This is an optimization exercise on Yosys and OpenROAD, whose aim is a short achievable clock period and few clock cycles per item, not a production implementation.
The RTL was checked by simulation tests, not by an equivalence proof against the original design.
Not every run is shown, and edits may drop behaviour that the tests do not exercise.

`flow/constraint.sdc`:
```
create_clock -name core_clock -period 11.5 [get_ports {clk}]
set_input_delay 2.3000 -clock core_clock [delete_from_list [all_inputs] [get_ports {clk}]]
set_output_delay 2.3000 -clock core_clock [all_outputs]
set_load 0.01 [all_outputs]
```
`flow/config.mk`:
```
export PLATFORM = sky130hd
export DESIGN_NAME = APRSC
export DESIGN_NICKNAME = APRSC
export VERILOG_FILES = /design/flow/design.v
export SDC_FILE = /design/flow/constraint.sdc
export NUM_CORES = 4
export LEC_CHECK = 0
export CAP_MARGIN = 20
export CORE_MARGIN = 2
export CORE_UTILIZATION = 40
export SLEW_MARGIN = 20
```
`flow/standard.sh`:
```
#!/bin/bash
# synth_recipe.tcl (not shown) runs the flow's synth.tcl, then flattens the netlist and writes it again
# the make line also repeats each setting of config.mk as NAME=value (left out here)
make -C /OpenROAD-flow-scripts/flow DESIGN_CONFIG=/design/flow/config.mk WORK_HOME=/design/flow/orfs CLKGATE_MAP_FILE= SYNTH_SCRIPT=/design/flow/synth_recipe.tcl "${@:-finish}"
```
`flow/flow/run.sh`:
```
#!/bin/bash
# Standard layout, with plain buffers (not delay cells) on the ports and
# resizing not limited to the same cell footprint, so that the port-to-port
# read path can be sped up.
set -euo pipefail
bash standard.sh \
  MATCH_CELL_FOOTPRINT=0 \
  "BUFFER_PORTS_ARGS=-buffer_cell sky130_fd_sc_hd__buf_4" \
  SETUP_SLACK_MARGIN=6.5 \
  ABC_CLOCK_PERIOD_IN_PS=4000 \
  TNS_END_PERCENT=100 \
  finish > standard_flow.log 2>&1
```
`flow/design.v`:
```
module ACCUM (
  input             reset,        
  input             clk,          
  input             clear,        
  input             scan_in0,     
  input             scan_in1,     
  input             scan_in2,     
  input             scan_in3,     
  input             scan_in4,     
  input             scan_enable,  
  input             test_mode,    
  input      [15:0] W,
  output reg [15:0] S,
  output            scan_out0,    
  output            scan_out1,    
  output            scan_out2,    
  output            scan_out3,    
  output            scan_out4     
);
  always@(posedge clk, posedge reset)begin
    if(reset)
      S <= 0;
    else if(clear)
      S <= 0;
    else
      S <= W + S;
  end
endmodule  
module FMULT_PRE (
input  [15:0]	AnBn,
input  [10:0]	SRnDQn,
output		S,		 
output [4:0]	EXP,		 
output [5:0]	AMANT,		 
output [5:0]	BMANT		 
);
wire [12:0]	AnBnMAG;
reg  [3:0]	AnBnEXP;
assign S = AnBn[15] ^ SRnDQn[10];
assign AnBnMAG = (AnBn[15]) ? (15'h4000 - {2'b00, AnBn[15:2]}) : (AnBn[15:2]);
always @(*) begin
	casez (AnBnMAG)
		13'b1????????????: AnBnEXP = 4'hD;
		13'b01???????????: AnBnEXP = 4'hC;
		13'b001??????????: AnBnEXP = 4'hB;
		13'b0001?????????: AnBnEXP = 4'hA;
		13'b00001????????: AnBnEXP = 4'h9;
		13'b000001???????: AnBnEXP = 4'h8;
		13'b0000001??????: AnBnEXP = 4'h7;
		13'b00000001?????: AnBnEXP = 4'h6;
		13'b000000001????: AnBnEXP = 4'h5;
		13'b0000000001???: AnBnEXP = 4'h4;
		13'b00000000001??: AnBnEXP = 4'h3;
		13'b000000000001?: AnBnEXP = 4'h2;
		13'b0000000000001: AnBnEXP = 4'h1;
		default:           AnBnEXP = 4'h0;
	endcase
end
wire [18:0] norm = {AnBnMAG, 6'b000000} >> AnBnEXP;
assign EXP   = AnBnEXP + SRnDQn[9:6];
assign AMANT = (AnBnMAG != 13'd0) ? norm[5:0] : 6'h20;
assign BMANT = SRnDQn[5:0];
endmodule  
module FMULT_POST (
input		S,
input  [4:0]	EXP,
input  [5:0]	AMANT,
input  [5:0]	BMANT,
output [15:0]	WAnWBn
);
wire [11:0] MANT = AMANT * BMANT + 12'h030;
wire [14:0] MAG  = (EXP < 27) ? ({MANT[11:4], 7'b0000000} >> (26 - EXP)) : ({MANT[11:4], 7'b0000000} << (EXP - 26));
assign WAnWBn = (S) ? (17'h10000 - {2'b00, MAG}) : (MAG);
endmodule  
module FMULT_MUL (
input  [5:0]	AMANT,
input  [5:0]	BMANT,
output [7:0]	MANT		 
);
wire [11:0] P = AMANT * BMANT + 12'h030;
assign MANT = P[11:4];
endmodule  
module FMULT_SCL (
input		S,
input  [4:0]	EXP,
input  [7:0]	MANT,
output [15:0]	WAnWBn
);
wire [14:0] MAG = (EXP < 27) ? ({MANT, 7'b0000000} >> (26 - EXP)) : ({MANT, 7'b0000000} << (EXP - 26));
assign WAnWBn = (S) ? (17'h10000 - {2'b00, MAG}) : (MAG);
endmodule  
module FMULT (
input  [15:0]	AnBn,
input  [10:0]	SRnDQn,
output [15:0]	WAnWBn
);
wire		S;
wire [4:0]	EXP;
wire [5:0]	AMANT, BMANT;
FMULT_PRE  PRE  (.AnBn(AnBn), .SRnDQn(SRnDQn), .S(S), .EXP(EXP), .AMANT(AMANT), .BMANT(BMANT));
FMULT_POST POST (.S(S), .EXP(EXP), .AMANT(AMANT), .BMANT(BMANT), .WAnWBn(WAnWBn));
endmodule  
module FMULT_ACCUM (
           reset,
           clk,
           start,
           scan_in0,
           scan_in1,
           scan_in2,
           scan_in3,
           scan_in4,
           scan_enable,
           test_mode,
           scan_out0,
           scan_out1,
           scan_out2,
           scan_out3,
           scan_out4,
           b1,b2,b3,b4,b5,b6,a1,a2,
           dq1,dq2,dq3,dq4,dq5,dq6,sr1,sr2,
           se,sez,
           done
           );
input
    reset,                       
    start,
    clk;
input[15:0] b1,b2,b3,b4,b5,b6,a1,a2;              
input[10:0] dq1,dq2,dq3,dq4,dq5,dq6,sr1,sr2;      
input
    scan_in0,                    
    scan_in1,                    
    scan_in2,                    
    scan_in3,                    
    scan_in4,                    
    scan_enable,                 
    test_mode;                   
output
    scan_out0,                   
    scan_out1,                   
    scan_out2,                   
    scan_out3,                   
    scan_out4;                   
output
    done;
reg [15:0] f1;                 
reg [10:0] f2;
reg [3:0]  in_sel;
wire[15:0] S;
wire[15:0] W;
output reg[14:0] sez,se;
reg clear,done;
FMULT FMULT_INST0(
           .AnBn(f1),
           .SRnDQn(f2),
           .WAnWBn(W)
);
ACCUM ACCUM_INST0(
	   .reset(reset),
           .clk(clk),
           .clear(clear),
           .scan_in0(),
           .scan_in1(),
           .scan_in2(),
           .scan_in3(),
           .scan_in4(),
           .scan_enable(scan_enable),
           .test_mode(test_mode),
           .W(W),
           .S(S),
           .scan_out0(),
           .scan_out1(),
           .scan_out2(),
           .scan_out3(),
           .scan_out4()
);
always @(posedge reset, posedge clk)
begin
	if(reset)
	begin
		f1<=16'h0000;
		f2<=11'h000;
		in_sel <= 4'h0;
		clear<=1'b1;
		done<=1'b0;
		sez<=15'h0000;
		se <=15'h0000;
	end
	else begin
		if (start) begin
			case (in_sel)
				4'h0: begin
					f1<=16'h0000;
					f2<=11'h000;
					in_sel<= in_sel + 1'b1;
					clear<=1'b0;
					done<=1'b0;
					sez<=15'h0000;
					se <=15'h0000;
				end
				4'h1: begin
					f1 <= b1;
					f2 <= dq1;
					in_sel<= in_sel + 1'b1;
					clear<=1'b0;
					done<=1'b0;
					sez<=15'h0000;
					se <=15'h0000;
				end 
				4'h2: begin
					f1 <= b2;
					f2 <= dq2;
					in_sel<= in_sel + 1'b1;
					clear<=1'b0;
					done<=1'b0;
					sez<=15'h0000;
					se <=15'h0000;
				end
				4'h3: begin
					f1 <= b3;
					f2 <= dq3;
					in_sel<= in_sel + 1'b1;
					clear<=1'b0;
					done<=1'b0;
					sez<=15'h0000;
					se <=15'h0000;
				end
				4'h4: begin
					f1 <= b4;
					f2 <= dq4;
					in_sel<= in_sel + 1'b1;
					clear<=1'b0;
					done<=1'b0;
					sez<=15'h0000;
					se <=15'h0000;
				end
				4'h5: begin
					f1 <= b5;
					f2 <= dq5;
					in_sel<= in_sel + 1'b1;
					clear<=1'b0;
					done<=1'b0;
					sez<=15'h0000;
					se <=15'h0000;
				end
				4'h6: begin
					f1 <= b6;
					f2 <= dq6;
					in_sel<= in_sel + 1'b1;
					clear<=1'b0;
					done<=1'b0;
					sez<=15'h0000;
					se <=15'h0000;
				end
				4'h7: begin
					f1 <= a1;
					f2 <= sr1;
					sez <= 15'h0000;
					se <=15'h0000;
					in_sel<= in_sel + 1'b1;
					clear<=1'b0;
					done<=1'b0;
				end
				4'h8: begin
					f1 <= a2;
					f2 <= sr2;
					in_sel<= in_sel + 1'b1;
					clear<=1'b0;
					done<=1'b0;
					sez[14:0]<=S[15:1];
					se <=15'h0000;
				end
				4'h9: begin
					f1 <= 16'h0000;
					f2 <= 11'h000;
					in_sel<= in_sel + 1'b1;
					clear<=1'b0;
					done<=1'b0;
					sez<=sez;
					se <=15'h0000;
				end
				default: begin
					f1<=16'h0000;
					f2<=11'h000;
					se[14:0]<=S[15:1];
					sez<=sez;
					in_sel<=1'b0;
					clear<=1'b1;
					done<=1'b1;
				end
			endcase  
		end  
	end  
end  
endmodule
module ADDB (
           reset,
           clk,
           scan_in0,
           scan_in1,
           scan_in2,
           scan_in3,
           scan_in4,
           scan_enable,
           test_mode,
           scan_out0,
           scan_out1,
           scan_out2,
           scan_out3,
           scan_out4,
	   DQ,
	   SE,
	   SR
	   );
input
    reset,                       
    clk;                         
input
    scan_in0,                    
    scan_in1,                    
    scan_in2,                    
    scan_in3,                    
    scan_in4,                    
    scan_enable,                 
    test_mode;                   
output
    scan_out0,                   
    scan_out1,                   
    scan_out2,                   
    scan_out3,                   
    scan_out4;                   
input [15:0]
	DQ;
input [14:0]	
	SE;
output wire [15:0]
	SR;
wire
	DQS,
	SES;
wire [15:0] 
	DQI,
	SEI;
assign DQS	= DQ[15];									 
assign DQI	= (DQS == 1'b0)	?	DQ	:	(65536 - ({1'b0,DQ[14:0]}))	;	 
assign SES	= SE[14];									 
assign SEI	= (SES == 1'b0)	?	SE	:	(32768 + SE)	;			 
assign SR	= (DQI + SEI);									 
endmodule  
module ADDC (
           reset,
           clk,
           scan_in0,
           scan_in1,
           scan_in2,
           scan_in3,
           scan_in4,
           scan_enable,
           test_mode,
           scan_out0,
           scan_out1,
           scan_out2,
           scan_out3,
           scan_out4,
           DQ,
           SEZ,
           PK0,
           SIGPK           
       );
input
    reset,                       
    clk;                         
input
    scan_in0,                    
    scan_in1,                    
    scan_in2,                    
    scan_in3,                    
    scan_in4,                    
    scan_enable,                 
    test_mode;                   
output
    scan_out0,                   
    scan_out1,                   
    scan_out2,                   
    scan_out3,                   
    scan_out4;                   
input [15:0]
	DQ;
input [14:0]
	SEZ;
output wire
	PK0,
	SIGPK;
wire
	DQS,
	SEZS;
wire [15:0] 
	DQI,
	DQSEZ,
	SEZI;
assign	DQS	=	DQ[15];							 
assign	DQI	=	(DQS == 0)?	DQ	:	(65536 - (DQ & 32767));	 
assign	SEZS	=	SEZ[14];						 
assign	SEZI	=	(SEZS == 0)?	SEZ	:	((32768) + SEZ);	 
assign	DQSEZ	=	(DQI + SEZI);						 
assign	PK0	=	DQSEZ[15]; 						 
assign	SIGPK	=	(DQSEZ == 0);						 
endmodule  
module FLOATA (
           reset,
           clk,
           scan_in0,
           scan_in1,
           scan_in2,
           scan_in3,
           scan_in4,
           scan_enable,
           test_mode,
           scan_out0,
           scan_out1,
           scan_out2,
           scan_out3,
           scan_out4,
	   DQ,
	   DQ0
       );
input
    reset,                       
    clk;                         
input
    scan_in0,                    
    scan_in1,                    
    scan_in2,                    
    scan_in3,                    
    scan_in4,                    
    scan_enable,                 
    test_mode;                   
output
    scan_out0,                   
    scan_out1,                   
    scan_out2,                   
    scan_out3,                   
    scan_out4;                   
input [15:0] 
	DQ;
output wire [10:0] 
	DQ0;
wire
	DQS;
wire [14:0]
	MAG;
reg [3:0]
	EXP;
wire [5:0]
	MANT;
assign	DQS = DQ[15];
assign	MAG = (DQ & 32767);
always@ (MAG) begin
	casez (MAG)	
		15'b1??????????????:
			begin
				EXP <= 15;
			end
		15'b01?????????????:
			begin
				EXP <= 14;
			end
		15'b001????????????:
			begin
				EXP <= 13;
			end
		15'b0001???????????:
			begin
				EXP <= 12;
			end
		15'b00001??????????:
			begin
				EXP <= 11;
			end
		15'b000001?????????:
			begin
				EXP <= 10;
			end
		15'b0000001????????:
			begin
				EXP <= 9;
			end
		15'b00000001???????:
			begin
				EXP <= 8;
			end
		15'b000000001??????:
			begin
				EXP <= 7;
			end
		15'b0000000001?????:
			begin
				EXP <= 6;
			end
		15'b00000000001????:
			begin
				EXP <= 5;
			end
		15'b000000000001???:
			begin
				EXP <= 4;
			end
		15'b0000000000001??:
			begin
				EXP <= 3;
			end
		15'b00000000000001?:
			begin
				EXP <= 2;
			end
		15'b000000000000001:
			begin
				EXP <= 1;
			end
		default:
			begin
				EXP <= 0;
			end
	endcase
end
assign MANT = (MAG == 0)?32:(({MAG,6'b000000})>>EXP);
assign	DQ0 = ({DQS,EXP,MANT});
endmodule  
module FLOATB (
           reset,
           clk,
           scan_in0,
           scan_in1,
           scan_in2,
           scan_in3,
           scan_in4,
           scan_enable,
           test_mode,
           scan_out0,
           scan_out1,
           scan_out2,
           scan_out3,
           scan_out4,
	   SR,
	   SR0
       );
input
    reset,                       
    clk;                         
input
    scan_in0,                    
    scan_in1,                    
    scan_in2,                    
    scan_in3,                    
    scan_in4,                    
    scan_enable,                 
    test_mode;                   
output
    scan_out0,                   
    scan_out1,                   
    scan_out2,                   
    scan_out3,                   
    scan_out4;                   
input [15:0] 
	SR;
output wire [10:0] 
	SR0;
wire 
	SRS;
wire [14:0]
	MAG;
reg [3:0]
	EXP;
wire [5:0]
	MANT;
assign SRS = SR[15];
assign MAG = (SRS == 0)?SR:((65536-SR) & 32767);
always@ (MAG) begin
	casez (MAG)	
		15'b1??????????????:
			begin
				EXP <= 15;
			end
		15'b01?????????????:
			begin
				EXP <= 14;
			end
		15'b001????????????:
			begin
				EXP <= 13;
			end
		15'b0001???????????:
			begin
				EXP <= 12;
			end
		15'b00001??????????:
			begin
				EXP <= 11;
			end
		15'b000001?????????:
			begin
				EXP <= 10;
			end
		15'b0000001????????:
			begin
				EXP <= 9;
			end
		15'b00000001???????:
			begin
				EXP <= 8;
			end
		15'b000000001??????:
			begin
				EXP <= 7;
			end
		15'b0000000001?????:
			begin
				EXP <= 6;
			end
		15'b00000000001????:
			begin
				EXP <= 5;
			end
		15'b000000000001???:
			begin
				EXP <= 4;
			end
		15'b0000000000001??:
			begin
				EXP <= 3;
			end
		15'b00000000000001?:
			begin
				EXP <= 2;
			end
		15'b000000000000001:
			begin
				EXP <= 1;
			end
		default:
			begin
				EXP <= 0;
			end
	endcase
end
assign MANT = (MAG == 0)?32:({MAG,6'b000000}>>EXP);
assign SR0 = ({SRS,EXP,MANT});
endmodule  
module UPA1 (
	input     reset,
	input     clk,
	input     scan_in0,
	input     scan_in1,
	input     scan_in2,
	input     scan_in3,
	input     scan_in4,
	input     scan_enable,
	input     test_mode,
	output    scan_out0,
	output    scan_out1,
	output    scan_out2,
	output    scan_out3,
	output    scan_out4,
	input     PK0,
	input     PK1,
	input     [15:0]A1,
	input     SIGPK,
	output    [15:0]A1T
);
   reg           [15:0] UGA1;
   wire          PKS,A1S;
   wire          [15:0] ULA1;
   wire          [15:0] UA1;
assign PKS = PK0^PK1;
always @(*) begin
	if ( (!PKS) && (!SIGPK))
		UGA1<= 192;
	else if ( (PKS) && (!SIGPK))
		UGA1<= 65344;
	else 
		UGA1<=0;
end
assign A1S=A1[15];
assign ULA1= A1S ? (65536-({8'h00, A1[15:8]} + 65280)) : (65536-{8'h00, A1[15:8]});
assign UA1=(UGA1+ULA1);
assign A1T=(A1+UA1);
endmodule  
module UPA2 (
input               reset,          
input               clk,            
input               test_mode,      
input               scan_enable,    
input               scan_in0,      
input               scan_in1,       
input               scan_in2,      
input               scan_in3,      
input               scan_in4,       
output              scan_out0,      
output              scan_out1,      
output              scan_out2,      
output              scan_out3,      
output              scan_out4,      
input          PK0,            
input          PK1,            
input          PK2,           
input [15:0]   A1,                
input [15:0]   A2,                
input          SIGPK,            
output [15:0]  A2T                
       );
wire        PKS1;
wire        PKS2;
wire [16:0] UGA2A;
wire        A1S;
reg  [16:0] FA1;
wire [16:0] FA;
wire [16:0] UGA2B;
wire        UGA2S;
wire [15:0] UGA2;
wire        A2S;
wire [15:0] ULA2;
wire [15:0] UA2;
wire [15:0] a;
assign PKS1 = PK0 ^ PK1;
assign PKS2 = PK0 ^ PK2; 
assign UGA2A = PKS2 ? 114688 : 16384;
assign A1S = A1[15];  
always @(*) begin
	if (!A1S)
		FA1 <= (A1<=8191)?{A1[14:0], 2'b00}:(32764);
	else
		FA1 <= (A1>=57345)? {A1[14:0], 2'b00}: (98308);
end 
assign FA= PKS1 ? FA1 : (131072-FA1);
assign UGA2B =(UGA2A+FA);
assign UGA2S =UGA2B[16];
assign a = UGA2S ? {6'b000000, UGA2B[16:7]}+64512 : {6'b000000, UGA2B[16:7]} ;
assign UGA2 = SIGPK ? 0 : a ;         
assign A2S=A2[15]; 
assign ULA2= A2S ? (65536-({7'b0000000,A2[15:7]}+65024)) : (65536-{7'b0000000,A2[15:7]});
assign UA2 =(UGA2+ULA2);
assign A2T = (A2 + UA2);
endmodule  
module UPA2_UGA2 (
input          PK0,
input          PK1,
input          PK2,
input [15:0]   A1,
input          SIGPK,
output [15:0]  UGA2
       );
wire        PKS1 = PK0 ^ PK1;
wire        PKS2 = PK0 ^ PK2;
wire [16:0] UGA2A = PKS2 ? 114688 : 16384;
reg  [16:0] FA1;
wire [16:0] FA;
wire [16:0] UGA2B;
wire [15:0] a;
always @(*) begin
	if (!A1[15])
		FA1 = (A1<=8191)?{A1[14:0], 2'b00}:(32764);
	else
		FA1 = (A1>=57345)? {A1[14:0], 2'b00}: (98308);
end
assign FA    = PKS1 ? FA1 : (131072-FA1);
assign UGA2B = (UGA2A+FA);
assign a     = UGA2B[16] ? {6'b000000, UGA2B[16:7]}+64512 : {6'b000000, UGA2B[16:7]} ;
assign UGA2  = SIGPK ? 0 : a ;
endmodule  
module UPA2_ULA2 (
input [15:0]   A2,
output [15:0]  ULA2
       );
assign ULA2 = A2[15] ? (65536-({7'b0000000,A2[15:7]}+65024)) : (65536-{7'b0000000,A2[15:7]});
endmodule  
module UPB (
input			reset,
input			clk,
input	[1:0]		rate_in,
input			Un,
input [15:0]	DQn,
input [15:0]	Bn,
input			scan_in0,
input			scan_in1,
input			scan_in2,
input			scan_in3,
input			scan_in4,
input			scan_enable,
input			test_mode,
output		scan_out0,
output		scan_out1,
output		scan_out2,
output		scan_out3,
output		scan_out4,
output reg [15:0] BnP
	);
wire [15:0] DQnMAG;	 
wire 		BnS;		 
wire [15:0] UBn;
reg [15:0] UGBn;		 
reg [15:0] ULBn;		 
assign DQnMAG = {1'b0, DQn[14:0]};	 
assign BnS = Bn[15];	 
always @(*) begin
	if (DQnMAG == 16'h0000) begin
		UGBn <= 16'h0000;		 
	end else if (Un) begin
		UGBn <= 16'hFF80;		 
	end else begin
		UGBn <= 16'h0080;		 
	end
end
always @(*) begin
	if (rate_in == 2'b00) begin
		if (BnS) begin
			ULBn <= 17'h10000 - ({9'h1FF, Bn[15:9]});
		end else begin
			ULBn <= 17'h10000 - ({9'h000, Bn[15:9]});
		end
	end else begin
		if (BnS) begin
			ULBn <= 17'h10000 - ({8'hFF, Bn[15:8]});
		end else begin
			ULBn <= 17'h10000 - ({8'h00, Bn[15:8]});
		end
	end
end
assign UBn = UGBn + ULBn;
always @(*) begin
	BnP <= Bn + UBn;
end
endmodule  
module LIMC (
           reset,
           clk,
           scan_in0,
           scan_in1,
           scan_in2,
           scan_in3,
           scan_in4,
           scan_enable,
           test_mode,
           scan_out0,
           scan_out1,
           scan_out2,
           scan_out3,
           scan_out4,
           A2T,
           A2P
       );
input
    reset,                       
    clk;                         
input
    scan_in0,                    
    scan_in1,                    
    scan_in2,                    
    scan_in3,                    
    scan_in4,                    
    scan_enable,                 
    test_mode;                   
output
    scan_out0,                   
    scan_out1,                   
    scan_out2,                   
    scan_out3,                   
    scan_out4;                   
input [15:0] A2T;
output reg [15:0] A2P;
 reg [15:0] A2UL;
 reg [15:0] A2LL;
always@(A2T)begin
                A2UL  = 16'h3000;                     
                A2LL  = 16'hD000;                     
		if ((16'h8000 <= A2T) && (A2T <= A2LL)) begin        
                A2P = A2LL;
                end
                else if ((A2UL <= A2T) && (A2T <= 16'h7FFF)) begin        
                A2P = A2UL;
                end 
                else begin
                A2P = A2T;
                end
end
endmodule                
module LIMD (
           reset,
           clk,
           scan_in0,
           scan_in1,
           scan_in2,
           scan_in3,
           scan_in4,
           scan_enable,
           test_mode,
           scan_out0,
           scan_out1,
           scan_out2,
           scan_out3,
           scan_out4,
           A1T,
           A2P,
           A1P
       );
input
    reset,                       
    clk;                         
input
    scan_in0,                    
    scan_in1,                    
    scan_in2,                    
    scan_in3,                    
    scan_in4,                    
    scan_enable,                 
    test_mode;                   
output
    scan_out0,                   
    scan_out1,                   
    scan_out2,                   
    scan_out3,                   
    scan_out4;                   
input [15:0]
	A1T;
input [15:0]
	A2P;
output reg [15:0]
       A1P;
 reg [15:0] A1UL;
 reg [15:0] A1LL;
 reg [15:0] OME;
always @(A1T,A2P)begin
                OME   = 16'd15360;
                A1UL  = (OME + 65536 - A2P);                     
                A1LL  = (A2P + 65536 - OME); 
                if ( 32768 <= A1T && A1T <= A1LL) begin        
                A1P = A1LL;
                end 
                else if ( A1UL <= A1T && A1T <= 32767) begin        
                A1P = A1UL;
                end 
                else begin
                A1P = A1T;
                end
end 
endmodule  
module TRIGB (
           reset,
           clk,
           scan_in0,
           scan_in1,
           scan_in2,
           scan_in3,
           scan_in4,
           scan_enable,
           test_mode,
           scan_out0,
           scan_out1,
           scan_out2,
           scan_out3,
           scan_out4,
           TR,
           AnP,
           AnR
       );
input
    reset,                       
    clk;                         
input
    scan_in0,                    
    scan_in1,                    
    scan_in2,                    
    scan_in3,                    
    scan_in4,                    
    scan_enable,                 
    test_mode,                   
    TR;
input [15:0] AnP;
output
    scan_out0,                   
    scan_out1,                   
    scan_out2,                   
    scan_out3,                   
    scan_out4;                   
output [15:0] AnR;
reg [15:0] AnR;
always @ (AnP, TR) begin
	if ( TR == 0) begin
		AnR = AnP;                    
	end else begin
		AnR = 0;                      
	end
end
endmodule  
module XOR (
           reset,
           clk,
           scan_in0,
           scan_in1,
           scan_in2,
           scan_in3,
           scan_in4,
           scan_enable,
           test_mode,
           scan_out0,
           scan_out1,
           scan_out2,
           scan_out3,
           scan_out4,
           DQn,
           DQ,
           Un
       );
input
    reset,                       
    clk;                         
input
    scan_in0,                    
    scan_in1,                    
    scan_in2,                    
    scan_in3,                    
    scan_in4,                    
    scan_enable,                 
    test_mode;                   
input [15:0] DQ;
input [10:0] DQn;
output
    scan_out0,                   
    scan_out1,                   
    scan_out2,                   
    scan_out3,                   
    scan_out4,                   
    Un;
reg DQS;
reg DQnS;
reg Un;
always @ (DQn, DQ) begin
	DQS = DQ [15];        
	DQnS = DQn [10];      
	Un = DQS ^ DQnS;      
end
endmodule  
module DELAY #(
  parameter SIZE   = 16,   
  parameter RSTVAL = 0     
)(
  input                 reset,        
  input                 clk,          
  input                 en,           
  input  [SIZE-1:0]     X,            
  output reg [SIZE-1:0] Y,            
  output [SIZE-1:0]     T             
);
  localparam [SIZE-1:0] RV = RSTVAL;
  reg [31*SIZE-1:0] R;  
  assign T = R[30*SIZE +: SIZE];
  always@(posedge clk, posedge reset) begin
    if(reset) begin  
      Y <= RV;
      R <= {31{RV}};
    end
    else if(en) begin  
      Y <= R[30*SIZE +: SIZE];
      R <= {R[0 +: 30*SIZE], X};
    end
  end
endmodule
module APRSC (
	input             reset,       
	input             clk,         
	input      [31:0] i_wb_adr,    
	input      [3:0]  i_wb_sel,    
	input             i_wb_we,     
	output reg [31:0] o_wb_dat,    
	input      [31:0] i_wb_dat,    
	input             i_wb_cyc,    
	input             i_wb_stb,    
	output            o_wb_ack,    
	output            o_wb_err     
);
localparam APRSC_TR   = 16'h0000;
localparam APRSC_DQ   = 16'h0004;
localparam APRSC_REQ  = 16'h0008;
localparam APRSC_RATE = 16'h000C;
localparam APRSC_A2P  = 16'h0010;
localparam APRSC_SE   = 16'h0014;
localparam APRSC_ACK  = 16'h0018;
localparam APRSC_SR   = 16'h001C;
wire wb_req   = i_wb_stb & i_wb_cyc;
wire wb_write = wb_req & i_wb_we;
wire wb_read  = wb_req & ~i_wb_we;
wire rd_reg = (i_wb_adr[15:5] == 11'h000) & i_wb_adr[4] & (i_wb_adr[1:0] == 2'b00);
reg  rd_other;
assign o_wb_err = 1'b0;
assign o_wb_ack = wb_req & (i_wb_we | rd_reg | rd_other);
reg         shift;                        
wire        pk1, pk2, pk1n, pk2n;
wire [10:0] sr1, sr2, sr1n, sr2n;
wire [10:0] dq1, dq2, dq3, dq4, dq5, dq6;
wire [10:0] dq1n, dq2n, dq3n, dq4n, dq5n, dq6n;
wire [15:0] a1, a2, a1n, a2n;
wire [15:0] b1, b2, b3, b4, b5, b6;
wire [15:0] b1n, b2n, b3n, b4n, b5n, b6n;
reg         u_pk0;
reg  [10:0] u_sr0, u_dq0;
reg  [15:0] u_a1r, u_a2r;
reg  [15:0] u_b1r, u_b2r, u_b3r, u_b4r, u_b5r, u_b6r;
DELAY #(.SIZE(1),  .RSTVAL(0))  DELAY_PK0 (.reset(reset), .clk(clk), .en(shift), .X(u_pk0), .Y(pk1), .T(pk1n));
DELAY #(.SIZE(1),  .RSTVAL(0))  DELAY_PK1 (.reset(reset), .clk(clk), .en(shift), .X(pk1),   .Y(pk2), .T(pk2n));
DELAY #(.SIZE(11), .RSTVAL(32)) DELAY_SR0 (.reset(reset), .clk(clk), .en(shift), .X(u_sr0), .Y(sr1), .T(sr1n));
DELAY #(.SIZE(11), .RSTVAL(32)) DELAY_SR1 (.reset(reset), .clk(clk), .en(shift), .X(sr1),   .Y(sr2), .T(sr2n));
DELAY #(.SIZE(11), .RSTVAL(32)) DELAY_DQ0 (.reset(reset), .clk(clk), .en(shift), .X(u_dq0), .Y(dq1), .T(dq1n));
DELAY #(.SIZE(11), .RSTVAL(32)) DELAY_DQ1 (.reset(reset), .clk(clk), .en(shift), .X(dq1),   .Y(dq2), .T(dq2n));
DELAY #(.SIZE(11), .RSTVAL(32)) DELAY_DQ2 (.reset(reset), .clk(clk), .en(shift), .X(dq2),   .Y(dq3), .T(dq3n));
DELAY #(.SIZE(11), .RSTVAL(32)) DELAY_DQ3 (.reset(reset), .clk(clk), .en(shift), .X(dq3),   .Y(dq4), .T(dq4n));
DELAY #(.SIZE(11), .RSTVAL(32)) DELAY_DQ4 (.reset(reset), .clk(clk), .en(shift), .X(dq4),   .Y(dq5), .T(dq5n));
DELAY #(.SIZE(11), .RSTVAL(32)) DELAY_DQ5 (.reset(reset), .clk(clk), .en(shift), .X(dq5),   .Y(dq6), .T(dq6n));
DELAY #(.SIZE(16), .RSTVAL(0))  DELAY_A1R (.reset(reset), .clk(clk), .en(shift), .X(u_a1r), .Y(a1),  .T(a1n));
DELAY #(.SIZE(16), .RSTVAL(0))  DELAY_A2R (.reset(reset), .clk(clk), .en(shift), .X(u_a2r), .Y(a2),  .T(a2n));
DELAY #(.SIZE(16), .RSTVAL(0))  DELAY_B1R (.reset(reset), .clk(clk), .en(shift), .X(u_b1r), .Y(b1),  .T(b1n));
DELAY #(.SIZE(16), .RSTVAL(0))  DELAY_B2R (.reset(reset), .clk(clk), .en(shift), .X(u_b2r), .Y(b2),  .T(b2n));
DELAY #(.SIZE(16), .RSTVAL(0))  DELAY_B3R (.reset(reset), .clk(clk), .en(shift), .X(u_b3r), .Y(b3),  .T(b3n));
DELAY #(.SIZE(16), .RSTVAL(0))  DELAY_B4R (.reset(reset), .clk(clk), .en(shift), .X(u_b4r), .Y(b4),  .T(b4n));
DELAY #(.SIZE(16), .RSTVAL(0))  DELAY_B5R (.reset(reset), .clk(clk), .en(shift), .X(u_b5r), .Y(b5),  .T(b5n));
DELAY #(.SIZE(16), .RSTVAL(0))  DELAY_B6R (.reset(reset), .clk(clk), .en(shift), .X(u_b6r), .Y(b6),  .T(b6n));
wire [7:0]  m_s;
wire [39:0] m_exp;
wire [47:0] m_am, m_bm;
reg  [7:0]  p1_s;
reg  [39:0] p1_exp;
reg  [47:0] p1_am, p1_bm;
FMULT_PRE PRE1 (.AnBn(b1n), .SRnDQn(dq1n), .S(m_s[0]), .EXP(m_exp[ 0 +: 5]), .AMANT(m_am[ 0 +: 6]), .BMANT(m_bm[ 0 +: 6]));
FMULT_PRE PRE2 (.AnBn(b2n), .SRnDQn(dq2n), .S(m_s[1]), .EXP(m_exp[ 5 +: 5]), .AMANT(m_am[ 6 +: 6]), .BMANT(m_bm[ 6 +: 6]));
FMULT_PRE PRE3 (.AnBn(b3n), .SRnDQn(dq3n), .S(m_s[2]), .EXP(m_exp[10 +: 5]), .AMANT(m_am[12 +: 6]), .BMANT(m_bm[12 +: 6]));
FMULT_PRE PRE4 (.AnBn(b4n), .SRnDQn(dq4n), .S(m_s[3]), .EXP(m_exp[15 +: 5]), .AMANT(m_am[18 +: 6]), .BMANT(m_bm[18 +: 6]));
FMULT_PRE PRE5 (.AnBn(b5n), .SRnDQn(dq5n), .S(m_s[4]), .EXP(m_exp[20 +: 5]), .AMANT(m_am[24 +: 6]), .BMANT(m_bm[24 +: 6]));
FMULT_PRE PRE6 (.AnBn(b6n), .SRnDQn(dq6n), .S(m_s[5]), .EXP(m_exp[25 +: 5]), .AMANT(m_am[30 +: 6]), .BMANT(m_bm[30 +: 6]));
FMULT_PRE PRE7 (.AnBn(a1n), .SRnDQn(sr1n), .S(m_s[6]), .EXP(m_exp[30 +: 5]), .AMANT(m_am[36 +: 6]), .BMANT(m_bm[36 +: 6]));
FMULT_PRE PRE8 (.AnBn(a2n), .SRnDQn(sr2n), .S(m_s[7]), .EXP(m_exp[35 +: 5]), .AMANT(m_am[42 +: 6]), .BMANT(m_bm[42 +: 6]));
wire [15:0] uga2_c0, uga2_c1, ula2;
wire [15:0] a1t_c0, a1t_c1, a1t_cz;
reg  [15:0] p1_uga2_c0, p1_uga2_c1, p1_ula2, p1_a2;
reg  [15:0] p1_a1t_c0, p1_a1t_c1, p1_a1t_cz;
UPA2_UGA2 UGA2_C0 (.SIGPK(1'b0), .PK0(1'b0), .PK1(pk1n), .PK2(pk2n), .A1(a1n), .UGA2(uga2_c0));
UPA2_UGA2 UGA2_C1 (.SIGPK(1'b0), .PK0(1'b1), .PK1(pk1n), .PK2(pk2n), .A1(a1n), .UGA2(uga2_c1));
UPA2_ULA2 ULA2_N  (.A2(a2n), .ULA2(ula2));
UPA1 UPA1_C0 (.reset(reset), .clk(clk), .test_mode(1'b0), .SIGPK(1'b0), .PK0(1'b0), .PK1(pk1n), .A1(a1n), .A1T(a1t_c0));
UPA1 UPA1_C1 (.reset(reset), .clk(clk), .test_mode(1'b0), .SIGPK(1'b0), .PK0(1'b1), .PK1(pk1n), .A1(a1n), .A1T(a1t_c1));
UPA1 UPA1_CZ (.reset(reset), .clk(clk), .test_mode(1'b0), .SIGPK(1'b1), .PK0(1'b0), .PK1(pk1n), .A1(a1n), .A1T(a1t_cz));
always @(posedge clk or posedge reset) begin
	if (reset) begin
		p1_s       <= 8'h00;
		p1_exp     <= 40'h0;
		p1_am      <= 48'h0;
		p1_bm      <= 48'h0;
		p1_uga2_c0 <= 16'h0000;
		p1_uga2_c1 <= 16'h0000;
		p1_ula2    <= 16'h0000;
		p1_a2      <= 16'h0000;
		p1_a1t_c0  <= 16'h0000;
		p1_a1t_c1  <= 16'h0000;
		p1_a1t_cz  <= 16'h0000;
	end else begin
		p1_s       <= m_s;
		p1_exp     <= m_exp;
		p1_am      <= m_am;
		p1_bm      <= m_bm;
		p1_uga2_c0 <= uga2_c0;
		p1_uga2_c1 <= uga2_c1;
		p1_ula2    <= ula2;
		p1_a2      <= a2n;
		p1_a1t_c0  <= a1t_c0;
		p1_a1t_c1  <= a1t_c1;
		p1_a1t_cz  <= a1t_cz;
	end
end
wire [63:0] m_mant;
reg  [7:0]  p2_s;
reg  [39:0] p2_exp;
reg  [63:0] p2_mant;
genvar gi;
generate
	for (gi = 0; gi < 8; gi = gi + 1) begin : g_mul
		FMULT_MUL MUL (.AMANT(p1_am[6*gi +: 6]), .BMANT(p1_bm[6*gi +: 6]), .MANT(m_mant[8*gi +: 8]));
	end
endgenerate
wire [15:0] a2t_c0 = p1_a2 + p1_uga2_c0 + p1_ula2;
wire [15:0] a2t_c1 = p1_a2 + p1_uga2_c1 + p1_ula2;
wire [15:0] a2t_cz = p1_a2 + p1_ula2;
wire [15:0] a2p_c0, a2p_c1, a2p_cz;
reg  [15:0] p2_a2p_c0, p2_a2p_c1, p2_a2p_cz;
reg  [15:0] p2_a1t_c0, p2_a1t_c1, p2_a1t_cz;
LIMC LIMC_C0 (.reset(reset), .clk(clk), .test_mode(1'b0), .A2T(a2t_c0), .A2P(a2p_c0));
LIMC LIMC_C1 (.reset(reset), .clk(clk), .test_mode(1'b0), .A2T(a2t_c1), .A2P(a2p_c1));
LIMC LIMC_CZ (.reset(reset), .clk(clk), .test_mode(1'b0), .A2T(a2t_cz), .A2P(a2p_cz));
always @(posedge clk or posedge reset) begin
	if (reset) begin
		p2_s      <= 8'h00;
		p2_exp    <= 40'h0;
		p2_mant   <= 64'h0;
		p2_a2p_c0 <= 16'h0000;
		p2_a2p_c1 <= 16'h0000;
		p2_a2p_cz <= 16'h0000;
		p2_a1t_c0 <= 16'h0000;
		p2_a1t_c1 <= 16'h0000;
		p2_a1t_cz <= 16'h0000;
	end else begin
		p2_s      <= p1_s;
		p2_exp    <= p1_exp;
		p2_mant   <= m_mant;
		p2_a2p_c0 <= a2p_c0;
		p2_a2p_c1 <= a2p_c1;
		p2_a2p_cz <= a2p_cz;
		p2_a1t_c0 <= p1_a1t_c0;
		p2_a1t_c1 <= p1_a1t_c1;
		p2_a1t_cz <= p1_a1t_cz;
	end
end
wire [127:0] w;
wire [15:0]  a1p_c0, a1p_c1, a1p_cz;
reg  [127:0] p3_w;
reg  [15:0]  p3_a2p_c0, p3_a2p_c1, p3_a2p_cz;
reg  [15:0]  p3_a1p_c0, p3_a1p_c1, p3_a1p_cz;
generate
	for (gi = 0; gi < 8; gi = gi + 1) begin : g_scl
		FMULT_SCL SCL (.S(p2_s[gi]), .EXP(p2_exp[5*gi +: 5]), .MANT(p2_mant[8*gi +: 8]), .WAnWBn(w[16*gi +: 16]));
	end
endgenerate
LIMD LIMD_C0 (.reset(reset), .clk(clk), .test_mode(1'b0), .A1T(p2_a1t_c0), .A2P(p2_a2p_c0), .A1P(a1p_c0));
LIMD LIMD_C1 (.reset(reset), .clk(clk), .test_mode(1'b0), .A1T(p2_a1t_c1), .A2P(p2_a2p_c1), .A1P(a1p_c1));
LIMD LIMD_CZ (.reset(reset), .clk(clk), .test_mode(1'b0), .A1T(p2_a1t_cz), .A2P(p2_a2p_cz), .A1P(a1p_cz));
always @(posedge clk or posedge reset) begin
	if (reset) begin
		p3_w      <= 128'h0;
		p3_a2p_c0 <= 16'h0000;
		p3_a2p_c1 <= 16'h0000;
		p3_a2p_cz <= 16'h0000;
		p3_a1p_c0 <= 16'h0000;
		p3_a1p_c1 <= 16'h0000;
		p3_a1p_cz <= 16'h0000;
	end else begin
		p3_w      <= w;
		p3_a2p_c0 <= p2_a2p_c0;
		p3_a2p_c1 <= p2_a2p_c1;
		p3_a2p_cz <= p2_a2p_cz;
		p3_a1p_c0 <= a1p_c0;
		p3_a1p_c1 <= a1p_c1;
		p3_a1p_cz <= a1p_cz;
	end
end
reg  [15:0] p4_s12, p4_s34, p4_s56, p4_s78;
reg  [15:0] p5_sum_z, p5_sum_a;
always @(posedge clk or posedge reset) begin
	if (reset) begin
		p4_s12   <= 16'h0000;
		p4_s34   <= 16'h0000;
		p4_s56   <= 16'h0000;
		p4_s78   <= 16'h0000;
		p5_sum_z <= 16'h0000;
		p5_sum_a <= 16'h0000;
	end else begin
		p4_s12   <= p3_w[0 +: 16]  + p3_w[16 +: 16];
		p4_s34   <= p3_w[32 +: 16] + p3_w[48 +: 16];
		p4_s56   <= p3_w[64 +: 16] + p3_w[80 +: 16];
		p4_s78   <= p3_w[96 +: 16] + p3_w[112 +: 16];
		p5_sum_z <= p4_s12 + p4_s34 + p4_s56;
		p5_sum_a <= (p4_s12 + p4_s34) + (p4_s56 + p4_s78);
	end
end
reg [14:0] se, sez;
reg [15:0] a2p_c0_q, a2p_c1_q, a2p_cz_q;
reg [15:0] a1p_c0_q, a1p_c1_q, a1p_cz_q;
always @(posedge clk or posedge reset) begin
	if (reset) begin
		se       <= 15'h0000;
		sez      <= 15'h0000;
		a2p_c0_q <= 16'h0080;
		a2p_c1_q <= 16'hFF80;
		a2p_cz_q <= 16'h0000;
		a1p_c0_q <= 16'h00C0;
		a1p_c1_q <= 16'hFF40;
		a1p_cz_q <= 16'h0000;
	end else if (shift) begin
		se       <= p5_sum_a[15:1];
		sez      <= p5_sum_z[15:1];
		a2p_c0_q <= p3_a2p_c0;
		a2p_c1_q <= p3_a2p_c1;
		a2p_cz_q <= p3_a2p_cz;
		a1p_c0_q <= p3_a1p_c0;
		a1p_c1_q <= p3_a1p_c1;
		a1p_cz_q <= p3_a1p_cz;
	end
end
reg [15:0] dq;
reg        tr;
reg [1:0]  rate_in;
reg        ack;         
reg [15:0] sr_q;        
reg        pk0_q, sigpk_q;
reg [15:0] a2p_q;       
wire [15:0] sr_w;
wire        pk0_w, sigpk_w;
ADDB ADDB_INST0 (.reset(reset), .clk(clk), .test_mode(1'b0), .DQ(i_wb_dat[15:0]), .SE(se), .SR(sr_w));
ADDC ADDC_INST0 (.reset(reset), .clk(clk), .test_mode(1'b0), .DQ(i_wb_dat[15:0]), .SEZ(sez), .PK0(pk0_w), .SIGPK(sigpk_w));
wire [15:0] a2p_w = sigpk_w ? a2p_cz_q : (pk0_w ? a2p_c1_q : a2p_c0_q);
wire wr_tr   = wb_write & (i_wb_adr[15:0] == APRSC_TR);
wire wr_dq   = wb_write & (i_wb_adr[15:0] == APRSC_DQ);
wire wr_req  = wb_write & (i_wb_adr[15:0] == APRSC_REQ);
wire wr_rate = wb_write & (i_wb_adr[15:0] == APRSC_RATE);
wire rd_a2p  = wb_read  & (i_wb_adr[15:0] == APRSC_A2P);
always @(posedge clk or posedge reset) begin
	if (reset) begin
		dq      <= 16'h0000;
		tr      <= 1'b0;
		rate_in <= 2'b00;
		ack     <= 1'b0;
		sr_q    <= 16'h0000;
		pk0_q   <= 1'b0;
		sigpk_q <= 1'b1;
		a2p_q   <= 16'h0000;
		shift   <= 1'b0;
		rd_other <= 1'b0;
	end else begin
		if (wr_tr)   tr      <= i_wb_dat[0];
		if (wr_rate) rate_in <= i_wb_dat[1:0];
		if (wr_dq) begin
			dq      <= i_wb_dat[15:0];
			sr_q    <= sr_w;
			pk0_q   <= pk0_w;
			sigpk_q <= sigpk_w;
			a2p_q   <= a2p_w;
		end
		if (wr_req & i_wb_dat[0]) ack <= 1'b1;
		else if (shift)           ack <= 1'b0;
		shift <= rd_a2p;
		rd_other <= wb_read & ~rd_reg & ~rd_other;
	end
end
wire [15:0] b1p, b2p, b3p, b4p, b5p, b6p;
wire [15:0] b1r, b2r, b3r, b4r, b5r, b6r;
wire        u1, u2, u3, u4, u5, u6;
wire [10:0] dq0, sr0;
wire [15:0] a1p = sigpk_q ? a1p_cz_q : (pk0_q ? a1p_c1_q : a1p_c0_q);
FLOATA FLOATA_INST0 (.reset(reset), .clk(clk), .test_mode(1'b0), .DQ(dq), .DQ0(dq0));
FLOATB FLOATB_INST0 (.reset(reset), .clk(clk), .test_mode(1'b0), .SR(sr_q), .SR0(sr0));
XOR XOR_INST0 (.reset(reset), .clk(clk), .test_mode(1'b0), .DQn(dq1), .DQ(dq), .Un(u1));
XOR XOR_INST1 (.reset(reset), .clk(clk), .test_mode(1'b0), .DQn(dq2), .DQ(dq), .Un(u2));
XOR XOR_INST2 (.reset(reset), .clk(clk), .test_mode(1'b0), .DQn(dq3), .DQ(dq), .Un(u3));
XOR XOR_INST3 (.reset(reset), .clk(clk), .test_mode(1'b0), .DQn(dq4), .DQ(dq), .Un(u4));
XOR XOR_INST4 (.reset(reset), .clk(clk), .test_mode(1'b0), .DQn(dq5), .DQ(dq), .Un(u5));
XOR XOR_INST5 (.reset(reset), .clk(clk), .test_mode(1'b0), .DQn(dq6), .DQ(dq), .Un(u6));
UPB UPB_INST0 (.reset(reset), .clk(clk), .test_mode(1'b0), .DQn(dq), .Un(u1), .rate_in(rate_in), .Bn(b1), .BnP(b1p));
UPB UPB_INST1 (.reset(reset), .clk(clk), .test_mode(1'b0), .DQn(dq), .Un(u2), .rate_in(rate_in), .Bn(b2), .BnP(b2p));
UPB UPB_INST2 (.reset(reset), .clk(clk), .test_mode(1'b0), .DQn(dq), .Un(u3), .rate_in(rate_in), .Bn(b3), .BnP(b3p));
UPB UPB_INST3 (.reset(reset), .clk(clk), .test_mode(1'b0), .DQn(dq), .Un(u4), .rate_in(rate_in), .Bn(b4), .BnP(b4p));
UPB UPB_INST4 (.reset(reset), .clk(clk), .test_mode(1'b0), .DQn(dq), .Un(u5), .rate_in(rate_in), .Bn(b5), .BnP(b5p));
UPB UPB_INST5 (.reset(reset), .clk(clk), .test_mode(1'b0), .DQn(dq), .Un(u6), .rate_in(rate_in), .Bn(b6), .BnP(b6p));
TRIGB TRIGB_B1P (.reset(reset), .clk(clk), .test_mode(1'b0), .AnP(b1p), .TR(tr), .AnR(b1r));
TRIGB TRIGB_B2P (.reset(reset), .clk(clk), .test_mode(1'b0), .AnP(b2p), .TR(tr), .AnR(b2r));
TRIGB TRIGB_B3P (.reset(reset), .clk(clk), .test_mode(1'b0), .AnP(b3p), .TR(tr), .AnR(b3r));
TRIGB TRIGB_B4P (.reset(reset), .clk(clk), .test_mode(1'b0), .AnP(b4p), .TR(tr), .AnR(b4r));
TRIGB TRIGB_B5P (.reset(reset), .clk(clk), .test_mode(1'b0), .AnP(b5p), .TR(tr), .AnR(b5r));
TRIGB TRIGB_B6P (.reset(reset), .clk(clk), .test_mode(1'b0), .AnP(b6p), .TR(tr), .AnR(b6r));
always @(posedge clk or posedge reset) begin
	if (reset) begin
		u_pk0 <= 1'b0;
		u_sr0 <= 11'd32;
		u_dq0 <= 11'd32;
		u_a1r <= 16'h0000;
		u_a2r <= 16'h0000;
		u_b1r <= 16'h0000;
		u_b2r <= 16'h0000;
		u_b3r <= 16'h0000;
		u_b4r <= 16'h0000;
		u_b5r <= 16'h0000;
		u_b6r <= 16'h0000;
	end else begin
		u_pk0 <= pk0_q;
		u_sr0 <= sr0;
		u_dq0 <= dq0;
		u_a1r <= tr ? 16'h0000 : a1p;
		u_a2r <= tr ? 16'h0000 : a2p_q;
		u_b1r <= b1r;
		u_b2r <= b2r;
		u_b3r <= b3r;
		u_b4r <= b4r;
		u_b5r <= b5r;
		u_b6r <= b6r;
	end
end
wire [31:0] rd_a2p_d = rd_other ? 32'hdead_beef : {16'h0000, a2p_q};
wire [31:0] rd_se_d  = rd_other ? 32'hdead_beef : {17'h00000, se};
wire [31:0] rd_ack_d = rd_other ? 32'hdead_beef : {31'h0000_0000, ack};
wire [31:0] rd_sr_d  = rd_other ? 32'hdead_beef : {16'h0000, sr_q};
always @(*) begin
	case (i_wb_adr[3:2])
		2'b00:		o_wb_dat = rd_a2p_d;    
		2'b01:		o_wb_dat = rd_se_d;     
		2'b10:		o_wb_dat = rd_ack_d;    
		default:	o_wb_dat = rd_sr_d;     
	endcase
end
endmodule  
```
==> run_1/layer_met1.png <==
The bar under the picture is 200 um long.
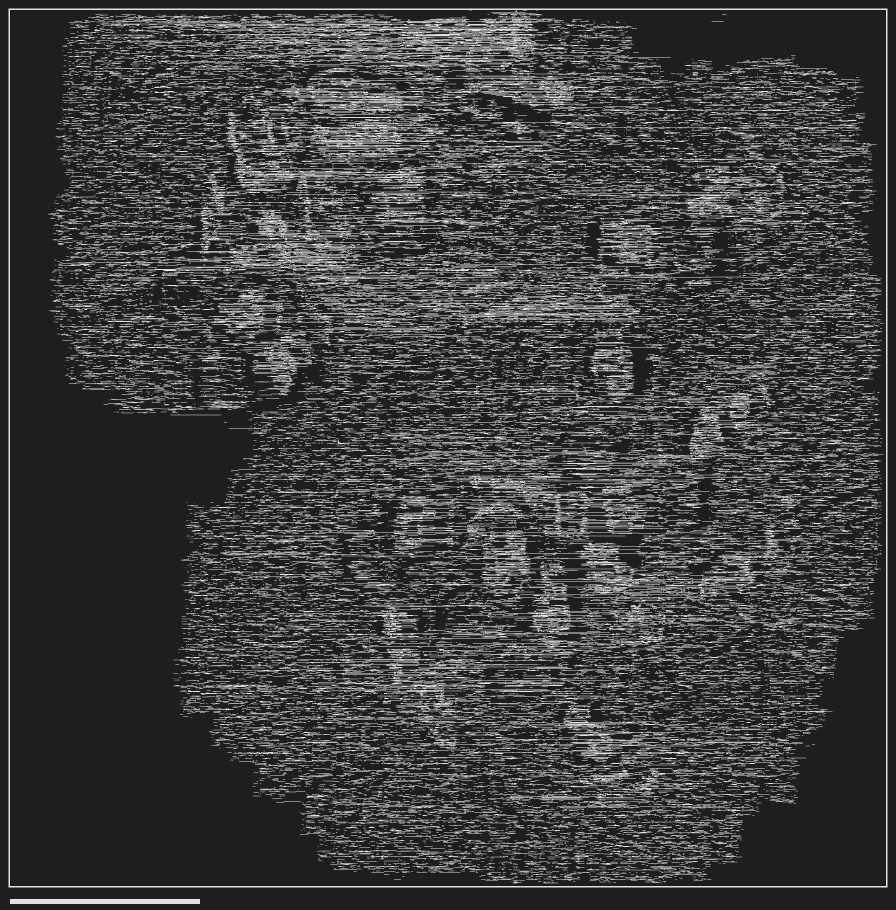
longest straight run = 311 um
main direction = horizontal
nets with wire on the layer = 23774
wire length on this layer = 296 mm
total number of vias: 178000
Routed WL: 612000 um
met1 usage: 20.7%

==> run_1/layer_met2.png <==
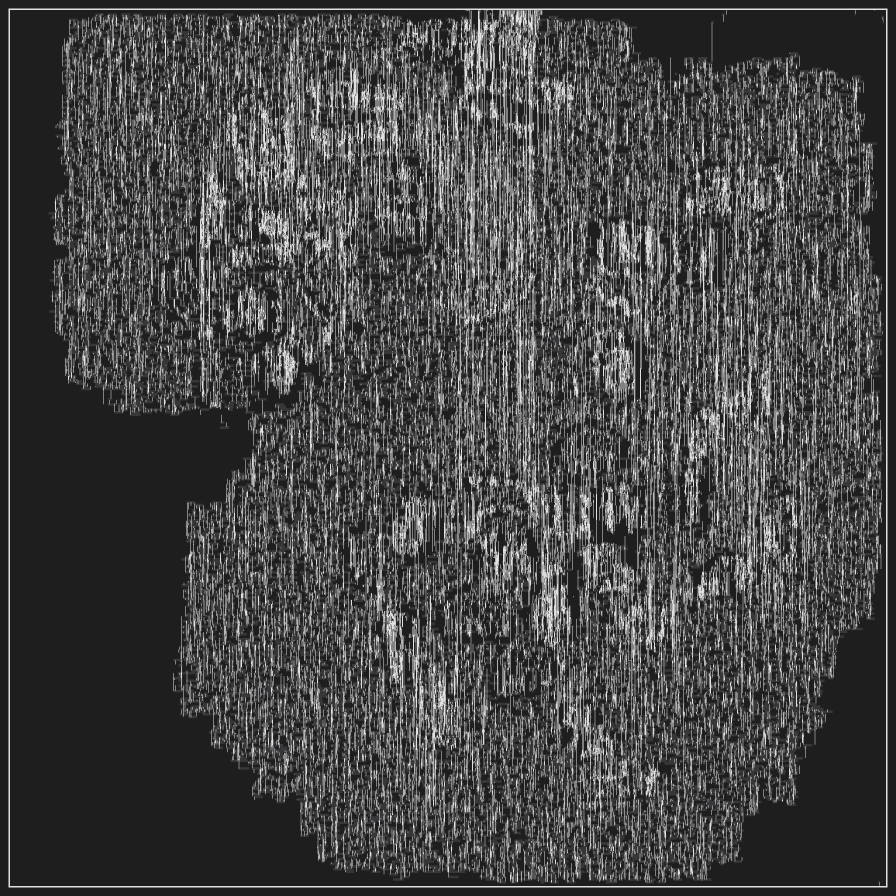
wire length on this layer = 281 mm
nets with wire on the layer = 22593
longest straight run = 255 um
share of all routed wire = 46%

==> run_1/layer_met3.png <==
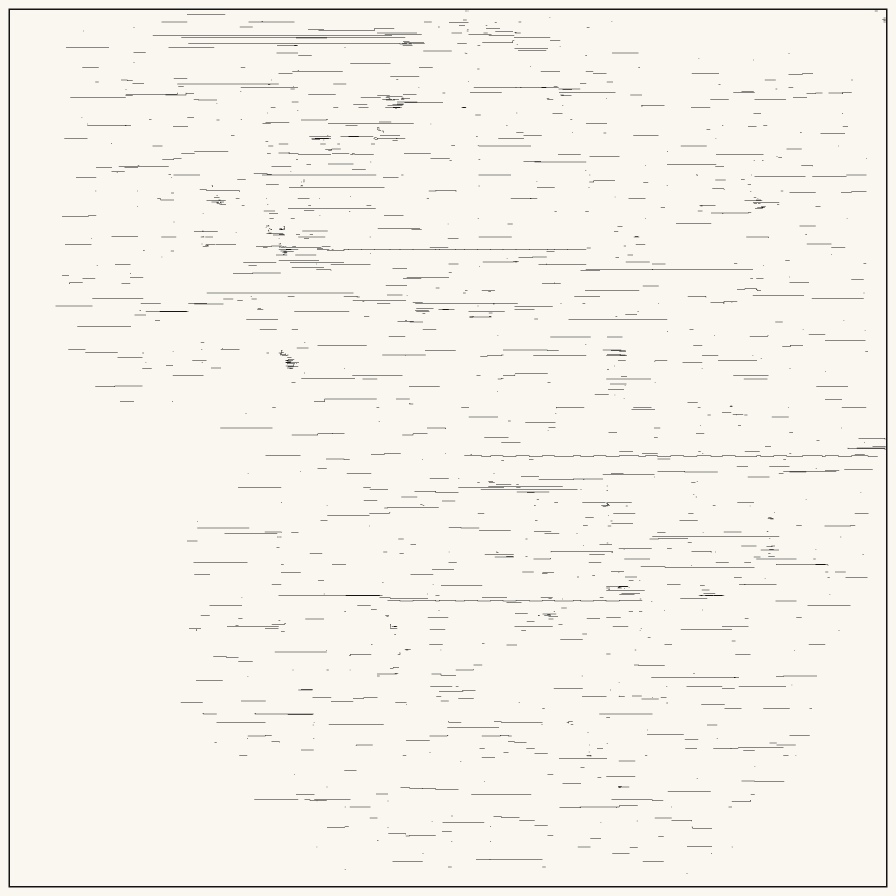
longest straight run = 252 um
share of all routed wire = 3.2%

run 1: synthesized netlist by cell type, types with 236 or more instances:
library cell / number
inv_1: 775
xnor2_1: 476
nor2_1: 595
dfrtp_1: 7723
a21oi_1: 425
mux2_2: 7057
dfstp_2: 278
o21ai_0: 578
clkbuf_1: 1008
nand2_1: 803
ha_1: 751
mux2i_1: 255
xor2_1: 236
fa_1: 287
run 1: final cells by class:
| class | count | area (sq um) |
|---|---|---|
| Antenna cell | 23 | 57.6 |
| Clock buffer | 1205 | 23700 |
| Clock inverter | 298 | 4140 |
| Fill cell | 74700 | 462000 |
| Inverter | 782 | 2950 |
| Multi-Input combinational cell | 13700 | 131000 |
| Sequential cell | 8001 | 201000 |
| Tap cell | 11200 | 14000 |
| Timing Repair Buffer | 331 | 3540 |
run 1: worst reg2reg max path, cell delays in order, from the launching register on:
cell and delay (ps):
dfrtp_1 510, inv_1 270, ha_1 230, or4b_1 620, o41ai_2 390, xnor2_1 300, a311o_1 350, nand2b_1 540
o221ai_2 180, buf_4 260, ha_1 260, fa_1 400, a21o_1 170, a21o_1 170
run 1: registers in the layout, summed over array words and instances (netlist names), 496 cells and up:
name         cells
DELAY_A1R.R    496
DELAY_B5R.R    496
DELAY_B6R.R    496
DELAY_B2R.R    496
DELAY_B4R.R    496
DELAY_B3R.R    496
DELAY_A2R.R    496
DELAY_B1R.R    496
run 1: per-layer routing:
metal / routed length [um] / share of wire (%) / vias up
met5: 0 / 0 / -
met4: 14600 / 2.4 / 0
met3: 19400 / 3.2 / 943
met2: 281000 / 46 / 1996
met1: 296000 / 48 / 91600
li1: - / - / 83500
run 1: through the flow:
stage / std cells
finish: 35600
global route: 35600
CTS: 35500
detailed placement: 34000
global placement: 34000
floorplan: 23600
run 1: cell families (layout without fill, tap and decap cells):
group	count (synthesis)	after routing	share of synthesized area, %
DFF	8001	8001	59.4
other	2	31	0.00222
and+or+nand+nor	2659	2660	3.82
buffers and inverters	1872	2616	2.12
adders and majority gates	1038	1038	4.48
AOI/OAI and AO/OA	1973	1973	3.78
muxes	7351	7351	24.5
xor gates and xnor gates	712	712	1.85
run 1: final timing paths:
path	from	endpoint	slack, ps
setup / recovery	i_wb_adr[8]	o_wb_ack	5850
hold / removal	p1_s[6]	p2_s[6]	290
setup reg to reg	DELAY_B5R.R[482]	p1_exp[24]	6730
hold reg to reg	p1_s[6]	p2_s[6]	290
max in group asynchronous	reset	DELAY_B2R.R[391]	7510
min in group asynchronous	reset	DELAY_B6R.R[394]	1320
run 1: what timing repair did:
item                                    in CTS  in global routing
buffers inserted                            12                 27
resized for setup                           94                 88
endpoints found under the hold margin        0                  0
endpoints found under the setup margin      85                127
pin swaps                                   22                 24
cloned                                       4                  2
==> results.py, run 1 <==
metrics = {
    "worst_hold_path": {
        "holdPathStages": 0,
        "hold_class": "reg2reg",
    },
    "die": {
        "die-area_sq_um": 851000,
        "die_h_um": 923,
        "core-area_sq_um": 842000,
        "row_count": 337,
    },
    "worst_setup_path": {
        "worstRegToRegCells": 13,
        "cp_max_fo": 2,
        "cp_slowest_cell": "nor4_2",
        "path_cells": "buf_6, nor4_2, nand4_1, nor2_2, nor3_2, nor2_1, buf_4",
        "critPathTopFamily": "simple AND/OR/NAND/NOR gates",
    },
    "detailed_routing": {
        "final_antenna_net_count": 0,
        "drc": 0,
    },
    "global_routing": {
        "grt_busiest_layer": "met2",
        "grt_pass1_vias": 184000,
        "antenna_found_initial": 43,
        "grt_max_degree": 206,
        "met3_usage_pct": 1.83,
    },
    "clock_network": {
        "clk_pin_slew_ps": 60,
        "cts_buffers": 815,
        "htree_levels": 6,
    },
    "yosys": {
        "synth.distinct_cells": 121,
        "synth_top_area_cell": "dfrtp_1",
        "synthArstFlopShare_pct": 100,
        "synthesis.area_sq_um": 338000,
        "ys_seq_elements": 8001,
    },
    "sta": {
        "maxSlewViolCount": 0,
        "timing.final.hold_violations": 0,
        "fin_crit_sh_pct": 49.2,
    },
    "final_layout": {
        "utilization_pct": 45.1,
        "areaGrowthSynthToFinish_pct": 12.4,
    },
    "run_status": {
        "status": "timing/DRC/antenna clean",
    },
}
Testbench counts for the RTL of run 1, summed over its fixed seeds: cycles 36,864, samples 4,096.
==> run_1/layer_met4.png <==
The bar under the picture is 200 um long.
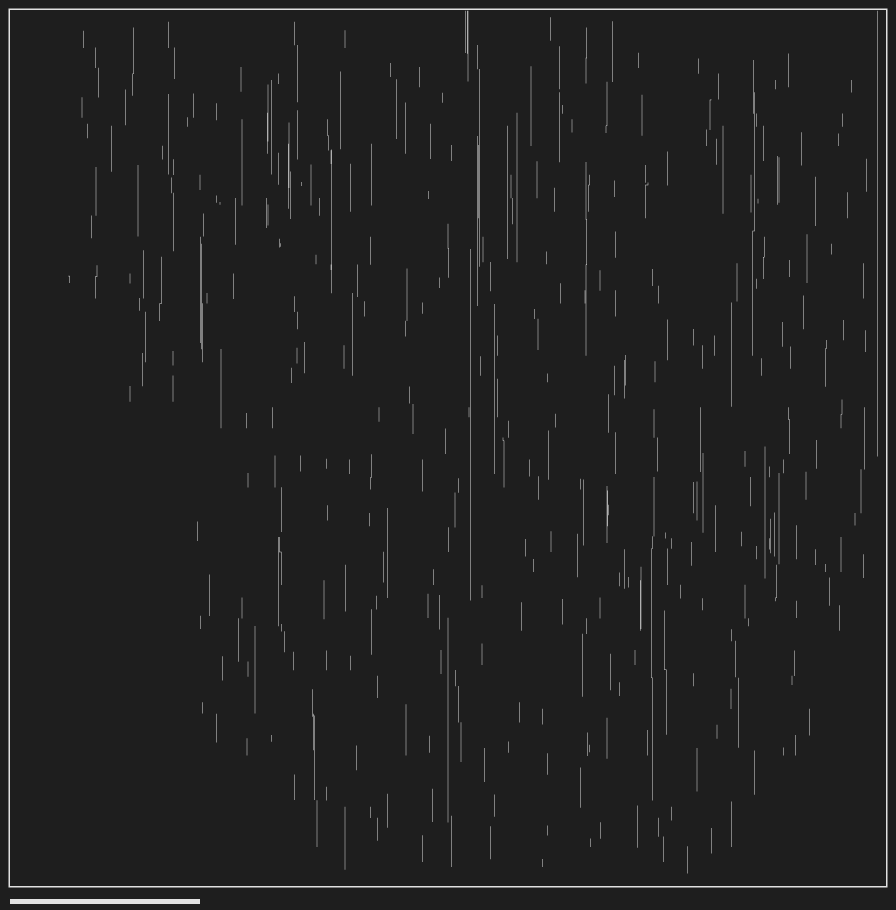

--- run 2 (diff from run 1) ---
--- a/flow/design.v
+++ b/flow/design.v
@@ -1387,16 +1387,34 @@
 		u_b6r <= b6r;
 	end
 end
-wire [31:0] rd_a2p_d = rd_other ? 32'hdead_beef : {16'h0000, a2p_q};
-wire [31:0] rd_se_d  = rd_other ? 32'hdead_beef : {17'h00000, se};
-wire [31:0] rd_ack_d = rd_other ? 32'hdead_beef : {31'h0000_0000, ack};
-wire [31:0] rd_sr_d  = rd_other ? 32'hdead_beef : {16'h0000, sr_q};
+wire        rd_other_nx = wb_read & ~rd_reg & ~rd_other;
+wire [15:0] a2p_nx = wr_dq ? a2p_w : a2p_q;
+wire [15:0] sr_nx  = wr_dq ? sr_w : sr_q;
+wire [14:0] se_nx  = shift ? p5_sum_a[15:1] : se;
+wire        ack_nx = (wr_req & i_wb_dat[0]) | (ack & ~shift);
+reg  [15:0] rdq_hi, rdq_a2p, rdq_se, rdq_ack, rdq_sr;
+always @(posedge clk or posedge reset) begin
+	if (reset) begin
+		rdq_hi  <= 16'h0000;
+		rdq_a2p <= 16'h0000;
+		rdq_se  <= 16'h0000;
+		rdq_ack <= 16'h0000;
+		rdq_sr  <= 16'h0000;
+	end else begin
+		rdq_hi  <= rd_other_nx ? 16'hdead : 16'h0000;
+		rdq_a2p <= rd_other_nx ? 16'hbeef : a2p_nx;
+		rdq_se  <= rd_other_nx ? 16'hbeef : {1'b0, se_nx};
+		rdq_ack <= rd_other_nx ? 16'hbeef : {15'h0000, ack_nx};
+		rdq_sr  <= rd_other_nx ? 16'hbeef : sr_nx;
+	end
+end
 always @(*) begin
+	o_wb_dat[31:16] = rdq_hi;
 	case (i_wb_adr[3:2])
-		2'b00:		o_wb_dat = rd_a2p_d;    
-		2'b01:		o_wb_dat = rd_se_d;     
-		2'b10:		o_wb_dat = rd_ack_d;    
-		default:	o_wb_dat = rd_sr_d;     
+		2'b00:		o_wb_dat[15:0] = rdq_a2p;    
+		2'b01:		o_wb_dat[15:0] = rdq_se;     
+		2'b10:		o_wb_dat[15:0] = rdq_ack;    
+		default:	o_wb_dat[15:0] = rdq_sr;     
 	endcase
 end
 endmodule  
==> run_2/layer_met4.png <==
The bar under the picture is 200 um long.
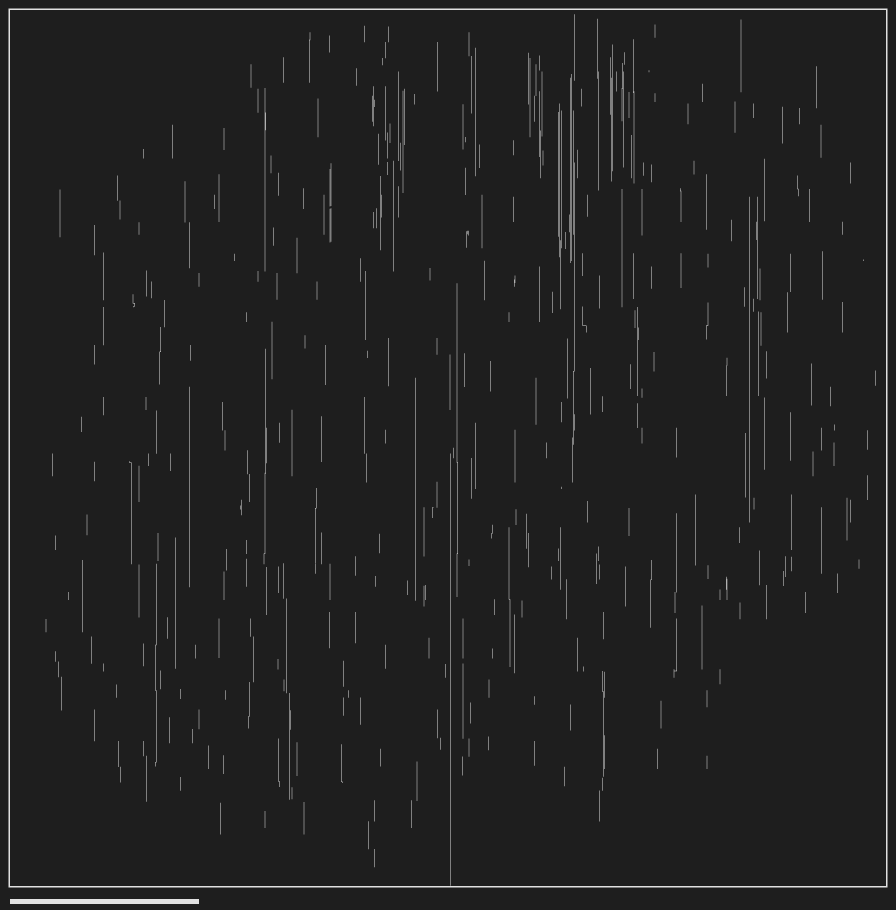
main direction = vertical
wire length on this layer = 16400 um
Routed WL: 655000 um
total number of vias: 183000

==> run_2/layer_met3.png <==
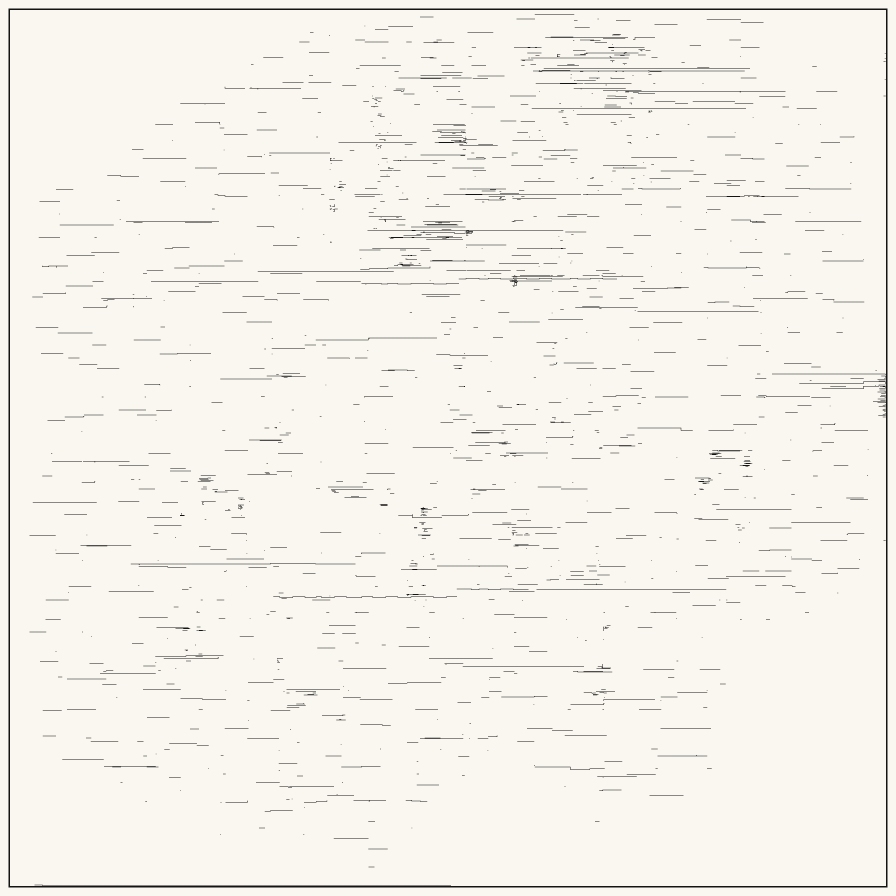
share of all routed wire = 3.4%
longest straight run = 432 um

==> run_2/layer_met2.png <==
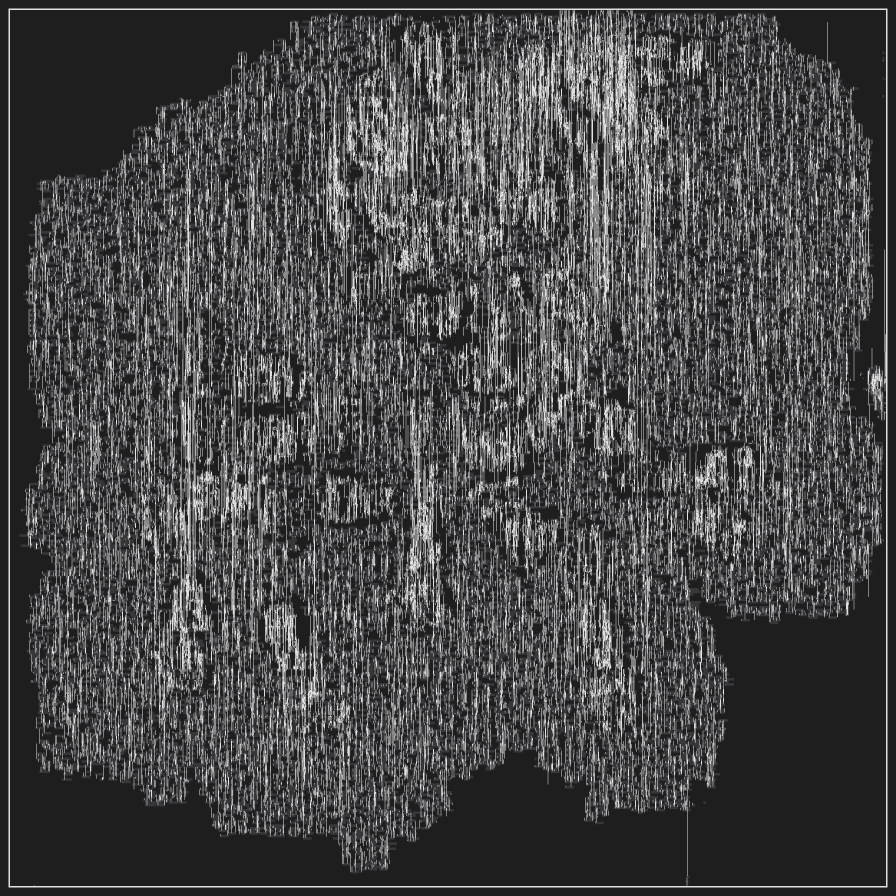
wire length on this layer = 296 mm
nets with wire on the layer = 22824
share of all routed wire = 45%

==> run 2 against run 1 <==
- still clean
- global-route usage grew 0.79 points
- critical path depth unchanged
- synthesized cell count grew 1.6%
- design area rose by 1.7%
==> results.py, run 2 <==
metrics = {
    "worst_setup_path": {
        "cp_slowest_cell": "nor4_4",
        "regToRegStartpoint": "DELAY_A2R.R[482]",
        "cp_max_fo": 2,
        "reg2reg_setup_slack_ps": 6560,
        "r2r_end": "p1_am[42]",
        "worstRegToRegCells": 11,
        "endpoint": "o_wb_ack",
        "path_cells": "buf_6, nor4_4, nand4_1, nor2_2, nor3_2, nor2_1, buf_4",
        "crit_cells": 7,
        "critPathArrivalTime_ps": 3320,
        "crit_type": "in2out",
        "critPathLaunch": "i_wb_adr[1]",
        "critPathTopFamily": "simple AND/OR/NAND/NOR gates",
    },
    "yosys": {
        "ys_seq_elements": 8049,
        "synthArstFlopShare_pct": 100,
        "synth_top_area_cell": "dfrtp_1",
        "synth.distinct_cells": 124,
        "synthesis.area_sq_um": 341000,
        "yosysMostFrequentCell": "dfrtp_1",
        "synthTopCellsByCount": "dfrtp_1, mux2_2, clkbuf_1, nand2_1, inv_1",
    },
    "sta": {
        "fin_crit_sh_pct": 48.9,
        "fmax_mhz": 178,
        "timing.final.hold_violations": 0,
        "fin_skew_ps": 129,
        "maxSlewViolCount": 0,
    },
    "clock_network": {
        "htree_levels": 6,
        "holdBufCountCts": 0,
        "clk_pin_slew_ps": 60,
        "cts_buffer_depth": 4,
        "cts_buffers": 833,
        "clock_latency_ps": 1170,
    },
    "die": {
        "die-area_sq_um": 861000,
        "die_h_um": 928,
        "core-area_sq_um": 851000,
        "row_count": 339,
    },
    "worst_hold_path": {
        "min_from": "p1_s[2]",
        "hold_class": "reg2reg",
    },
    "global_routing": {
        "antenna_found_initial": 51,
        "grt_max_degree": 206,
    },
    "detailed_routing": {
        "final_antenna_net_count": 0,
    },
    "final_layout": {
        "areaGrowthSynthToFinish_pct": 13.0,
    },
    "run_status": {
        "status": "timing/DRC/antenna clean",
    },
}
Testbench counts for the RTL of run 2, summed over its fixed seeds: cycles 36,864, samples 4,096.
run 2: layout make-up:
class / count / area, sq um
fill: 75400 / 466000
sequential: 8049 / 202000
multi-input combinational: 14000 / 133000
clock buffer: 1211 / 24300
tap: 11300 / 14100
clock inverter: 345 / 5110
timing repair buffer: 364 / 4130
inverter: 789 / 2980
antenna: 22 / 55.1
run 2: kinds of logic (layout without fill, tap and decap cells):
family	after synthesis	after routing	synth area share [%]
DFF	8049	8049	59.1
buffers and inverters	1909	2709	2.16
adders and majority gates	1038	1038	4.43
AOI/OAI and AO/OA	2146	2146	4.15
other	2	31	0.00220
and+or+nand+nor	2842	2848	4.15
muxes	7302	7302	24.2
xor gates and xnor gates	702	702	1.80
run 2: worst min path at each step:
stage                     to  slack, ps
6_report             p2_s[2]        310
5_1_grt              p2_s[2]        320
4_1_cts            p1_bm[35]        300
3_5_place_dp      p2_exp[35]        330
3_3_place_gp      p2_exp[25]        330
2_1_floorplan  p2_a1t_c0[10]        330
run 2: metrics by stage:
stage | utilization, % | hold slack [ps] | setup WS, ps | std cells
6_report | 45.3 | 313 | 5880 | 36100
3_3_place_gp | 41.6 | 332 | 3840 | 34400
2_1_floorplan | - | 331 | -102950 | 24000
3_5_place_dp | 41.6 | 335 | 3850 | 34400
4_1_cts | 45.2 | 304 | 5900 | 36000
5_1_grt | 45.3 | 315 | 5800 | 36100
run 2: layer usage:
metal | track usage (%) | part of all wire (%)
met5 | 0 | 0.0018
met4 | 3.65 | 2.5
met3 | 1.83 | 3.3
met2 | 23.5 | 45
met1 | 22.3 | 49
run 2: worst register-to-register path, stage by stage, from the launching register on:
cell and delay (ps):
dfrtp_1 460, inv_1 190, ha_1 250, or4b_1 550
o21ai_0 240, xor2_1 490, o21ai_0 220, o211a_1 300
nor2_2 510, mux2i_1 360, mux2i_1 150, a211oi_1 1000
run 2: repair_timing:
action                     4_1_cts  5_1_grt
pin swaps                       33       52
gates resized for setup        110      209
buffers inserted                39       30
gates cloned                     9       10
setup endpoints to repair      102      150
==> run_2/congestion.png <==
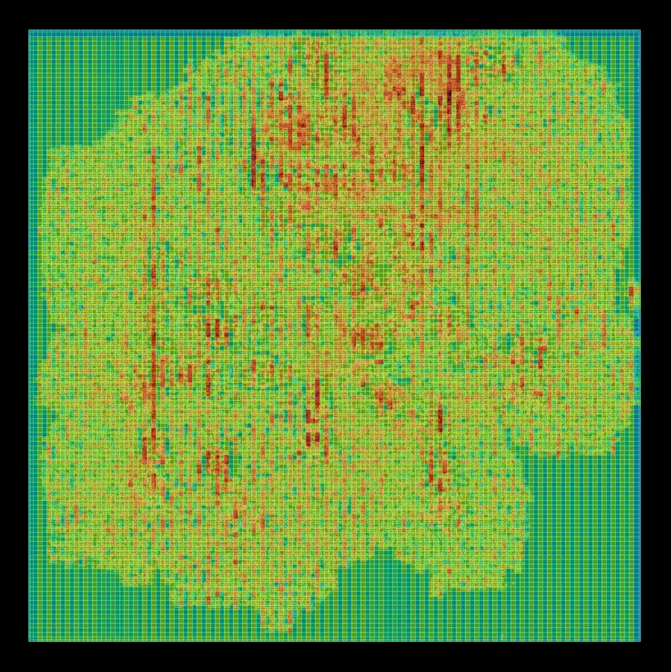

--- run 3 (diff from run 2) ---
--- a/flow/design.v
+++ b/flow/design.v
@@ -1070,7 +1070,7 @@
 	input      [31:0] i_wb_adr,    
 	input      [3:0]  i_wb_sel,    
 	input             i_wb_we,     
-	output reg [31:0] o_wb_dat,    
+	output     [31:0] o_wb_dat,    
 	input      [31:0] i_wb_dat,    
 	input             i_wb_cyc,    
 	input             i_wb_stb,    
@@ -1091,7 +1091,6 @@
 wire rd_reg = (i_wb_adr[15:5] == 11'h000) & i_wb_adr[4] & (i_wb_adr[1:0] == 2'b00);
 reg  rd_other;
 assign o_wb_err = 1'b0;
-assign o_wb_ack = wb_req & (i_wb_we | rd_reg | rd_other);
 reg         shift;                        
 wire        pk1, pk2, pk1n, pk2n;
 wire [10:0] sr1, sr2, sr1n, sr2n;
@@ -1299,8 +1298,22 @@
 reg [15:0] a2p_q;       
 wire [15:0] sr_w;
 wire        pk0_w, sigpk_w;
-ADDB ADDB_INST0 (.reset(reset), .clk(clk), .test_mode(1'b0), .DQ(i_wb_dat[15:0]), .SE(se), .SR(sr_w));
-ADDC ADDC_INST0 (.reset(reset), .clk(clk), .test_mode(1'b0), .DQ(i_wb_dat[15:0]), .SEZ(sez), .PK0(pk0_w), .SIGPK(sigpk_w));
+wire        dq_neg = i_wb_dat[15];
+wire [15:0] dq_mag = {1'b0, i_wb_dat[14:0]};
+wire [15:0] sei    = {se[14], se};
+wire [15:0] sezi   = {sez[14], sez};
+wire [15:0] sr_pos = sei + dq_mag;
+wire [15:0] sr_neg = sei - dq_mag;
+wire [15:0] sz_pos = sezi + dq_mag;
+wire [15:0] sz_neg = sezi - dq_mag;
+reg  [15:0] nsezi;
+assign sr_w    = dq_neg ? sr_neg : sr_pos;
+assign pk0_w   = dq_neg ? sz_neg[15] : sz_pos[15];
+assign sigpk_w = dq_neg ? (dq_mag == sezi) : (dq_mag == nsezi);
+always @(posedge clk or posedge reset) begin
+	if (reset) nsezi <= 16'h0000;
+	else       nsezi <= 16'h0000 - sezi;
+end
 wire [15:0] a2p_w = sigpk_w ? a2p_cz_q : (pk0_w ? a2p_c1_q : a2p_c0_q);
 wire wr_tr   = wb_write & (i_wb_adr[15:0] == APRSC_TR);
 wire wr_dq   = wb_write & (i_wb_adr[15:0] == APRSC_DQ);
@@ -1408,13 +1421,35 @@
 		rdq_sr  <= rd_other_nx ? 16'hbeef : sr_nx;
 	end
 end
+APRSC_BUS BUS (
+	.adr(i_wb_adr[15:0]), .we(i_wb_we), .cyc(i_wb_cyc), .stb(i_wb_stb), .rd_other(rd_other),
+	.rdq_hi(rdq_hi), .rdq_a2p(rdq_a2p), .rdq_se(rdq_se), .rdq_ack(rdq_ack), .rdq_sr(rdq_sr),
+	.ack(o_wb_ack), .dat(o_wb_dat)
+);
+endmodule  
+module APRSC_BUS (
+	input      [15:0] adr,
+	input             we,
+	input             cyc,
+	input             stb,
+	input             rd_other,    
+	input      [15:0] rdq_hi,
+	input      [15:0] rdq_a2p,
+	input      [15:0] rdq_se,
+	input      [15:0] rdq_ack,
+	input      [15:0] rdq_sr,
+	output            ack,
+	output reg [31:0] dat
+);
+wire rd_reg = (adr[15:5] == 11'h000) & adr[4] & (adr[1:0] == 2'b00);
+assign ack = cyc & stb & (we | rd_reg | rd_other);
 always @(*) begin
-	o_wb_dat[31:16] = rdq_hi;
-	case (i_wb_adr[3:2])
-		2'b00:		o_wb_dat[15:0] = rdq_a2p;    
-		2'b01:		o_wb_dat[15:0] = rdq_se;     
-		2'b10:		o_wb_dat[15:0] = rdq_ack;    
-		default:	o_wb_dat[15:0] = rdq_sr;     
+	dat[31:16] = rdq_hi;
+	case (adr[3:2])
+		2'b00:		dat[15:0] = rdq_a2p;    
+		2'b01:		dat[15:0] = rdq_se;     
+		2'b10:		dat[15:0] = rdq_ack;    
+		default:	dat[15:0] = rdq_sr;     
 	endcase
 end
 endmodule  
==> flow/flow/run.sh (replaced) <==
#!/bin/bash
# Standard layout, with plain buffers (not delay cells) on the ports,
# resizing not limited to the same cell footprint, the bus interface's
# port-to-port logic mapped on its own, and the bus pins kept together on
# one edge (flow/io.tcl), so that the port-to-port read path is short.
set -euo pipefail
bash standard.sh \
  MATCH_CELL_FOOTPRINT=0 \
  "BUFFER_PORTS_ARGS=-buffer_cell sky130_fd_sc_hd__buf_4" \
  SETUP_SLACK_MARGIN=6.5 \
  SYNTH_KEEP_MODULES=APRSC_BUS \
  TNS_END_PERCENT=100 \
  IO_CONSTRAINTS=$PWD/flow/io.tcl \
  finish > standard_flow.log 2>&1
==> flow/flow/io.tcl (new file) <==
# Keep the bus pins that carry port-to-port and port-to-register paths
# together on the top edge, so that the logic between them is short.
set bus_pins {}
for {set i 0} {$i < 16} {incr i} { lappend bus_pins "i_wb_adr\[$i\]" }
lappend bus_pins i_wb_cyc i_wb_stb i_wb_we o_wb_ack
for {set i 0} {$i < 32} {incr i} { lappend bus_pins "o_wb_dat\[$i\]" }
for {set i 0} {$i < 16} {incr i} { lappend bus_pins "i_wb_dat\[$i\]" }
set_io_pin_constraint -pin_names $bus_pins -region top:* -group
==> run_3/congestion.png <==
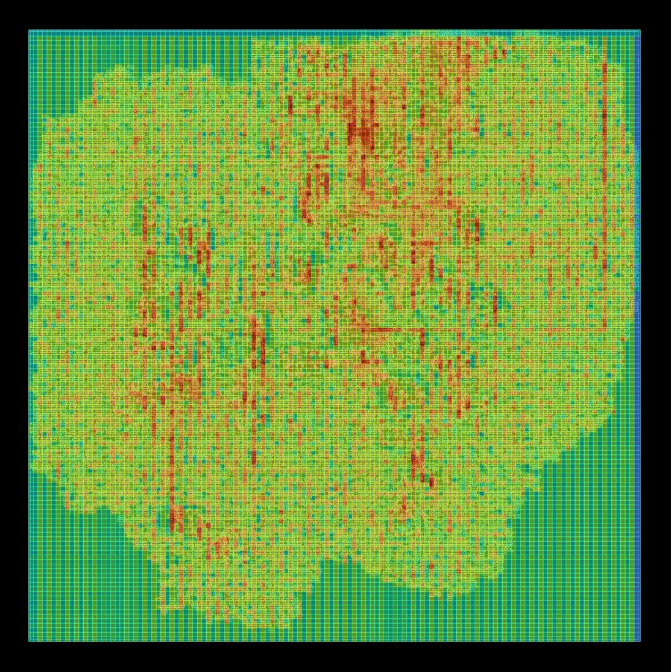
Util after Layout: 45.1%
met3 Usage GRT: 1.74%
routed len/inst: 18.0 um
met2 track demand over resource: 23.7%
Top Usage Layer GRT: met2

==> run_3/layer_met3.png <==
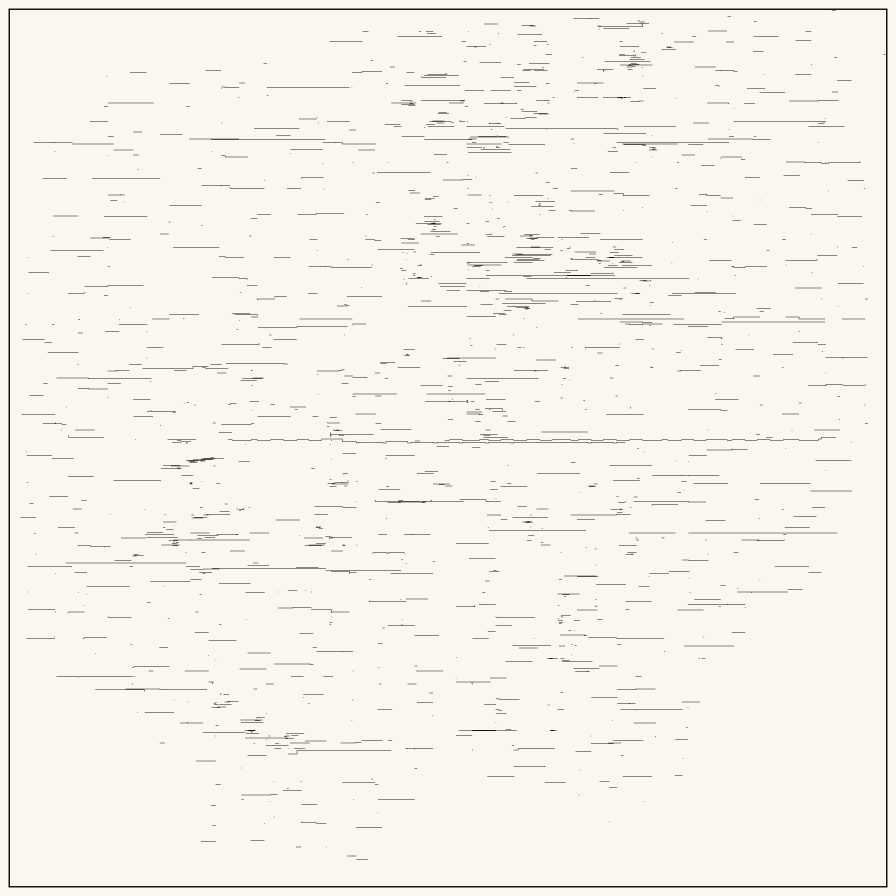
wire length on this layer = 20000 um
nets with wire on the layer = 567

==> run 3 against run 2 <==
- still clean on timing, DRC and antenna
- sequential cell count grew 16
- die area down 0.17%
- register-to-register slack improved by 150 ps
- via count down 1.2%
- setup slack improved by 190 ps
- wire length is 1.0% lower
- sequential share of layout area up 0.46 points
- area after synthesis fell by 0.17%
- non-clock buffer count fell by 43
==> results.py, run 3 <==
metrics = {
    "clock_network": {
        "holdBufCountCts": 0,
        "clock_latency_ps": 1150,
        "cts_buffer_depth": 4,
        "clk_pin_slew_ps": 60,
        "htree_levels": 6,
        "cts_buffers": 826,
    },
    "yosys": {
        "synthFlopType": "dfrtp_1",
        "synthArstFlopShare_pct": 100,
        "yosysMostFrequentCell": "dfrtp_1",
        "yosysWarnings": 15,
        "synth_top_area_cell": "dfrtp_1",
        "synth.distinct_cells": 111,
        "synthesis.area_sq_um": 341000,
        "synthTopCellsByCount": "dfrtp_1, mux2_2, clkbuf_1, inv_1, nand2_1",
        "ys_seq_elements": 8065,
    },
    "worst_setup_path": {
        "cp_max_fo": 6,
        "path_cells": "buf_16, mux4_2, buf_6",
        "critPathArrivalTime_ps": 3130,
        "crit_type": "in2out",
        "reg2reg_setup_slack_ps": 6710,
        "worstSetupEndpointType": "output pin",
        "critPathTopFamily": "multiplexers",
        "cp_slowest_cell": "mux4_2",
    },
    "sta": {
        "fmax_mhz": 184,
        "finalSetupViolCount": 0,
        "timing.hold.ws_ps": 343,
        "maxSlewViolCount": 0,
        "fin_skew_ps": 134,
        "timing.final.hold_violations": 0,
        "setup_tns_ps": 0,
        "fin_crit_sh_pct": 47.2,
        "fin_crit_ps": 5430,
    },
    "die": {
        "row_count": 339,
        "die_h_um": 927,
        "die-area_sq_um": 859000,
        "core-area_sq_um": 850000,
    },
    "worst_hold_path": {
        "hold_class": "reg2reg",
    },
    "global_routing": {
        "grt_max_degree": 200,
        "grtUsageTotal_pct": 14.9,
        "grt_pass1_vias": 187000,
        "gr-total-overflow": 0,
        "antenna_found_initial": 39,
    },
    "final_layout": {
        "fillers": 75500,
        "areaGrowthSynthToFinish_pct": 12.4,
        "layout.nets": 25100,
        "instances_no_fill": 35900,
        "multi_input_area_sq_um": 132000,
        "register_area_sq_um": 202000,
    },
    "detailed_routing": {
        "drc": 0,
        "drtIter0Drc": 9729,
        "final_antenna_net_count": 0,
        "first_pass_iters": 6,
    },
    "run_status": {
        "status": "timing/DRC/antenna clean",
    },
    "job": {
        "maxCapViolCount": 0,
    },
    "placement": {
        "dp.cells": 34300,
        "place_hpwl_um": 428000,
    },
}
Testbench counts for the RTL of run 3, summed over its fixed seeds: cycles 36,864, samples 4,096.
==> run_3/layer_met4.png <==
The bar under the picture is 200 um long.
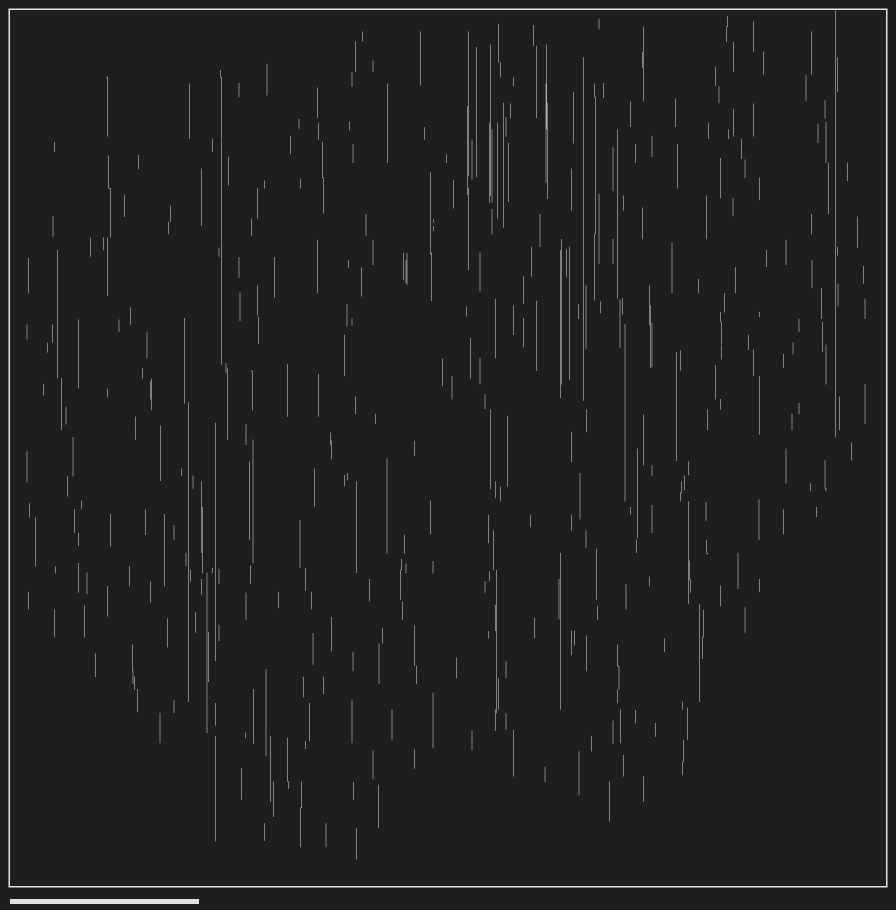
wire length on this layer = 15800 um
main direction = vertical
nets with wire on the layer = 132
share of all routed wire = 2.4%
longest straight run = 452 um
total number of vias: 180000
Routed WL: 648000 um

-- run 3: worst paths after layout --
path	endpoint	cells past startpoint	startpoint
max	o_wb_dat[5]	3	i_wb_adr[2]
min in group asynchronous	DELAY_SR0.R[13]	2	reset
min reg2reg	p2_a1t_c0[14]	0	p1_a1t_c0[14]
max reg2reg	p3_a1p_c1[2]	16	p2_a2p_c1[2]
max in group asynchronous	DELAY_B2R.R[182]	7	reset
min	p2_a1t_c0[14]	0	p1_a1t_c0[14]
-- run 3: area by class of cell --
type / instances / area share [%]
sequential: 8065 / 52.8
multi-input combinational: 13900 / 34.4
clock buffer: 1207 / 6.33
tap: 11300 / 3.67
clock inverter: 321 / 1.11
timing repair buffer: 321 / 0.915
inverter: 831 / 0.819
antenna: 38 / 0.0248
-- run 3: per-layer routing --
metal	global-route usage, %	part of all wire [%]	up-vias
met5	0	0	-
met4	3.60	2.4	0
met3	1.74	3.1	963
met2	23.7	46	2151
met1	22.0	49	92800
li1	-	-	84500
-- run 3: Yosys stat by module, one instance, submodules excluded --
module | flops+latches | times used
APRSC | 8065 | 1
APRSC_BUS | 0 | 1
-- run 3: cell families (layout without fill, tap and decap cells) --
| kind of cell | Yosys count | after routing | share of synthesized area, % |
|---|---|---|---|
| other | 2 | 49 | 0.00220 |
| flip-flops | 8065 | 8065 | 59.3 |
| buffers and inverters | 1941 | 2680 | 2.18 |
| multiplexers | 7312 | 7312 | 24.2 |
| XOR/XNOR | 739 | 739 | 1.90 |
| adder cells (fa/ha/maj) | 1054 | 1054 | 4.50 |
| AO/OA/AOI/OAI | 2062 | 2063 | 3.95 |
| AND/OR/NAND/NOR | 2724 | 2725 | 3.91 |
-- run 3: what timing repair did --
item	in CTS	in global routing
pin swaps	9	9
buffers inserted	11	15
endpoints found under the setup margin	74	101
gates cloned	4	0
resized for setup	65	55
-- run 3: stage by stage --
step                instance area [sq um]  setup WS, ps
finish                             383000          6070
floorplan                          341000       -103180
global placement                   354000          5620
global route                       383000          6060
CTS                                383000          6070
detailed placement                 354000          5650
==> run_3/layout.png <==
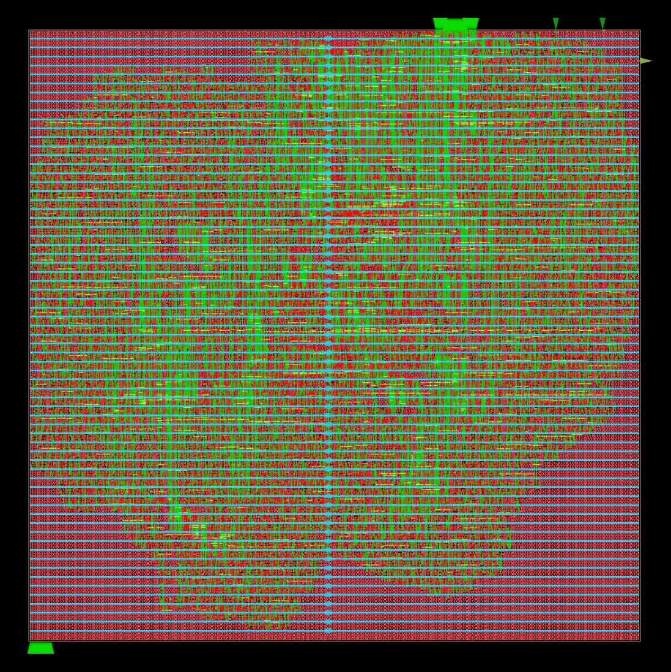

--- run 4 (diff from run 3) ---
--- a/flow/design.v
+++ b/flow/design.v
@@ -1421,8 +1421,10 @@
 		rdq_sr  <= rd_other_nx ? 16'hbeef : sr_nx;
 	end
 end
+wire [3:0] rd_sel;
+APRSC_DEC DEC (.adr(i_wb_adr[3:2]), .sel(rd_sel));
 APRSC_BUS BUS (
-	.adr(i_wb_adr[15:0]), .we(i_wb_we), .cyc(i_wb_cyc), .stb(i_wb_stb), .rd_other(rd_other),
+	.adr(i_wb_adr[15:0]), .we(i_wb_we), .cyc(i_wb_cyc), .stb(i_wb_stb), .rd_other(rd_other), .sel(rd_sel),
 	.rdq_hi(rdq_hi), .rdq_a2p(rdq_a2p), .rdq_se(rdq_se), .rdq_ack(rdq_ack), .rdq_sr(rdq_sr),
 	.ack(o_wb_ack), .dat(o_wb_dat)
 );
@@ -1433,6 +1435,7 @@
 	input             cyc,
 	input             stb,
 	input             rd_other,    
+	input      [3:0]  sel,         
 	input      [15:0] rdq_hi,
 	input      [15:0] rdq_a2p,
 	input      [15:0] rdq_se,
@@ -1445,11 +1448,15 @@
 assign ack = cyc & stb & (we | rd_reg | rd_other);
 always @(*) begin
 	dat[31:16] = rdq_hi;
-	case (adr[3:2])
-		2'b00:		dat[15:0] = rdq_a2p;    
-		2'b01:		dat[15:0] = rdq_se;     
-		2'b10:		dat[15:0] = rdq_ack;    
-		default:	dat[15:0] = rdq_sr;     
-	endcase
+	dat[15:0]  = ({16{sel[0]}} & rdq_a2p)      
+	           | ({16{sel[1]}} & rdq_se)       
+	           | ({16{sel[2]}} & rdq_ack)      
+	           | ({16{sel[3]}} & rdq_sr);      
 end
 endmodule  
+module APRSC_DEC (
+	input  [1:0] adr,
+	output [3:0] sel
+);
+assign sel = 4'b0001 << adr;
+endmodule  
--- a/flow/flow/run.sh
+++ b/flow/flow/run.sh
@@ -8,7 +8,7 @@
   MATCH_CELL_FOOTPRINT=0 \
   "BUFFER_PORTS_ARGS=-buffer_cell sky130_fd_sc_hd__buf_4" \
   SETUP_SLACK_MARGIN=6.5 \
-  SYNTH_KEEP_MODULES=APRSC_BUS \
+  "SYNTH_KEEP_MODULES=APRSC_BUS APRSC_DEC" \
   TNS_END_PERCENT=100 \
   IO_CONSTRAINTS=$PWD/flow/io.tcl \
   finish > standard_flow.log 2>&1
==> run_4/layout.png <==
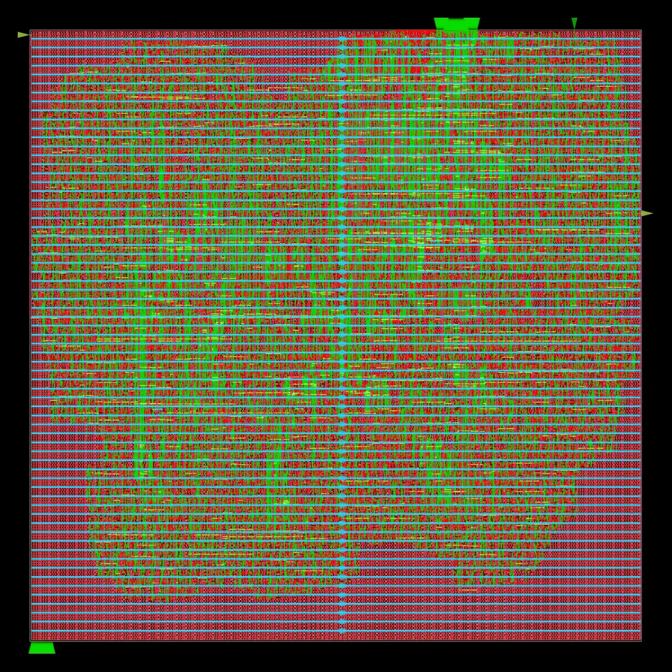
DIE HEIGHT: 927 um
die area: 859000 sq um

==> run_4/layer_met3.png <==
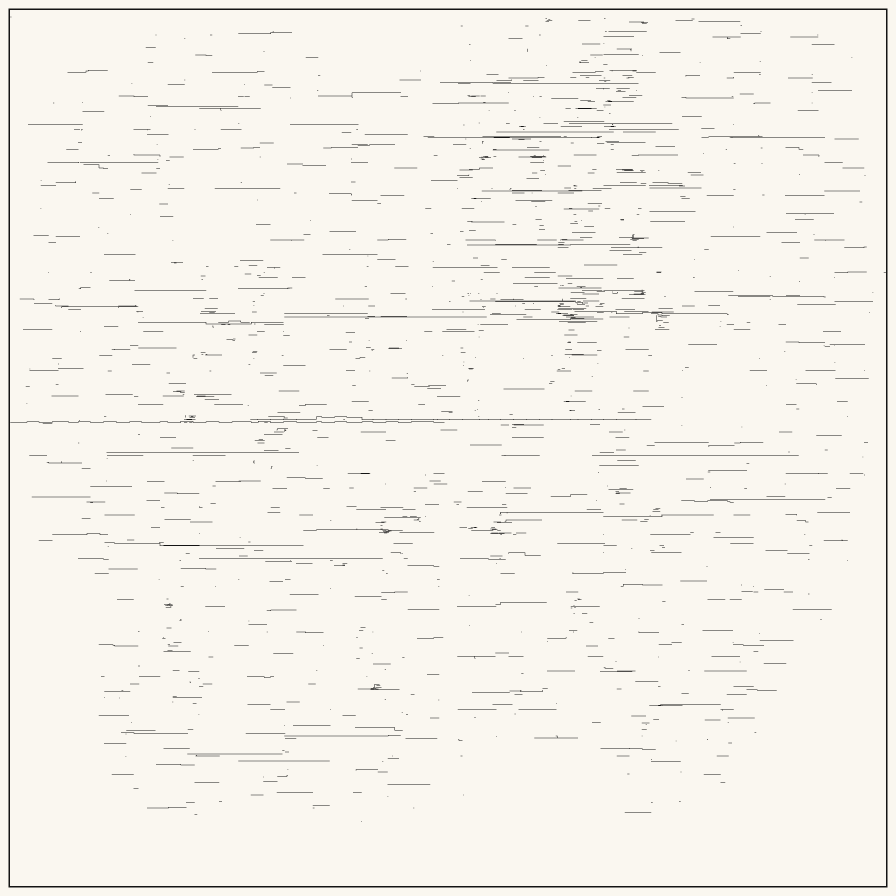
nets with wire on the layer = 549
wire length on this layer = 21.0 mm

==> run_4/layer_met1.png <==
The bar under the picture is 200 um long.
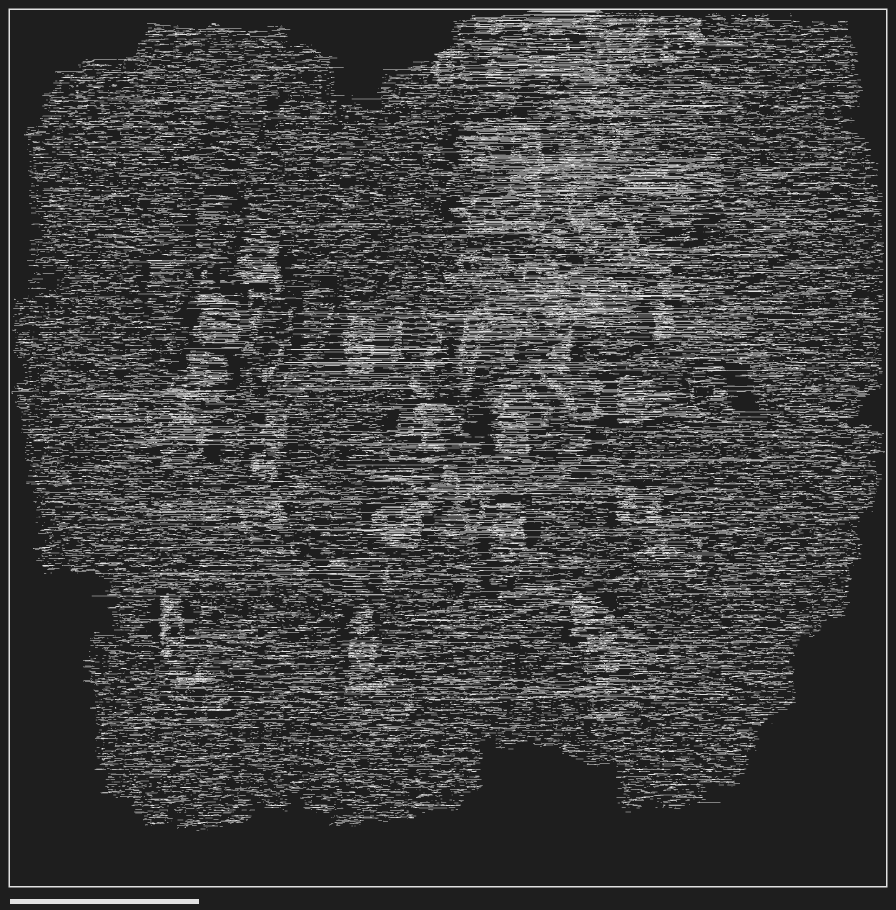
nets with wire on the layer = 24034
share of all routed wire = 48%
longest straight run = 235 um
main direction = horizontal
wire length on this layer = 308 mm
met1 usage: 21.5%
Routed WL: 638000 um
total number of vias: 180000

==> run 4 against run 3 <==
- design area about the same
- area after synthesis barely moved
- sequential share of layout area barely moved
- still clean
- synthesized cell count grew 0.13%
- first-iteration DRC count grew 6.9%
==> results.py, run 4 <==
metrics = {
    "worst_setup_path": {
        "r2r_end": "p3_a1p_c1[12]",
    },
    "yosys": {
        "synthXorXnorAreaFrac_pct": 1.84,
        "synthesis.area_sq_um": 341000,
        "synthArstFlopShare_pct": 100,
        "yosysMostFrequentCell": "dfrtp_1",
        "synthTopCellsByCount": "dfrtp_1, mux2_2, clkbuf_1, nand2_1, inv_1",
        "yosysWarnings": 15,
    },
    "run_status": {
        "status": "timing/DRC/antenna clean",
    },
    "clock_network": {
        "cts_buffer_depth": 4,
        "cts_buffers": 818,
        "clock_latency_ps": 1190,
    },
    "sta": {
        "timing.final.hold_violations": 0,
        "fin_skew_ps": 102,
        "finalSetupViolCount": 0,
        "fin_crit_sh_pct": 46.9,
    },
    "worst_hold_path": {
        "hold_class": "reg2reg",
        "min_from": "DELAY_SR1.R[334]",
    },
    "final_layout": {
        "utilization_pct": 45.0,
    },
    "die": {
        "core-area_sq_um": 851000,
    },
    "detailed_routing": {
        "drc": 0,
        "wl_per_cell_um": 17.7,
    },
    "global_routing": {
        "antenna_found_initial": 34,
        "grtUsageTotal_pct": 14.7,
    },
}
Testbench counts for the RTL of run 4, summed over its fixed seeds: cycles 36,864, samples 4,096.
[run 4: cell count changes after synthesis, moves of 27 or more]
cell	change
xnor2_1	-27
inv_1	-27
o21ai_0	-62
o211ai_1	+27
nor2_1	+44
nand3_1	+48
[run 4: final cells by class]
class / instances / area, sq um
diodes: 32 / 80.1
clock buffers: 1201 / 24100
clock inverters: 326 / 4650
fillers: 75600 / 468000
inverters: 811 / 3060
multi-input cells: 13900 / 132000
flip-flops and latches: 8065 / 202000
well taps: 11300 / 14100
repair buffers: 304 / 3290
[run 4: per-stage QoR]
stage	hold WS (ps)	cells	cell area (sq um)	worst slack [ps]
3_3_place_gp	333	34400	354000	5730
2_1_floorplan	331	23900	341000	-103180
5_1_grt	334	35900	383000	6070
6_report	314	35900	383000	6100
4_1_cts	329	35900	383000	6090
3_5_place_dp	335	34400	354000	5740
[run 4: worst max-delay path, cell delays in order]
cell and delay (ps):
buf_12 110, nor2b_4 130, buf_8 140, a22oi_2 170, nand2_2 100, buf_6 130
[run 4: modules after synthesis (local to each module, per instance)]
| module | times used | cells |
|---|---|---|
| APRSC | 1 | 23800 |
| APRSC_BUS | 1 | 78 |
| APRSC_DEC | 1 | 4 |
[run 4: cells by family (layout without fill, tap and decap cells)]
kind of cell / count (synthesis) / count (layout)
buffers and inverters: 1932 / 2642
adder cells (fa/ha/maj): 1059 / 1059
multiplexers: 7302 / 7302
flip-flops: 8065 / 8065
other: 2 / 43
XOR/XNOR: 716 / 716
AND/OR/NAND/NOR: 2765 / 2766
AO/OA/AOI/OAI: 2090 / 2090
[run 4: worst max-delay path by stage]
stage / to / slack (ps) / depth (start not counted)
global route: o_wb_dat[2] / 6070 / 6
CTS: o_wb_dat[4] / 6090 / 5
global placement: u_b6r[14] / 5730 / 17
detailed placement: u_b5r[14] / 5740 / 17
finish: o_wb_dat[5] / 6100 / 6
floorplan: DELAY_A1R.R[0] / -103180 / 1
[run 4: timing repair]
action	in CTS	in global routing
endpoints found under the setup margin	77	87
resized for setup	100	36
pin swaps	25	20
cloned	3	1
buffers inserted	8	9
[run 4: per-layer routing]
metal / part of all wire (%) / routed length (um)
met3: 3.3 / 21000
met4: 2.6 / 16700
met1: 48 / 308000
met2: 46 / 292000
met5: 0.0036 / 23
==> run_4/layer_met4.png <==
The bar under the picture is 200 um long.
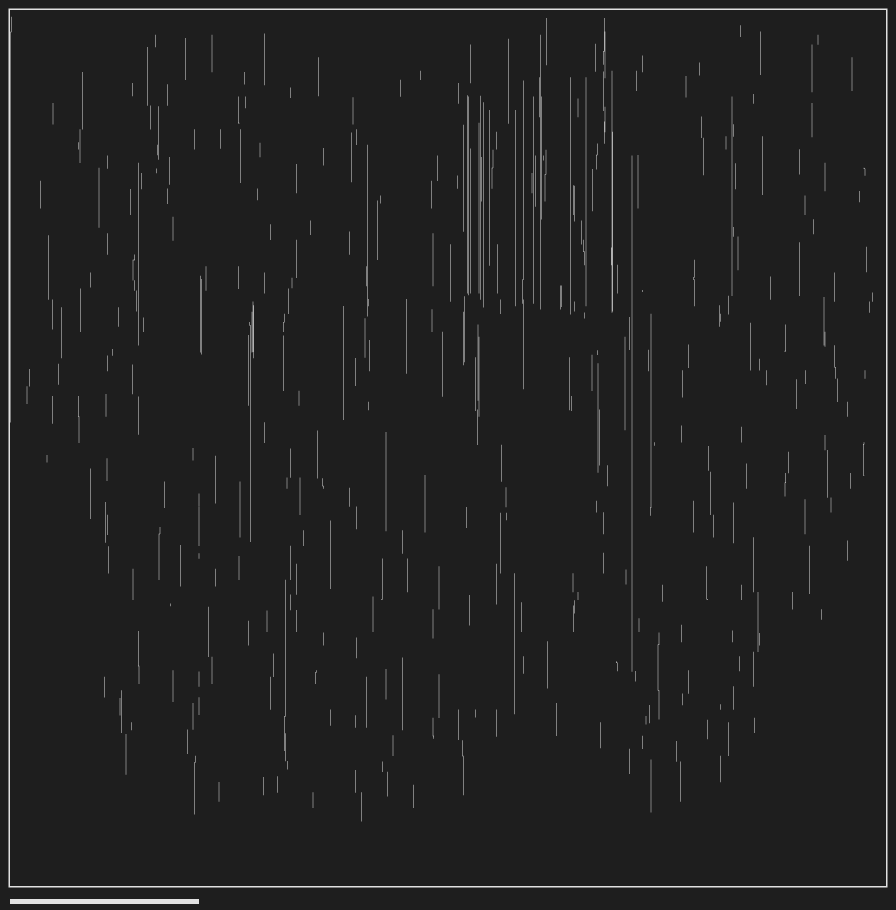

--- run 5 (diff from run 4) ---
--- a/flow/design.v
+++ b/flow/design.v
@@ -1421,8 +1421,11 @@
 		rdq_sr  <= rd_other_nx ? 16'hbeef : sr_nx;
 	end
 end
-wire [3:0] rd_sel;
-APRSC_DEC DEC (.adr(i_wb_adr[3:2]), .sel(rd_sel));
+wire [15:0] rd_sel;
+APRSC_DEC DEC0 (.adr(i_wb_adr[3:2]), .sel(rd_sel[ 3: 0]));
+APRSC_DEC DEC1 (.adr(i_wb_adr[3:2]), .sel(rd_sel[ 7: 4]));
+APRSC_DEC DEC2 (.adr(i_wb_adr[3:2]), .sel(rd_sel[11: 8]));
+APRSC_DEC DEC3 (.adr(i_wb_adr[3:2]), .sel(rd_sel[15:12]));
 APRSC_BUS BUS (
 	.adr(i_wb_adr[15:0]), .we(i_wb_we), .cyc(i_wb_cyc), .stb(i_wb_stb), .rd_other(rd_other), .sel(rd_sel),
 	.rdq_hi(rdq_hi), .rdq_a2p(rdq_a2p), .rdq_se(rdq_se), .rdq_ack(rdq_ack), .rdq_sr(rdq_sr),
@@ -1435,7 +1438,7 @@
 	input             cyc,
 	input             stb,
 	input             rd_other,    
-	input      [3:0]  sel,         
+	input      [15:0] sel,         
 	input      [15:0] rdq_hi,
 	input      [15:0] rdq_a2p,
 	input      [15:0] rdq_se,
@@ -1446,12 +1449,14 @@
 );
 wire rd_reg = (adr[15:5] == 11'h000) & adr[4] & (adr[1:0] == 2'b00);
 assign ack = cyc & stb & (we | rd_reg | rd_other);
+integer k;
 always @(*) begin
 	dat[31:16] = rdq_hi;
-	dat[15:0]  = ({16{sel[0]}} & rdq_a2p)      
-	           | ({16{sel[1]}} & rdq_se)       
-	           | ({16{sel[2]}} & rdq_ack)      
-	           | ({16{sel[3]}} & rdq_sr);      
+	for (k = 0; k < 16; k = k + 1)
+		dat[k] = (sel[4*(k/4)+0] & rdq_a2p[k])      
+		       | (sel[4*(k/4)+1] & rdq_se[k])       
+		       | (sel[4*(k/4)+2] & rdq_ack[k])      
+		       | (sel[4*(k/4)+3] & rdq_sr[k]);      
 end
 endmodule  
 module APRSC_DEC (
==> run_5/layer_met4.png <==
The bar under the picture is 200 um long.
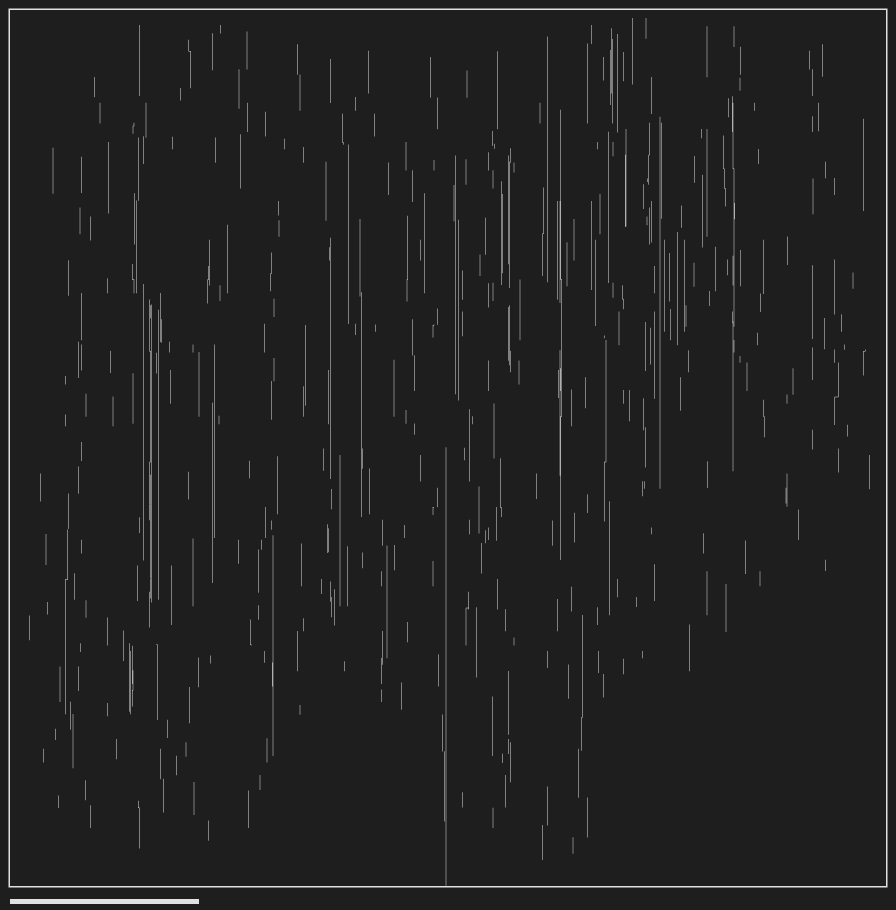
nets with wire on the layer = 161
longest straight run = 464 um
Routed WL: 624000 um
total number of vias: 180000

==> run_5/layout.png <==
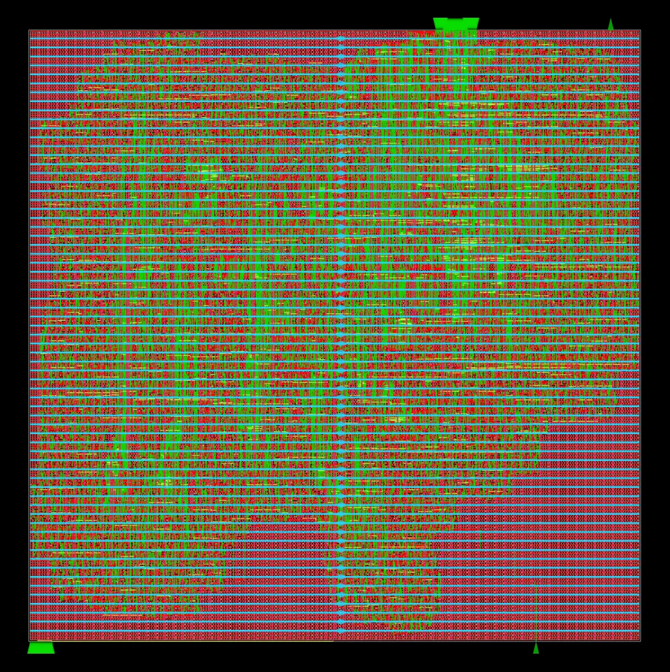
FP Rows: 339
# IOs: 107
Die W: 927 um
die area: 859000 sq um
Util after Layout: 45.1%

==> run 5 against run 4 <==
- maximum frequency rose by 0.58%
- clock skew is 9.2 ps higher
- highest routed layer is now met4
==> results.py, run 5 <==
metrics = {
    "run_status": {
        "status": "timing/DRC/antenna clean",
    },
    "worst_setup_path": {
        "worstRegToRegCells": 16,
        "crit_type": "in2out",
        "worstSetupEndpointType": "output pin",
        "critPathArrivalTime_ps": 3070,
    },
    "global_routing": {
        "grt_pass1_vias": 188000,
        "antenna_found_initial": 24,
        "grtUsageTotal_pct": 14.4,
    },
    "clock_network": {
        "holdBufCountCts": 0,
        "clock_latency_ps": 1150,
        "cts_buffer_depth": 4,
        "cts_buffers": 832,
        "htree_levels": 6,
        "clk_pin_slew_ps": 60,
    },
    "detailed_routing": {
        "wl_per_cell_um": 17.3,
        "final_antenna_net_count": 0,
        "drtIter0Drc": 9622,
    },
    "yosys": {
        "synthTopCellsByCount": "dfrtp_1, mux2_2, clkbuf_1, nand2_1, ha_1",
        "synthesis.area_sq_um": 341000,
        "synth_top_area_cell": "dfrtp_1",
        "synth.distinct_cells": 113,
    },
    "sta": {
        "finalSetupViolCount": 0,
        "maxSlewViolCount": 0,
        "fin_skew_ps": 111,
        "fmax_mhz": 186,
        "timing.final.hold_violations": 0,
        "fin_crit_sh_pct": 46.7,
    },
    "worst_hold_path": {
        "min_to": "p1_bm[34]",
        "holdPathStages": 0,
        "min_from": "DELAY_DQ5.R[334]",
    },
    "final_layout": {
        "areaGrowthSynthToFinish_pct": 12.6,
        "layout.nets": 25100,
    },
    "job": {
        "maxCapViolCount": 0,
    },
}
Testbench counts for the RTL of run 5, summed over its fixed seeds: cycles 36,864, samples 4,096.
==> run_5/layer_met3.png <==
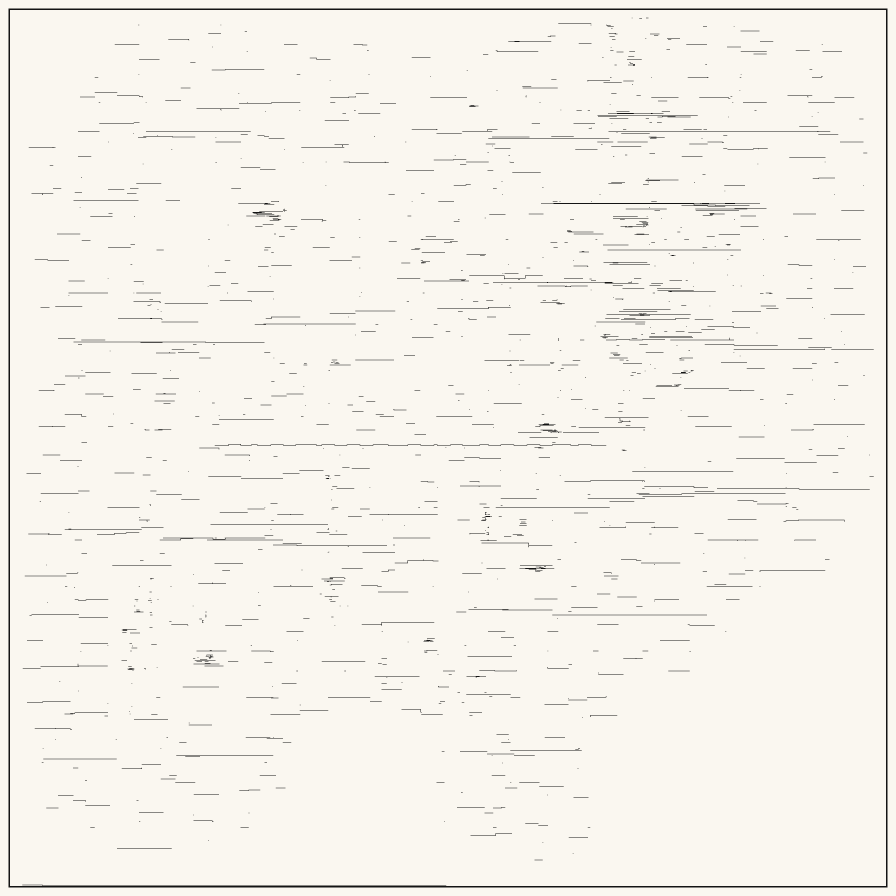
share of all routed wire = 3.1%
main direction = horizontal
met3 Usage GRT: 1.81%

run 5: cell count changes after synthesis, moves of 28 or more:
| cell | previous run | this run |
|---|---|---|
| a21oi_1 | 452 | 480 |
| or3_1 | 62 | 98 |
| inv_1 | 793 | 758 |
| nand2b_1 | 91 | 137 |
| o211ai_1 | 99 | 49 |
| nand2_1 | 805 | 856 |
run 5: what timing repair did:
| item | CTS | global route |
|---|---|---|
| setup endpoints to repair | 68 | 82 |
| pin swaps | 34 | 17 |
| gates resized for setup | 96 | 61 |
| gates cloned | 4 | 0 |
| setup buffers | 0 | 6 |
run 5: layout make-up:
cell class | instances | area [sq um]
sequential | 8065 | 202000
clock inverter | 319 | 4310
clock buffer | 1222 | 24300
fill | 75400 | 467000
inverter | 768 | 2900
timing repair buffer | 322 | 3550
multi-input combinational | 14000 | 132000
tap | 11300 | 14100
antenna | 42 | 105
run 5: Yosys stat by module, one instance, submodules excluded:
module,flops+latches,cells inside,times used
APRSC,8065,23900,1
APRSC_BUS,0,70,1
APRSC_DEC,0,4,4
run 5: per-layer routing:
metal,wire [um],track usage (%)
met5,0,0
met4,19500,4.22
met3,19400,1.81
met2,297000,23.9
met1,288000,20.0
run 5: cell families after synthesis:
kind of cell / share of synthesized area, %
other cells: 0.00220
xor+xnor: 1.89
flops: 59.3
mux: 24.1
fa+ha+maj: 4.53
buf+inv: 2.10
simple gates: 4.16
compound gates: 3.88
run 5: worst max-delay path by stage:
stage	slack, ps	start	cells after the start	end
after floorplan	-103180	reset	1	DELAY_A1R.R[0]
after global placement	5410	i_wb_dat[0]	15	rdq_sr[15]
after detailed placement	5440	i_wb_dat[2]	14	rdq_sr[15]
after CTS	6130	i_wb_adr[2]	5	o_wb_dat[4]
after global routing	6110	i_wb_adr[2]	5	o_wb_dat[1]
final	6130	i_wb_adr[2]	5	o_wb_dat[1]
run 5: worst max-delay path: stages:
cell and delay, ps:
buf_16 120, and2b_2 230, a22oi_2 150, nand2_2 120, buf_6 140
run 5: through the flow:
step	util, %	instance area (sq um)	hold WS, ps	worst slack (ps)
4_1_cts	45.0	383000	316	6130
3_5_place_dp	41.6	354000	335	5440
5_1_grt	45.1	383000	341	6110
6_report	45.1	383000	331	6130
3_3_place_gp	41.6	354000	337	5410
2_1_floorplan	-	341000	331	-103180

==> static timing again, ports no longer ideal <==
In the flow no input, the clock included, has a driving cell. The finished layouts below were timed again as built, in two steps.
Step 1, drivers: a clkbuf_16 drives clk and a buf_2 each remaining input, both assumed.
Step 2 also shifts input and output timing later by t, the mid clock arrival at the registers, as if the neighbouring blocks saw the same clock.
Three values: ideal ports, drivers, drivers and shift; two values: the first two.
| run | shift t [ns] | slack for setup (ns) | worst setup path at the end | worst register clock-pin slew, ns |
|---|---|---|---|---|
| run 1 | 1.281 | 5.846 / 5.789 / 4.961 | input to register | 0.07 / 0.07 |
| run 2 | 1.252 | 5.878 / 5.705 / 4.997 | input to register | 0.07 / 0.07 |
| run 3 | 1.255 | 6.067 / 5.853 / 5.688 | input to register | 0.07 / 0.07 |
| run 4 | 1.265 | 6.101 / 6.038 / 5.757 | input to register | 0.07 / 0.07 |
| run 5 | 1.231 | 6.132 / 5.941 / 5.713 | input to register | 0.07 / 0.07 |
After both steps every run listed still meets setup and hold. For run 1, which loses most, drivers alone change the setup slack by -0.057 ns; drivers and shift together by -0.885 ns.
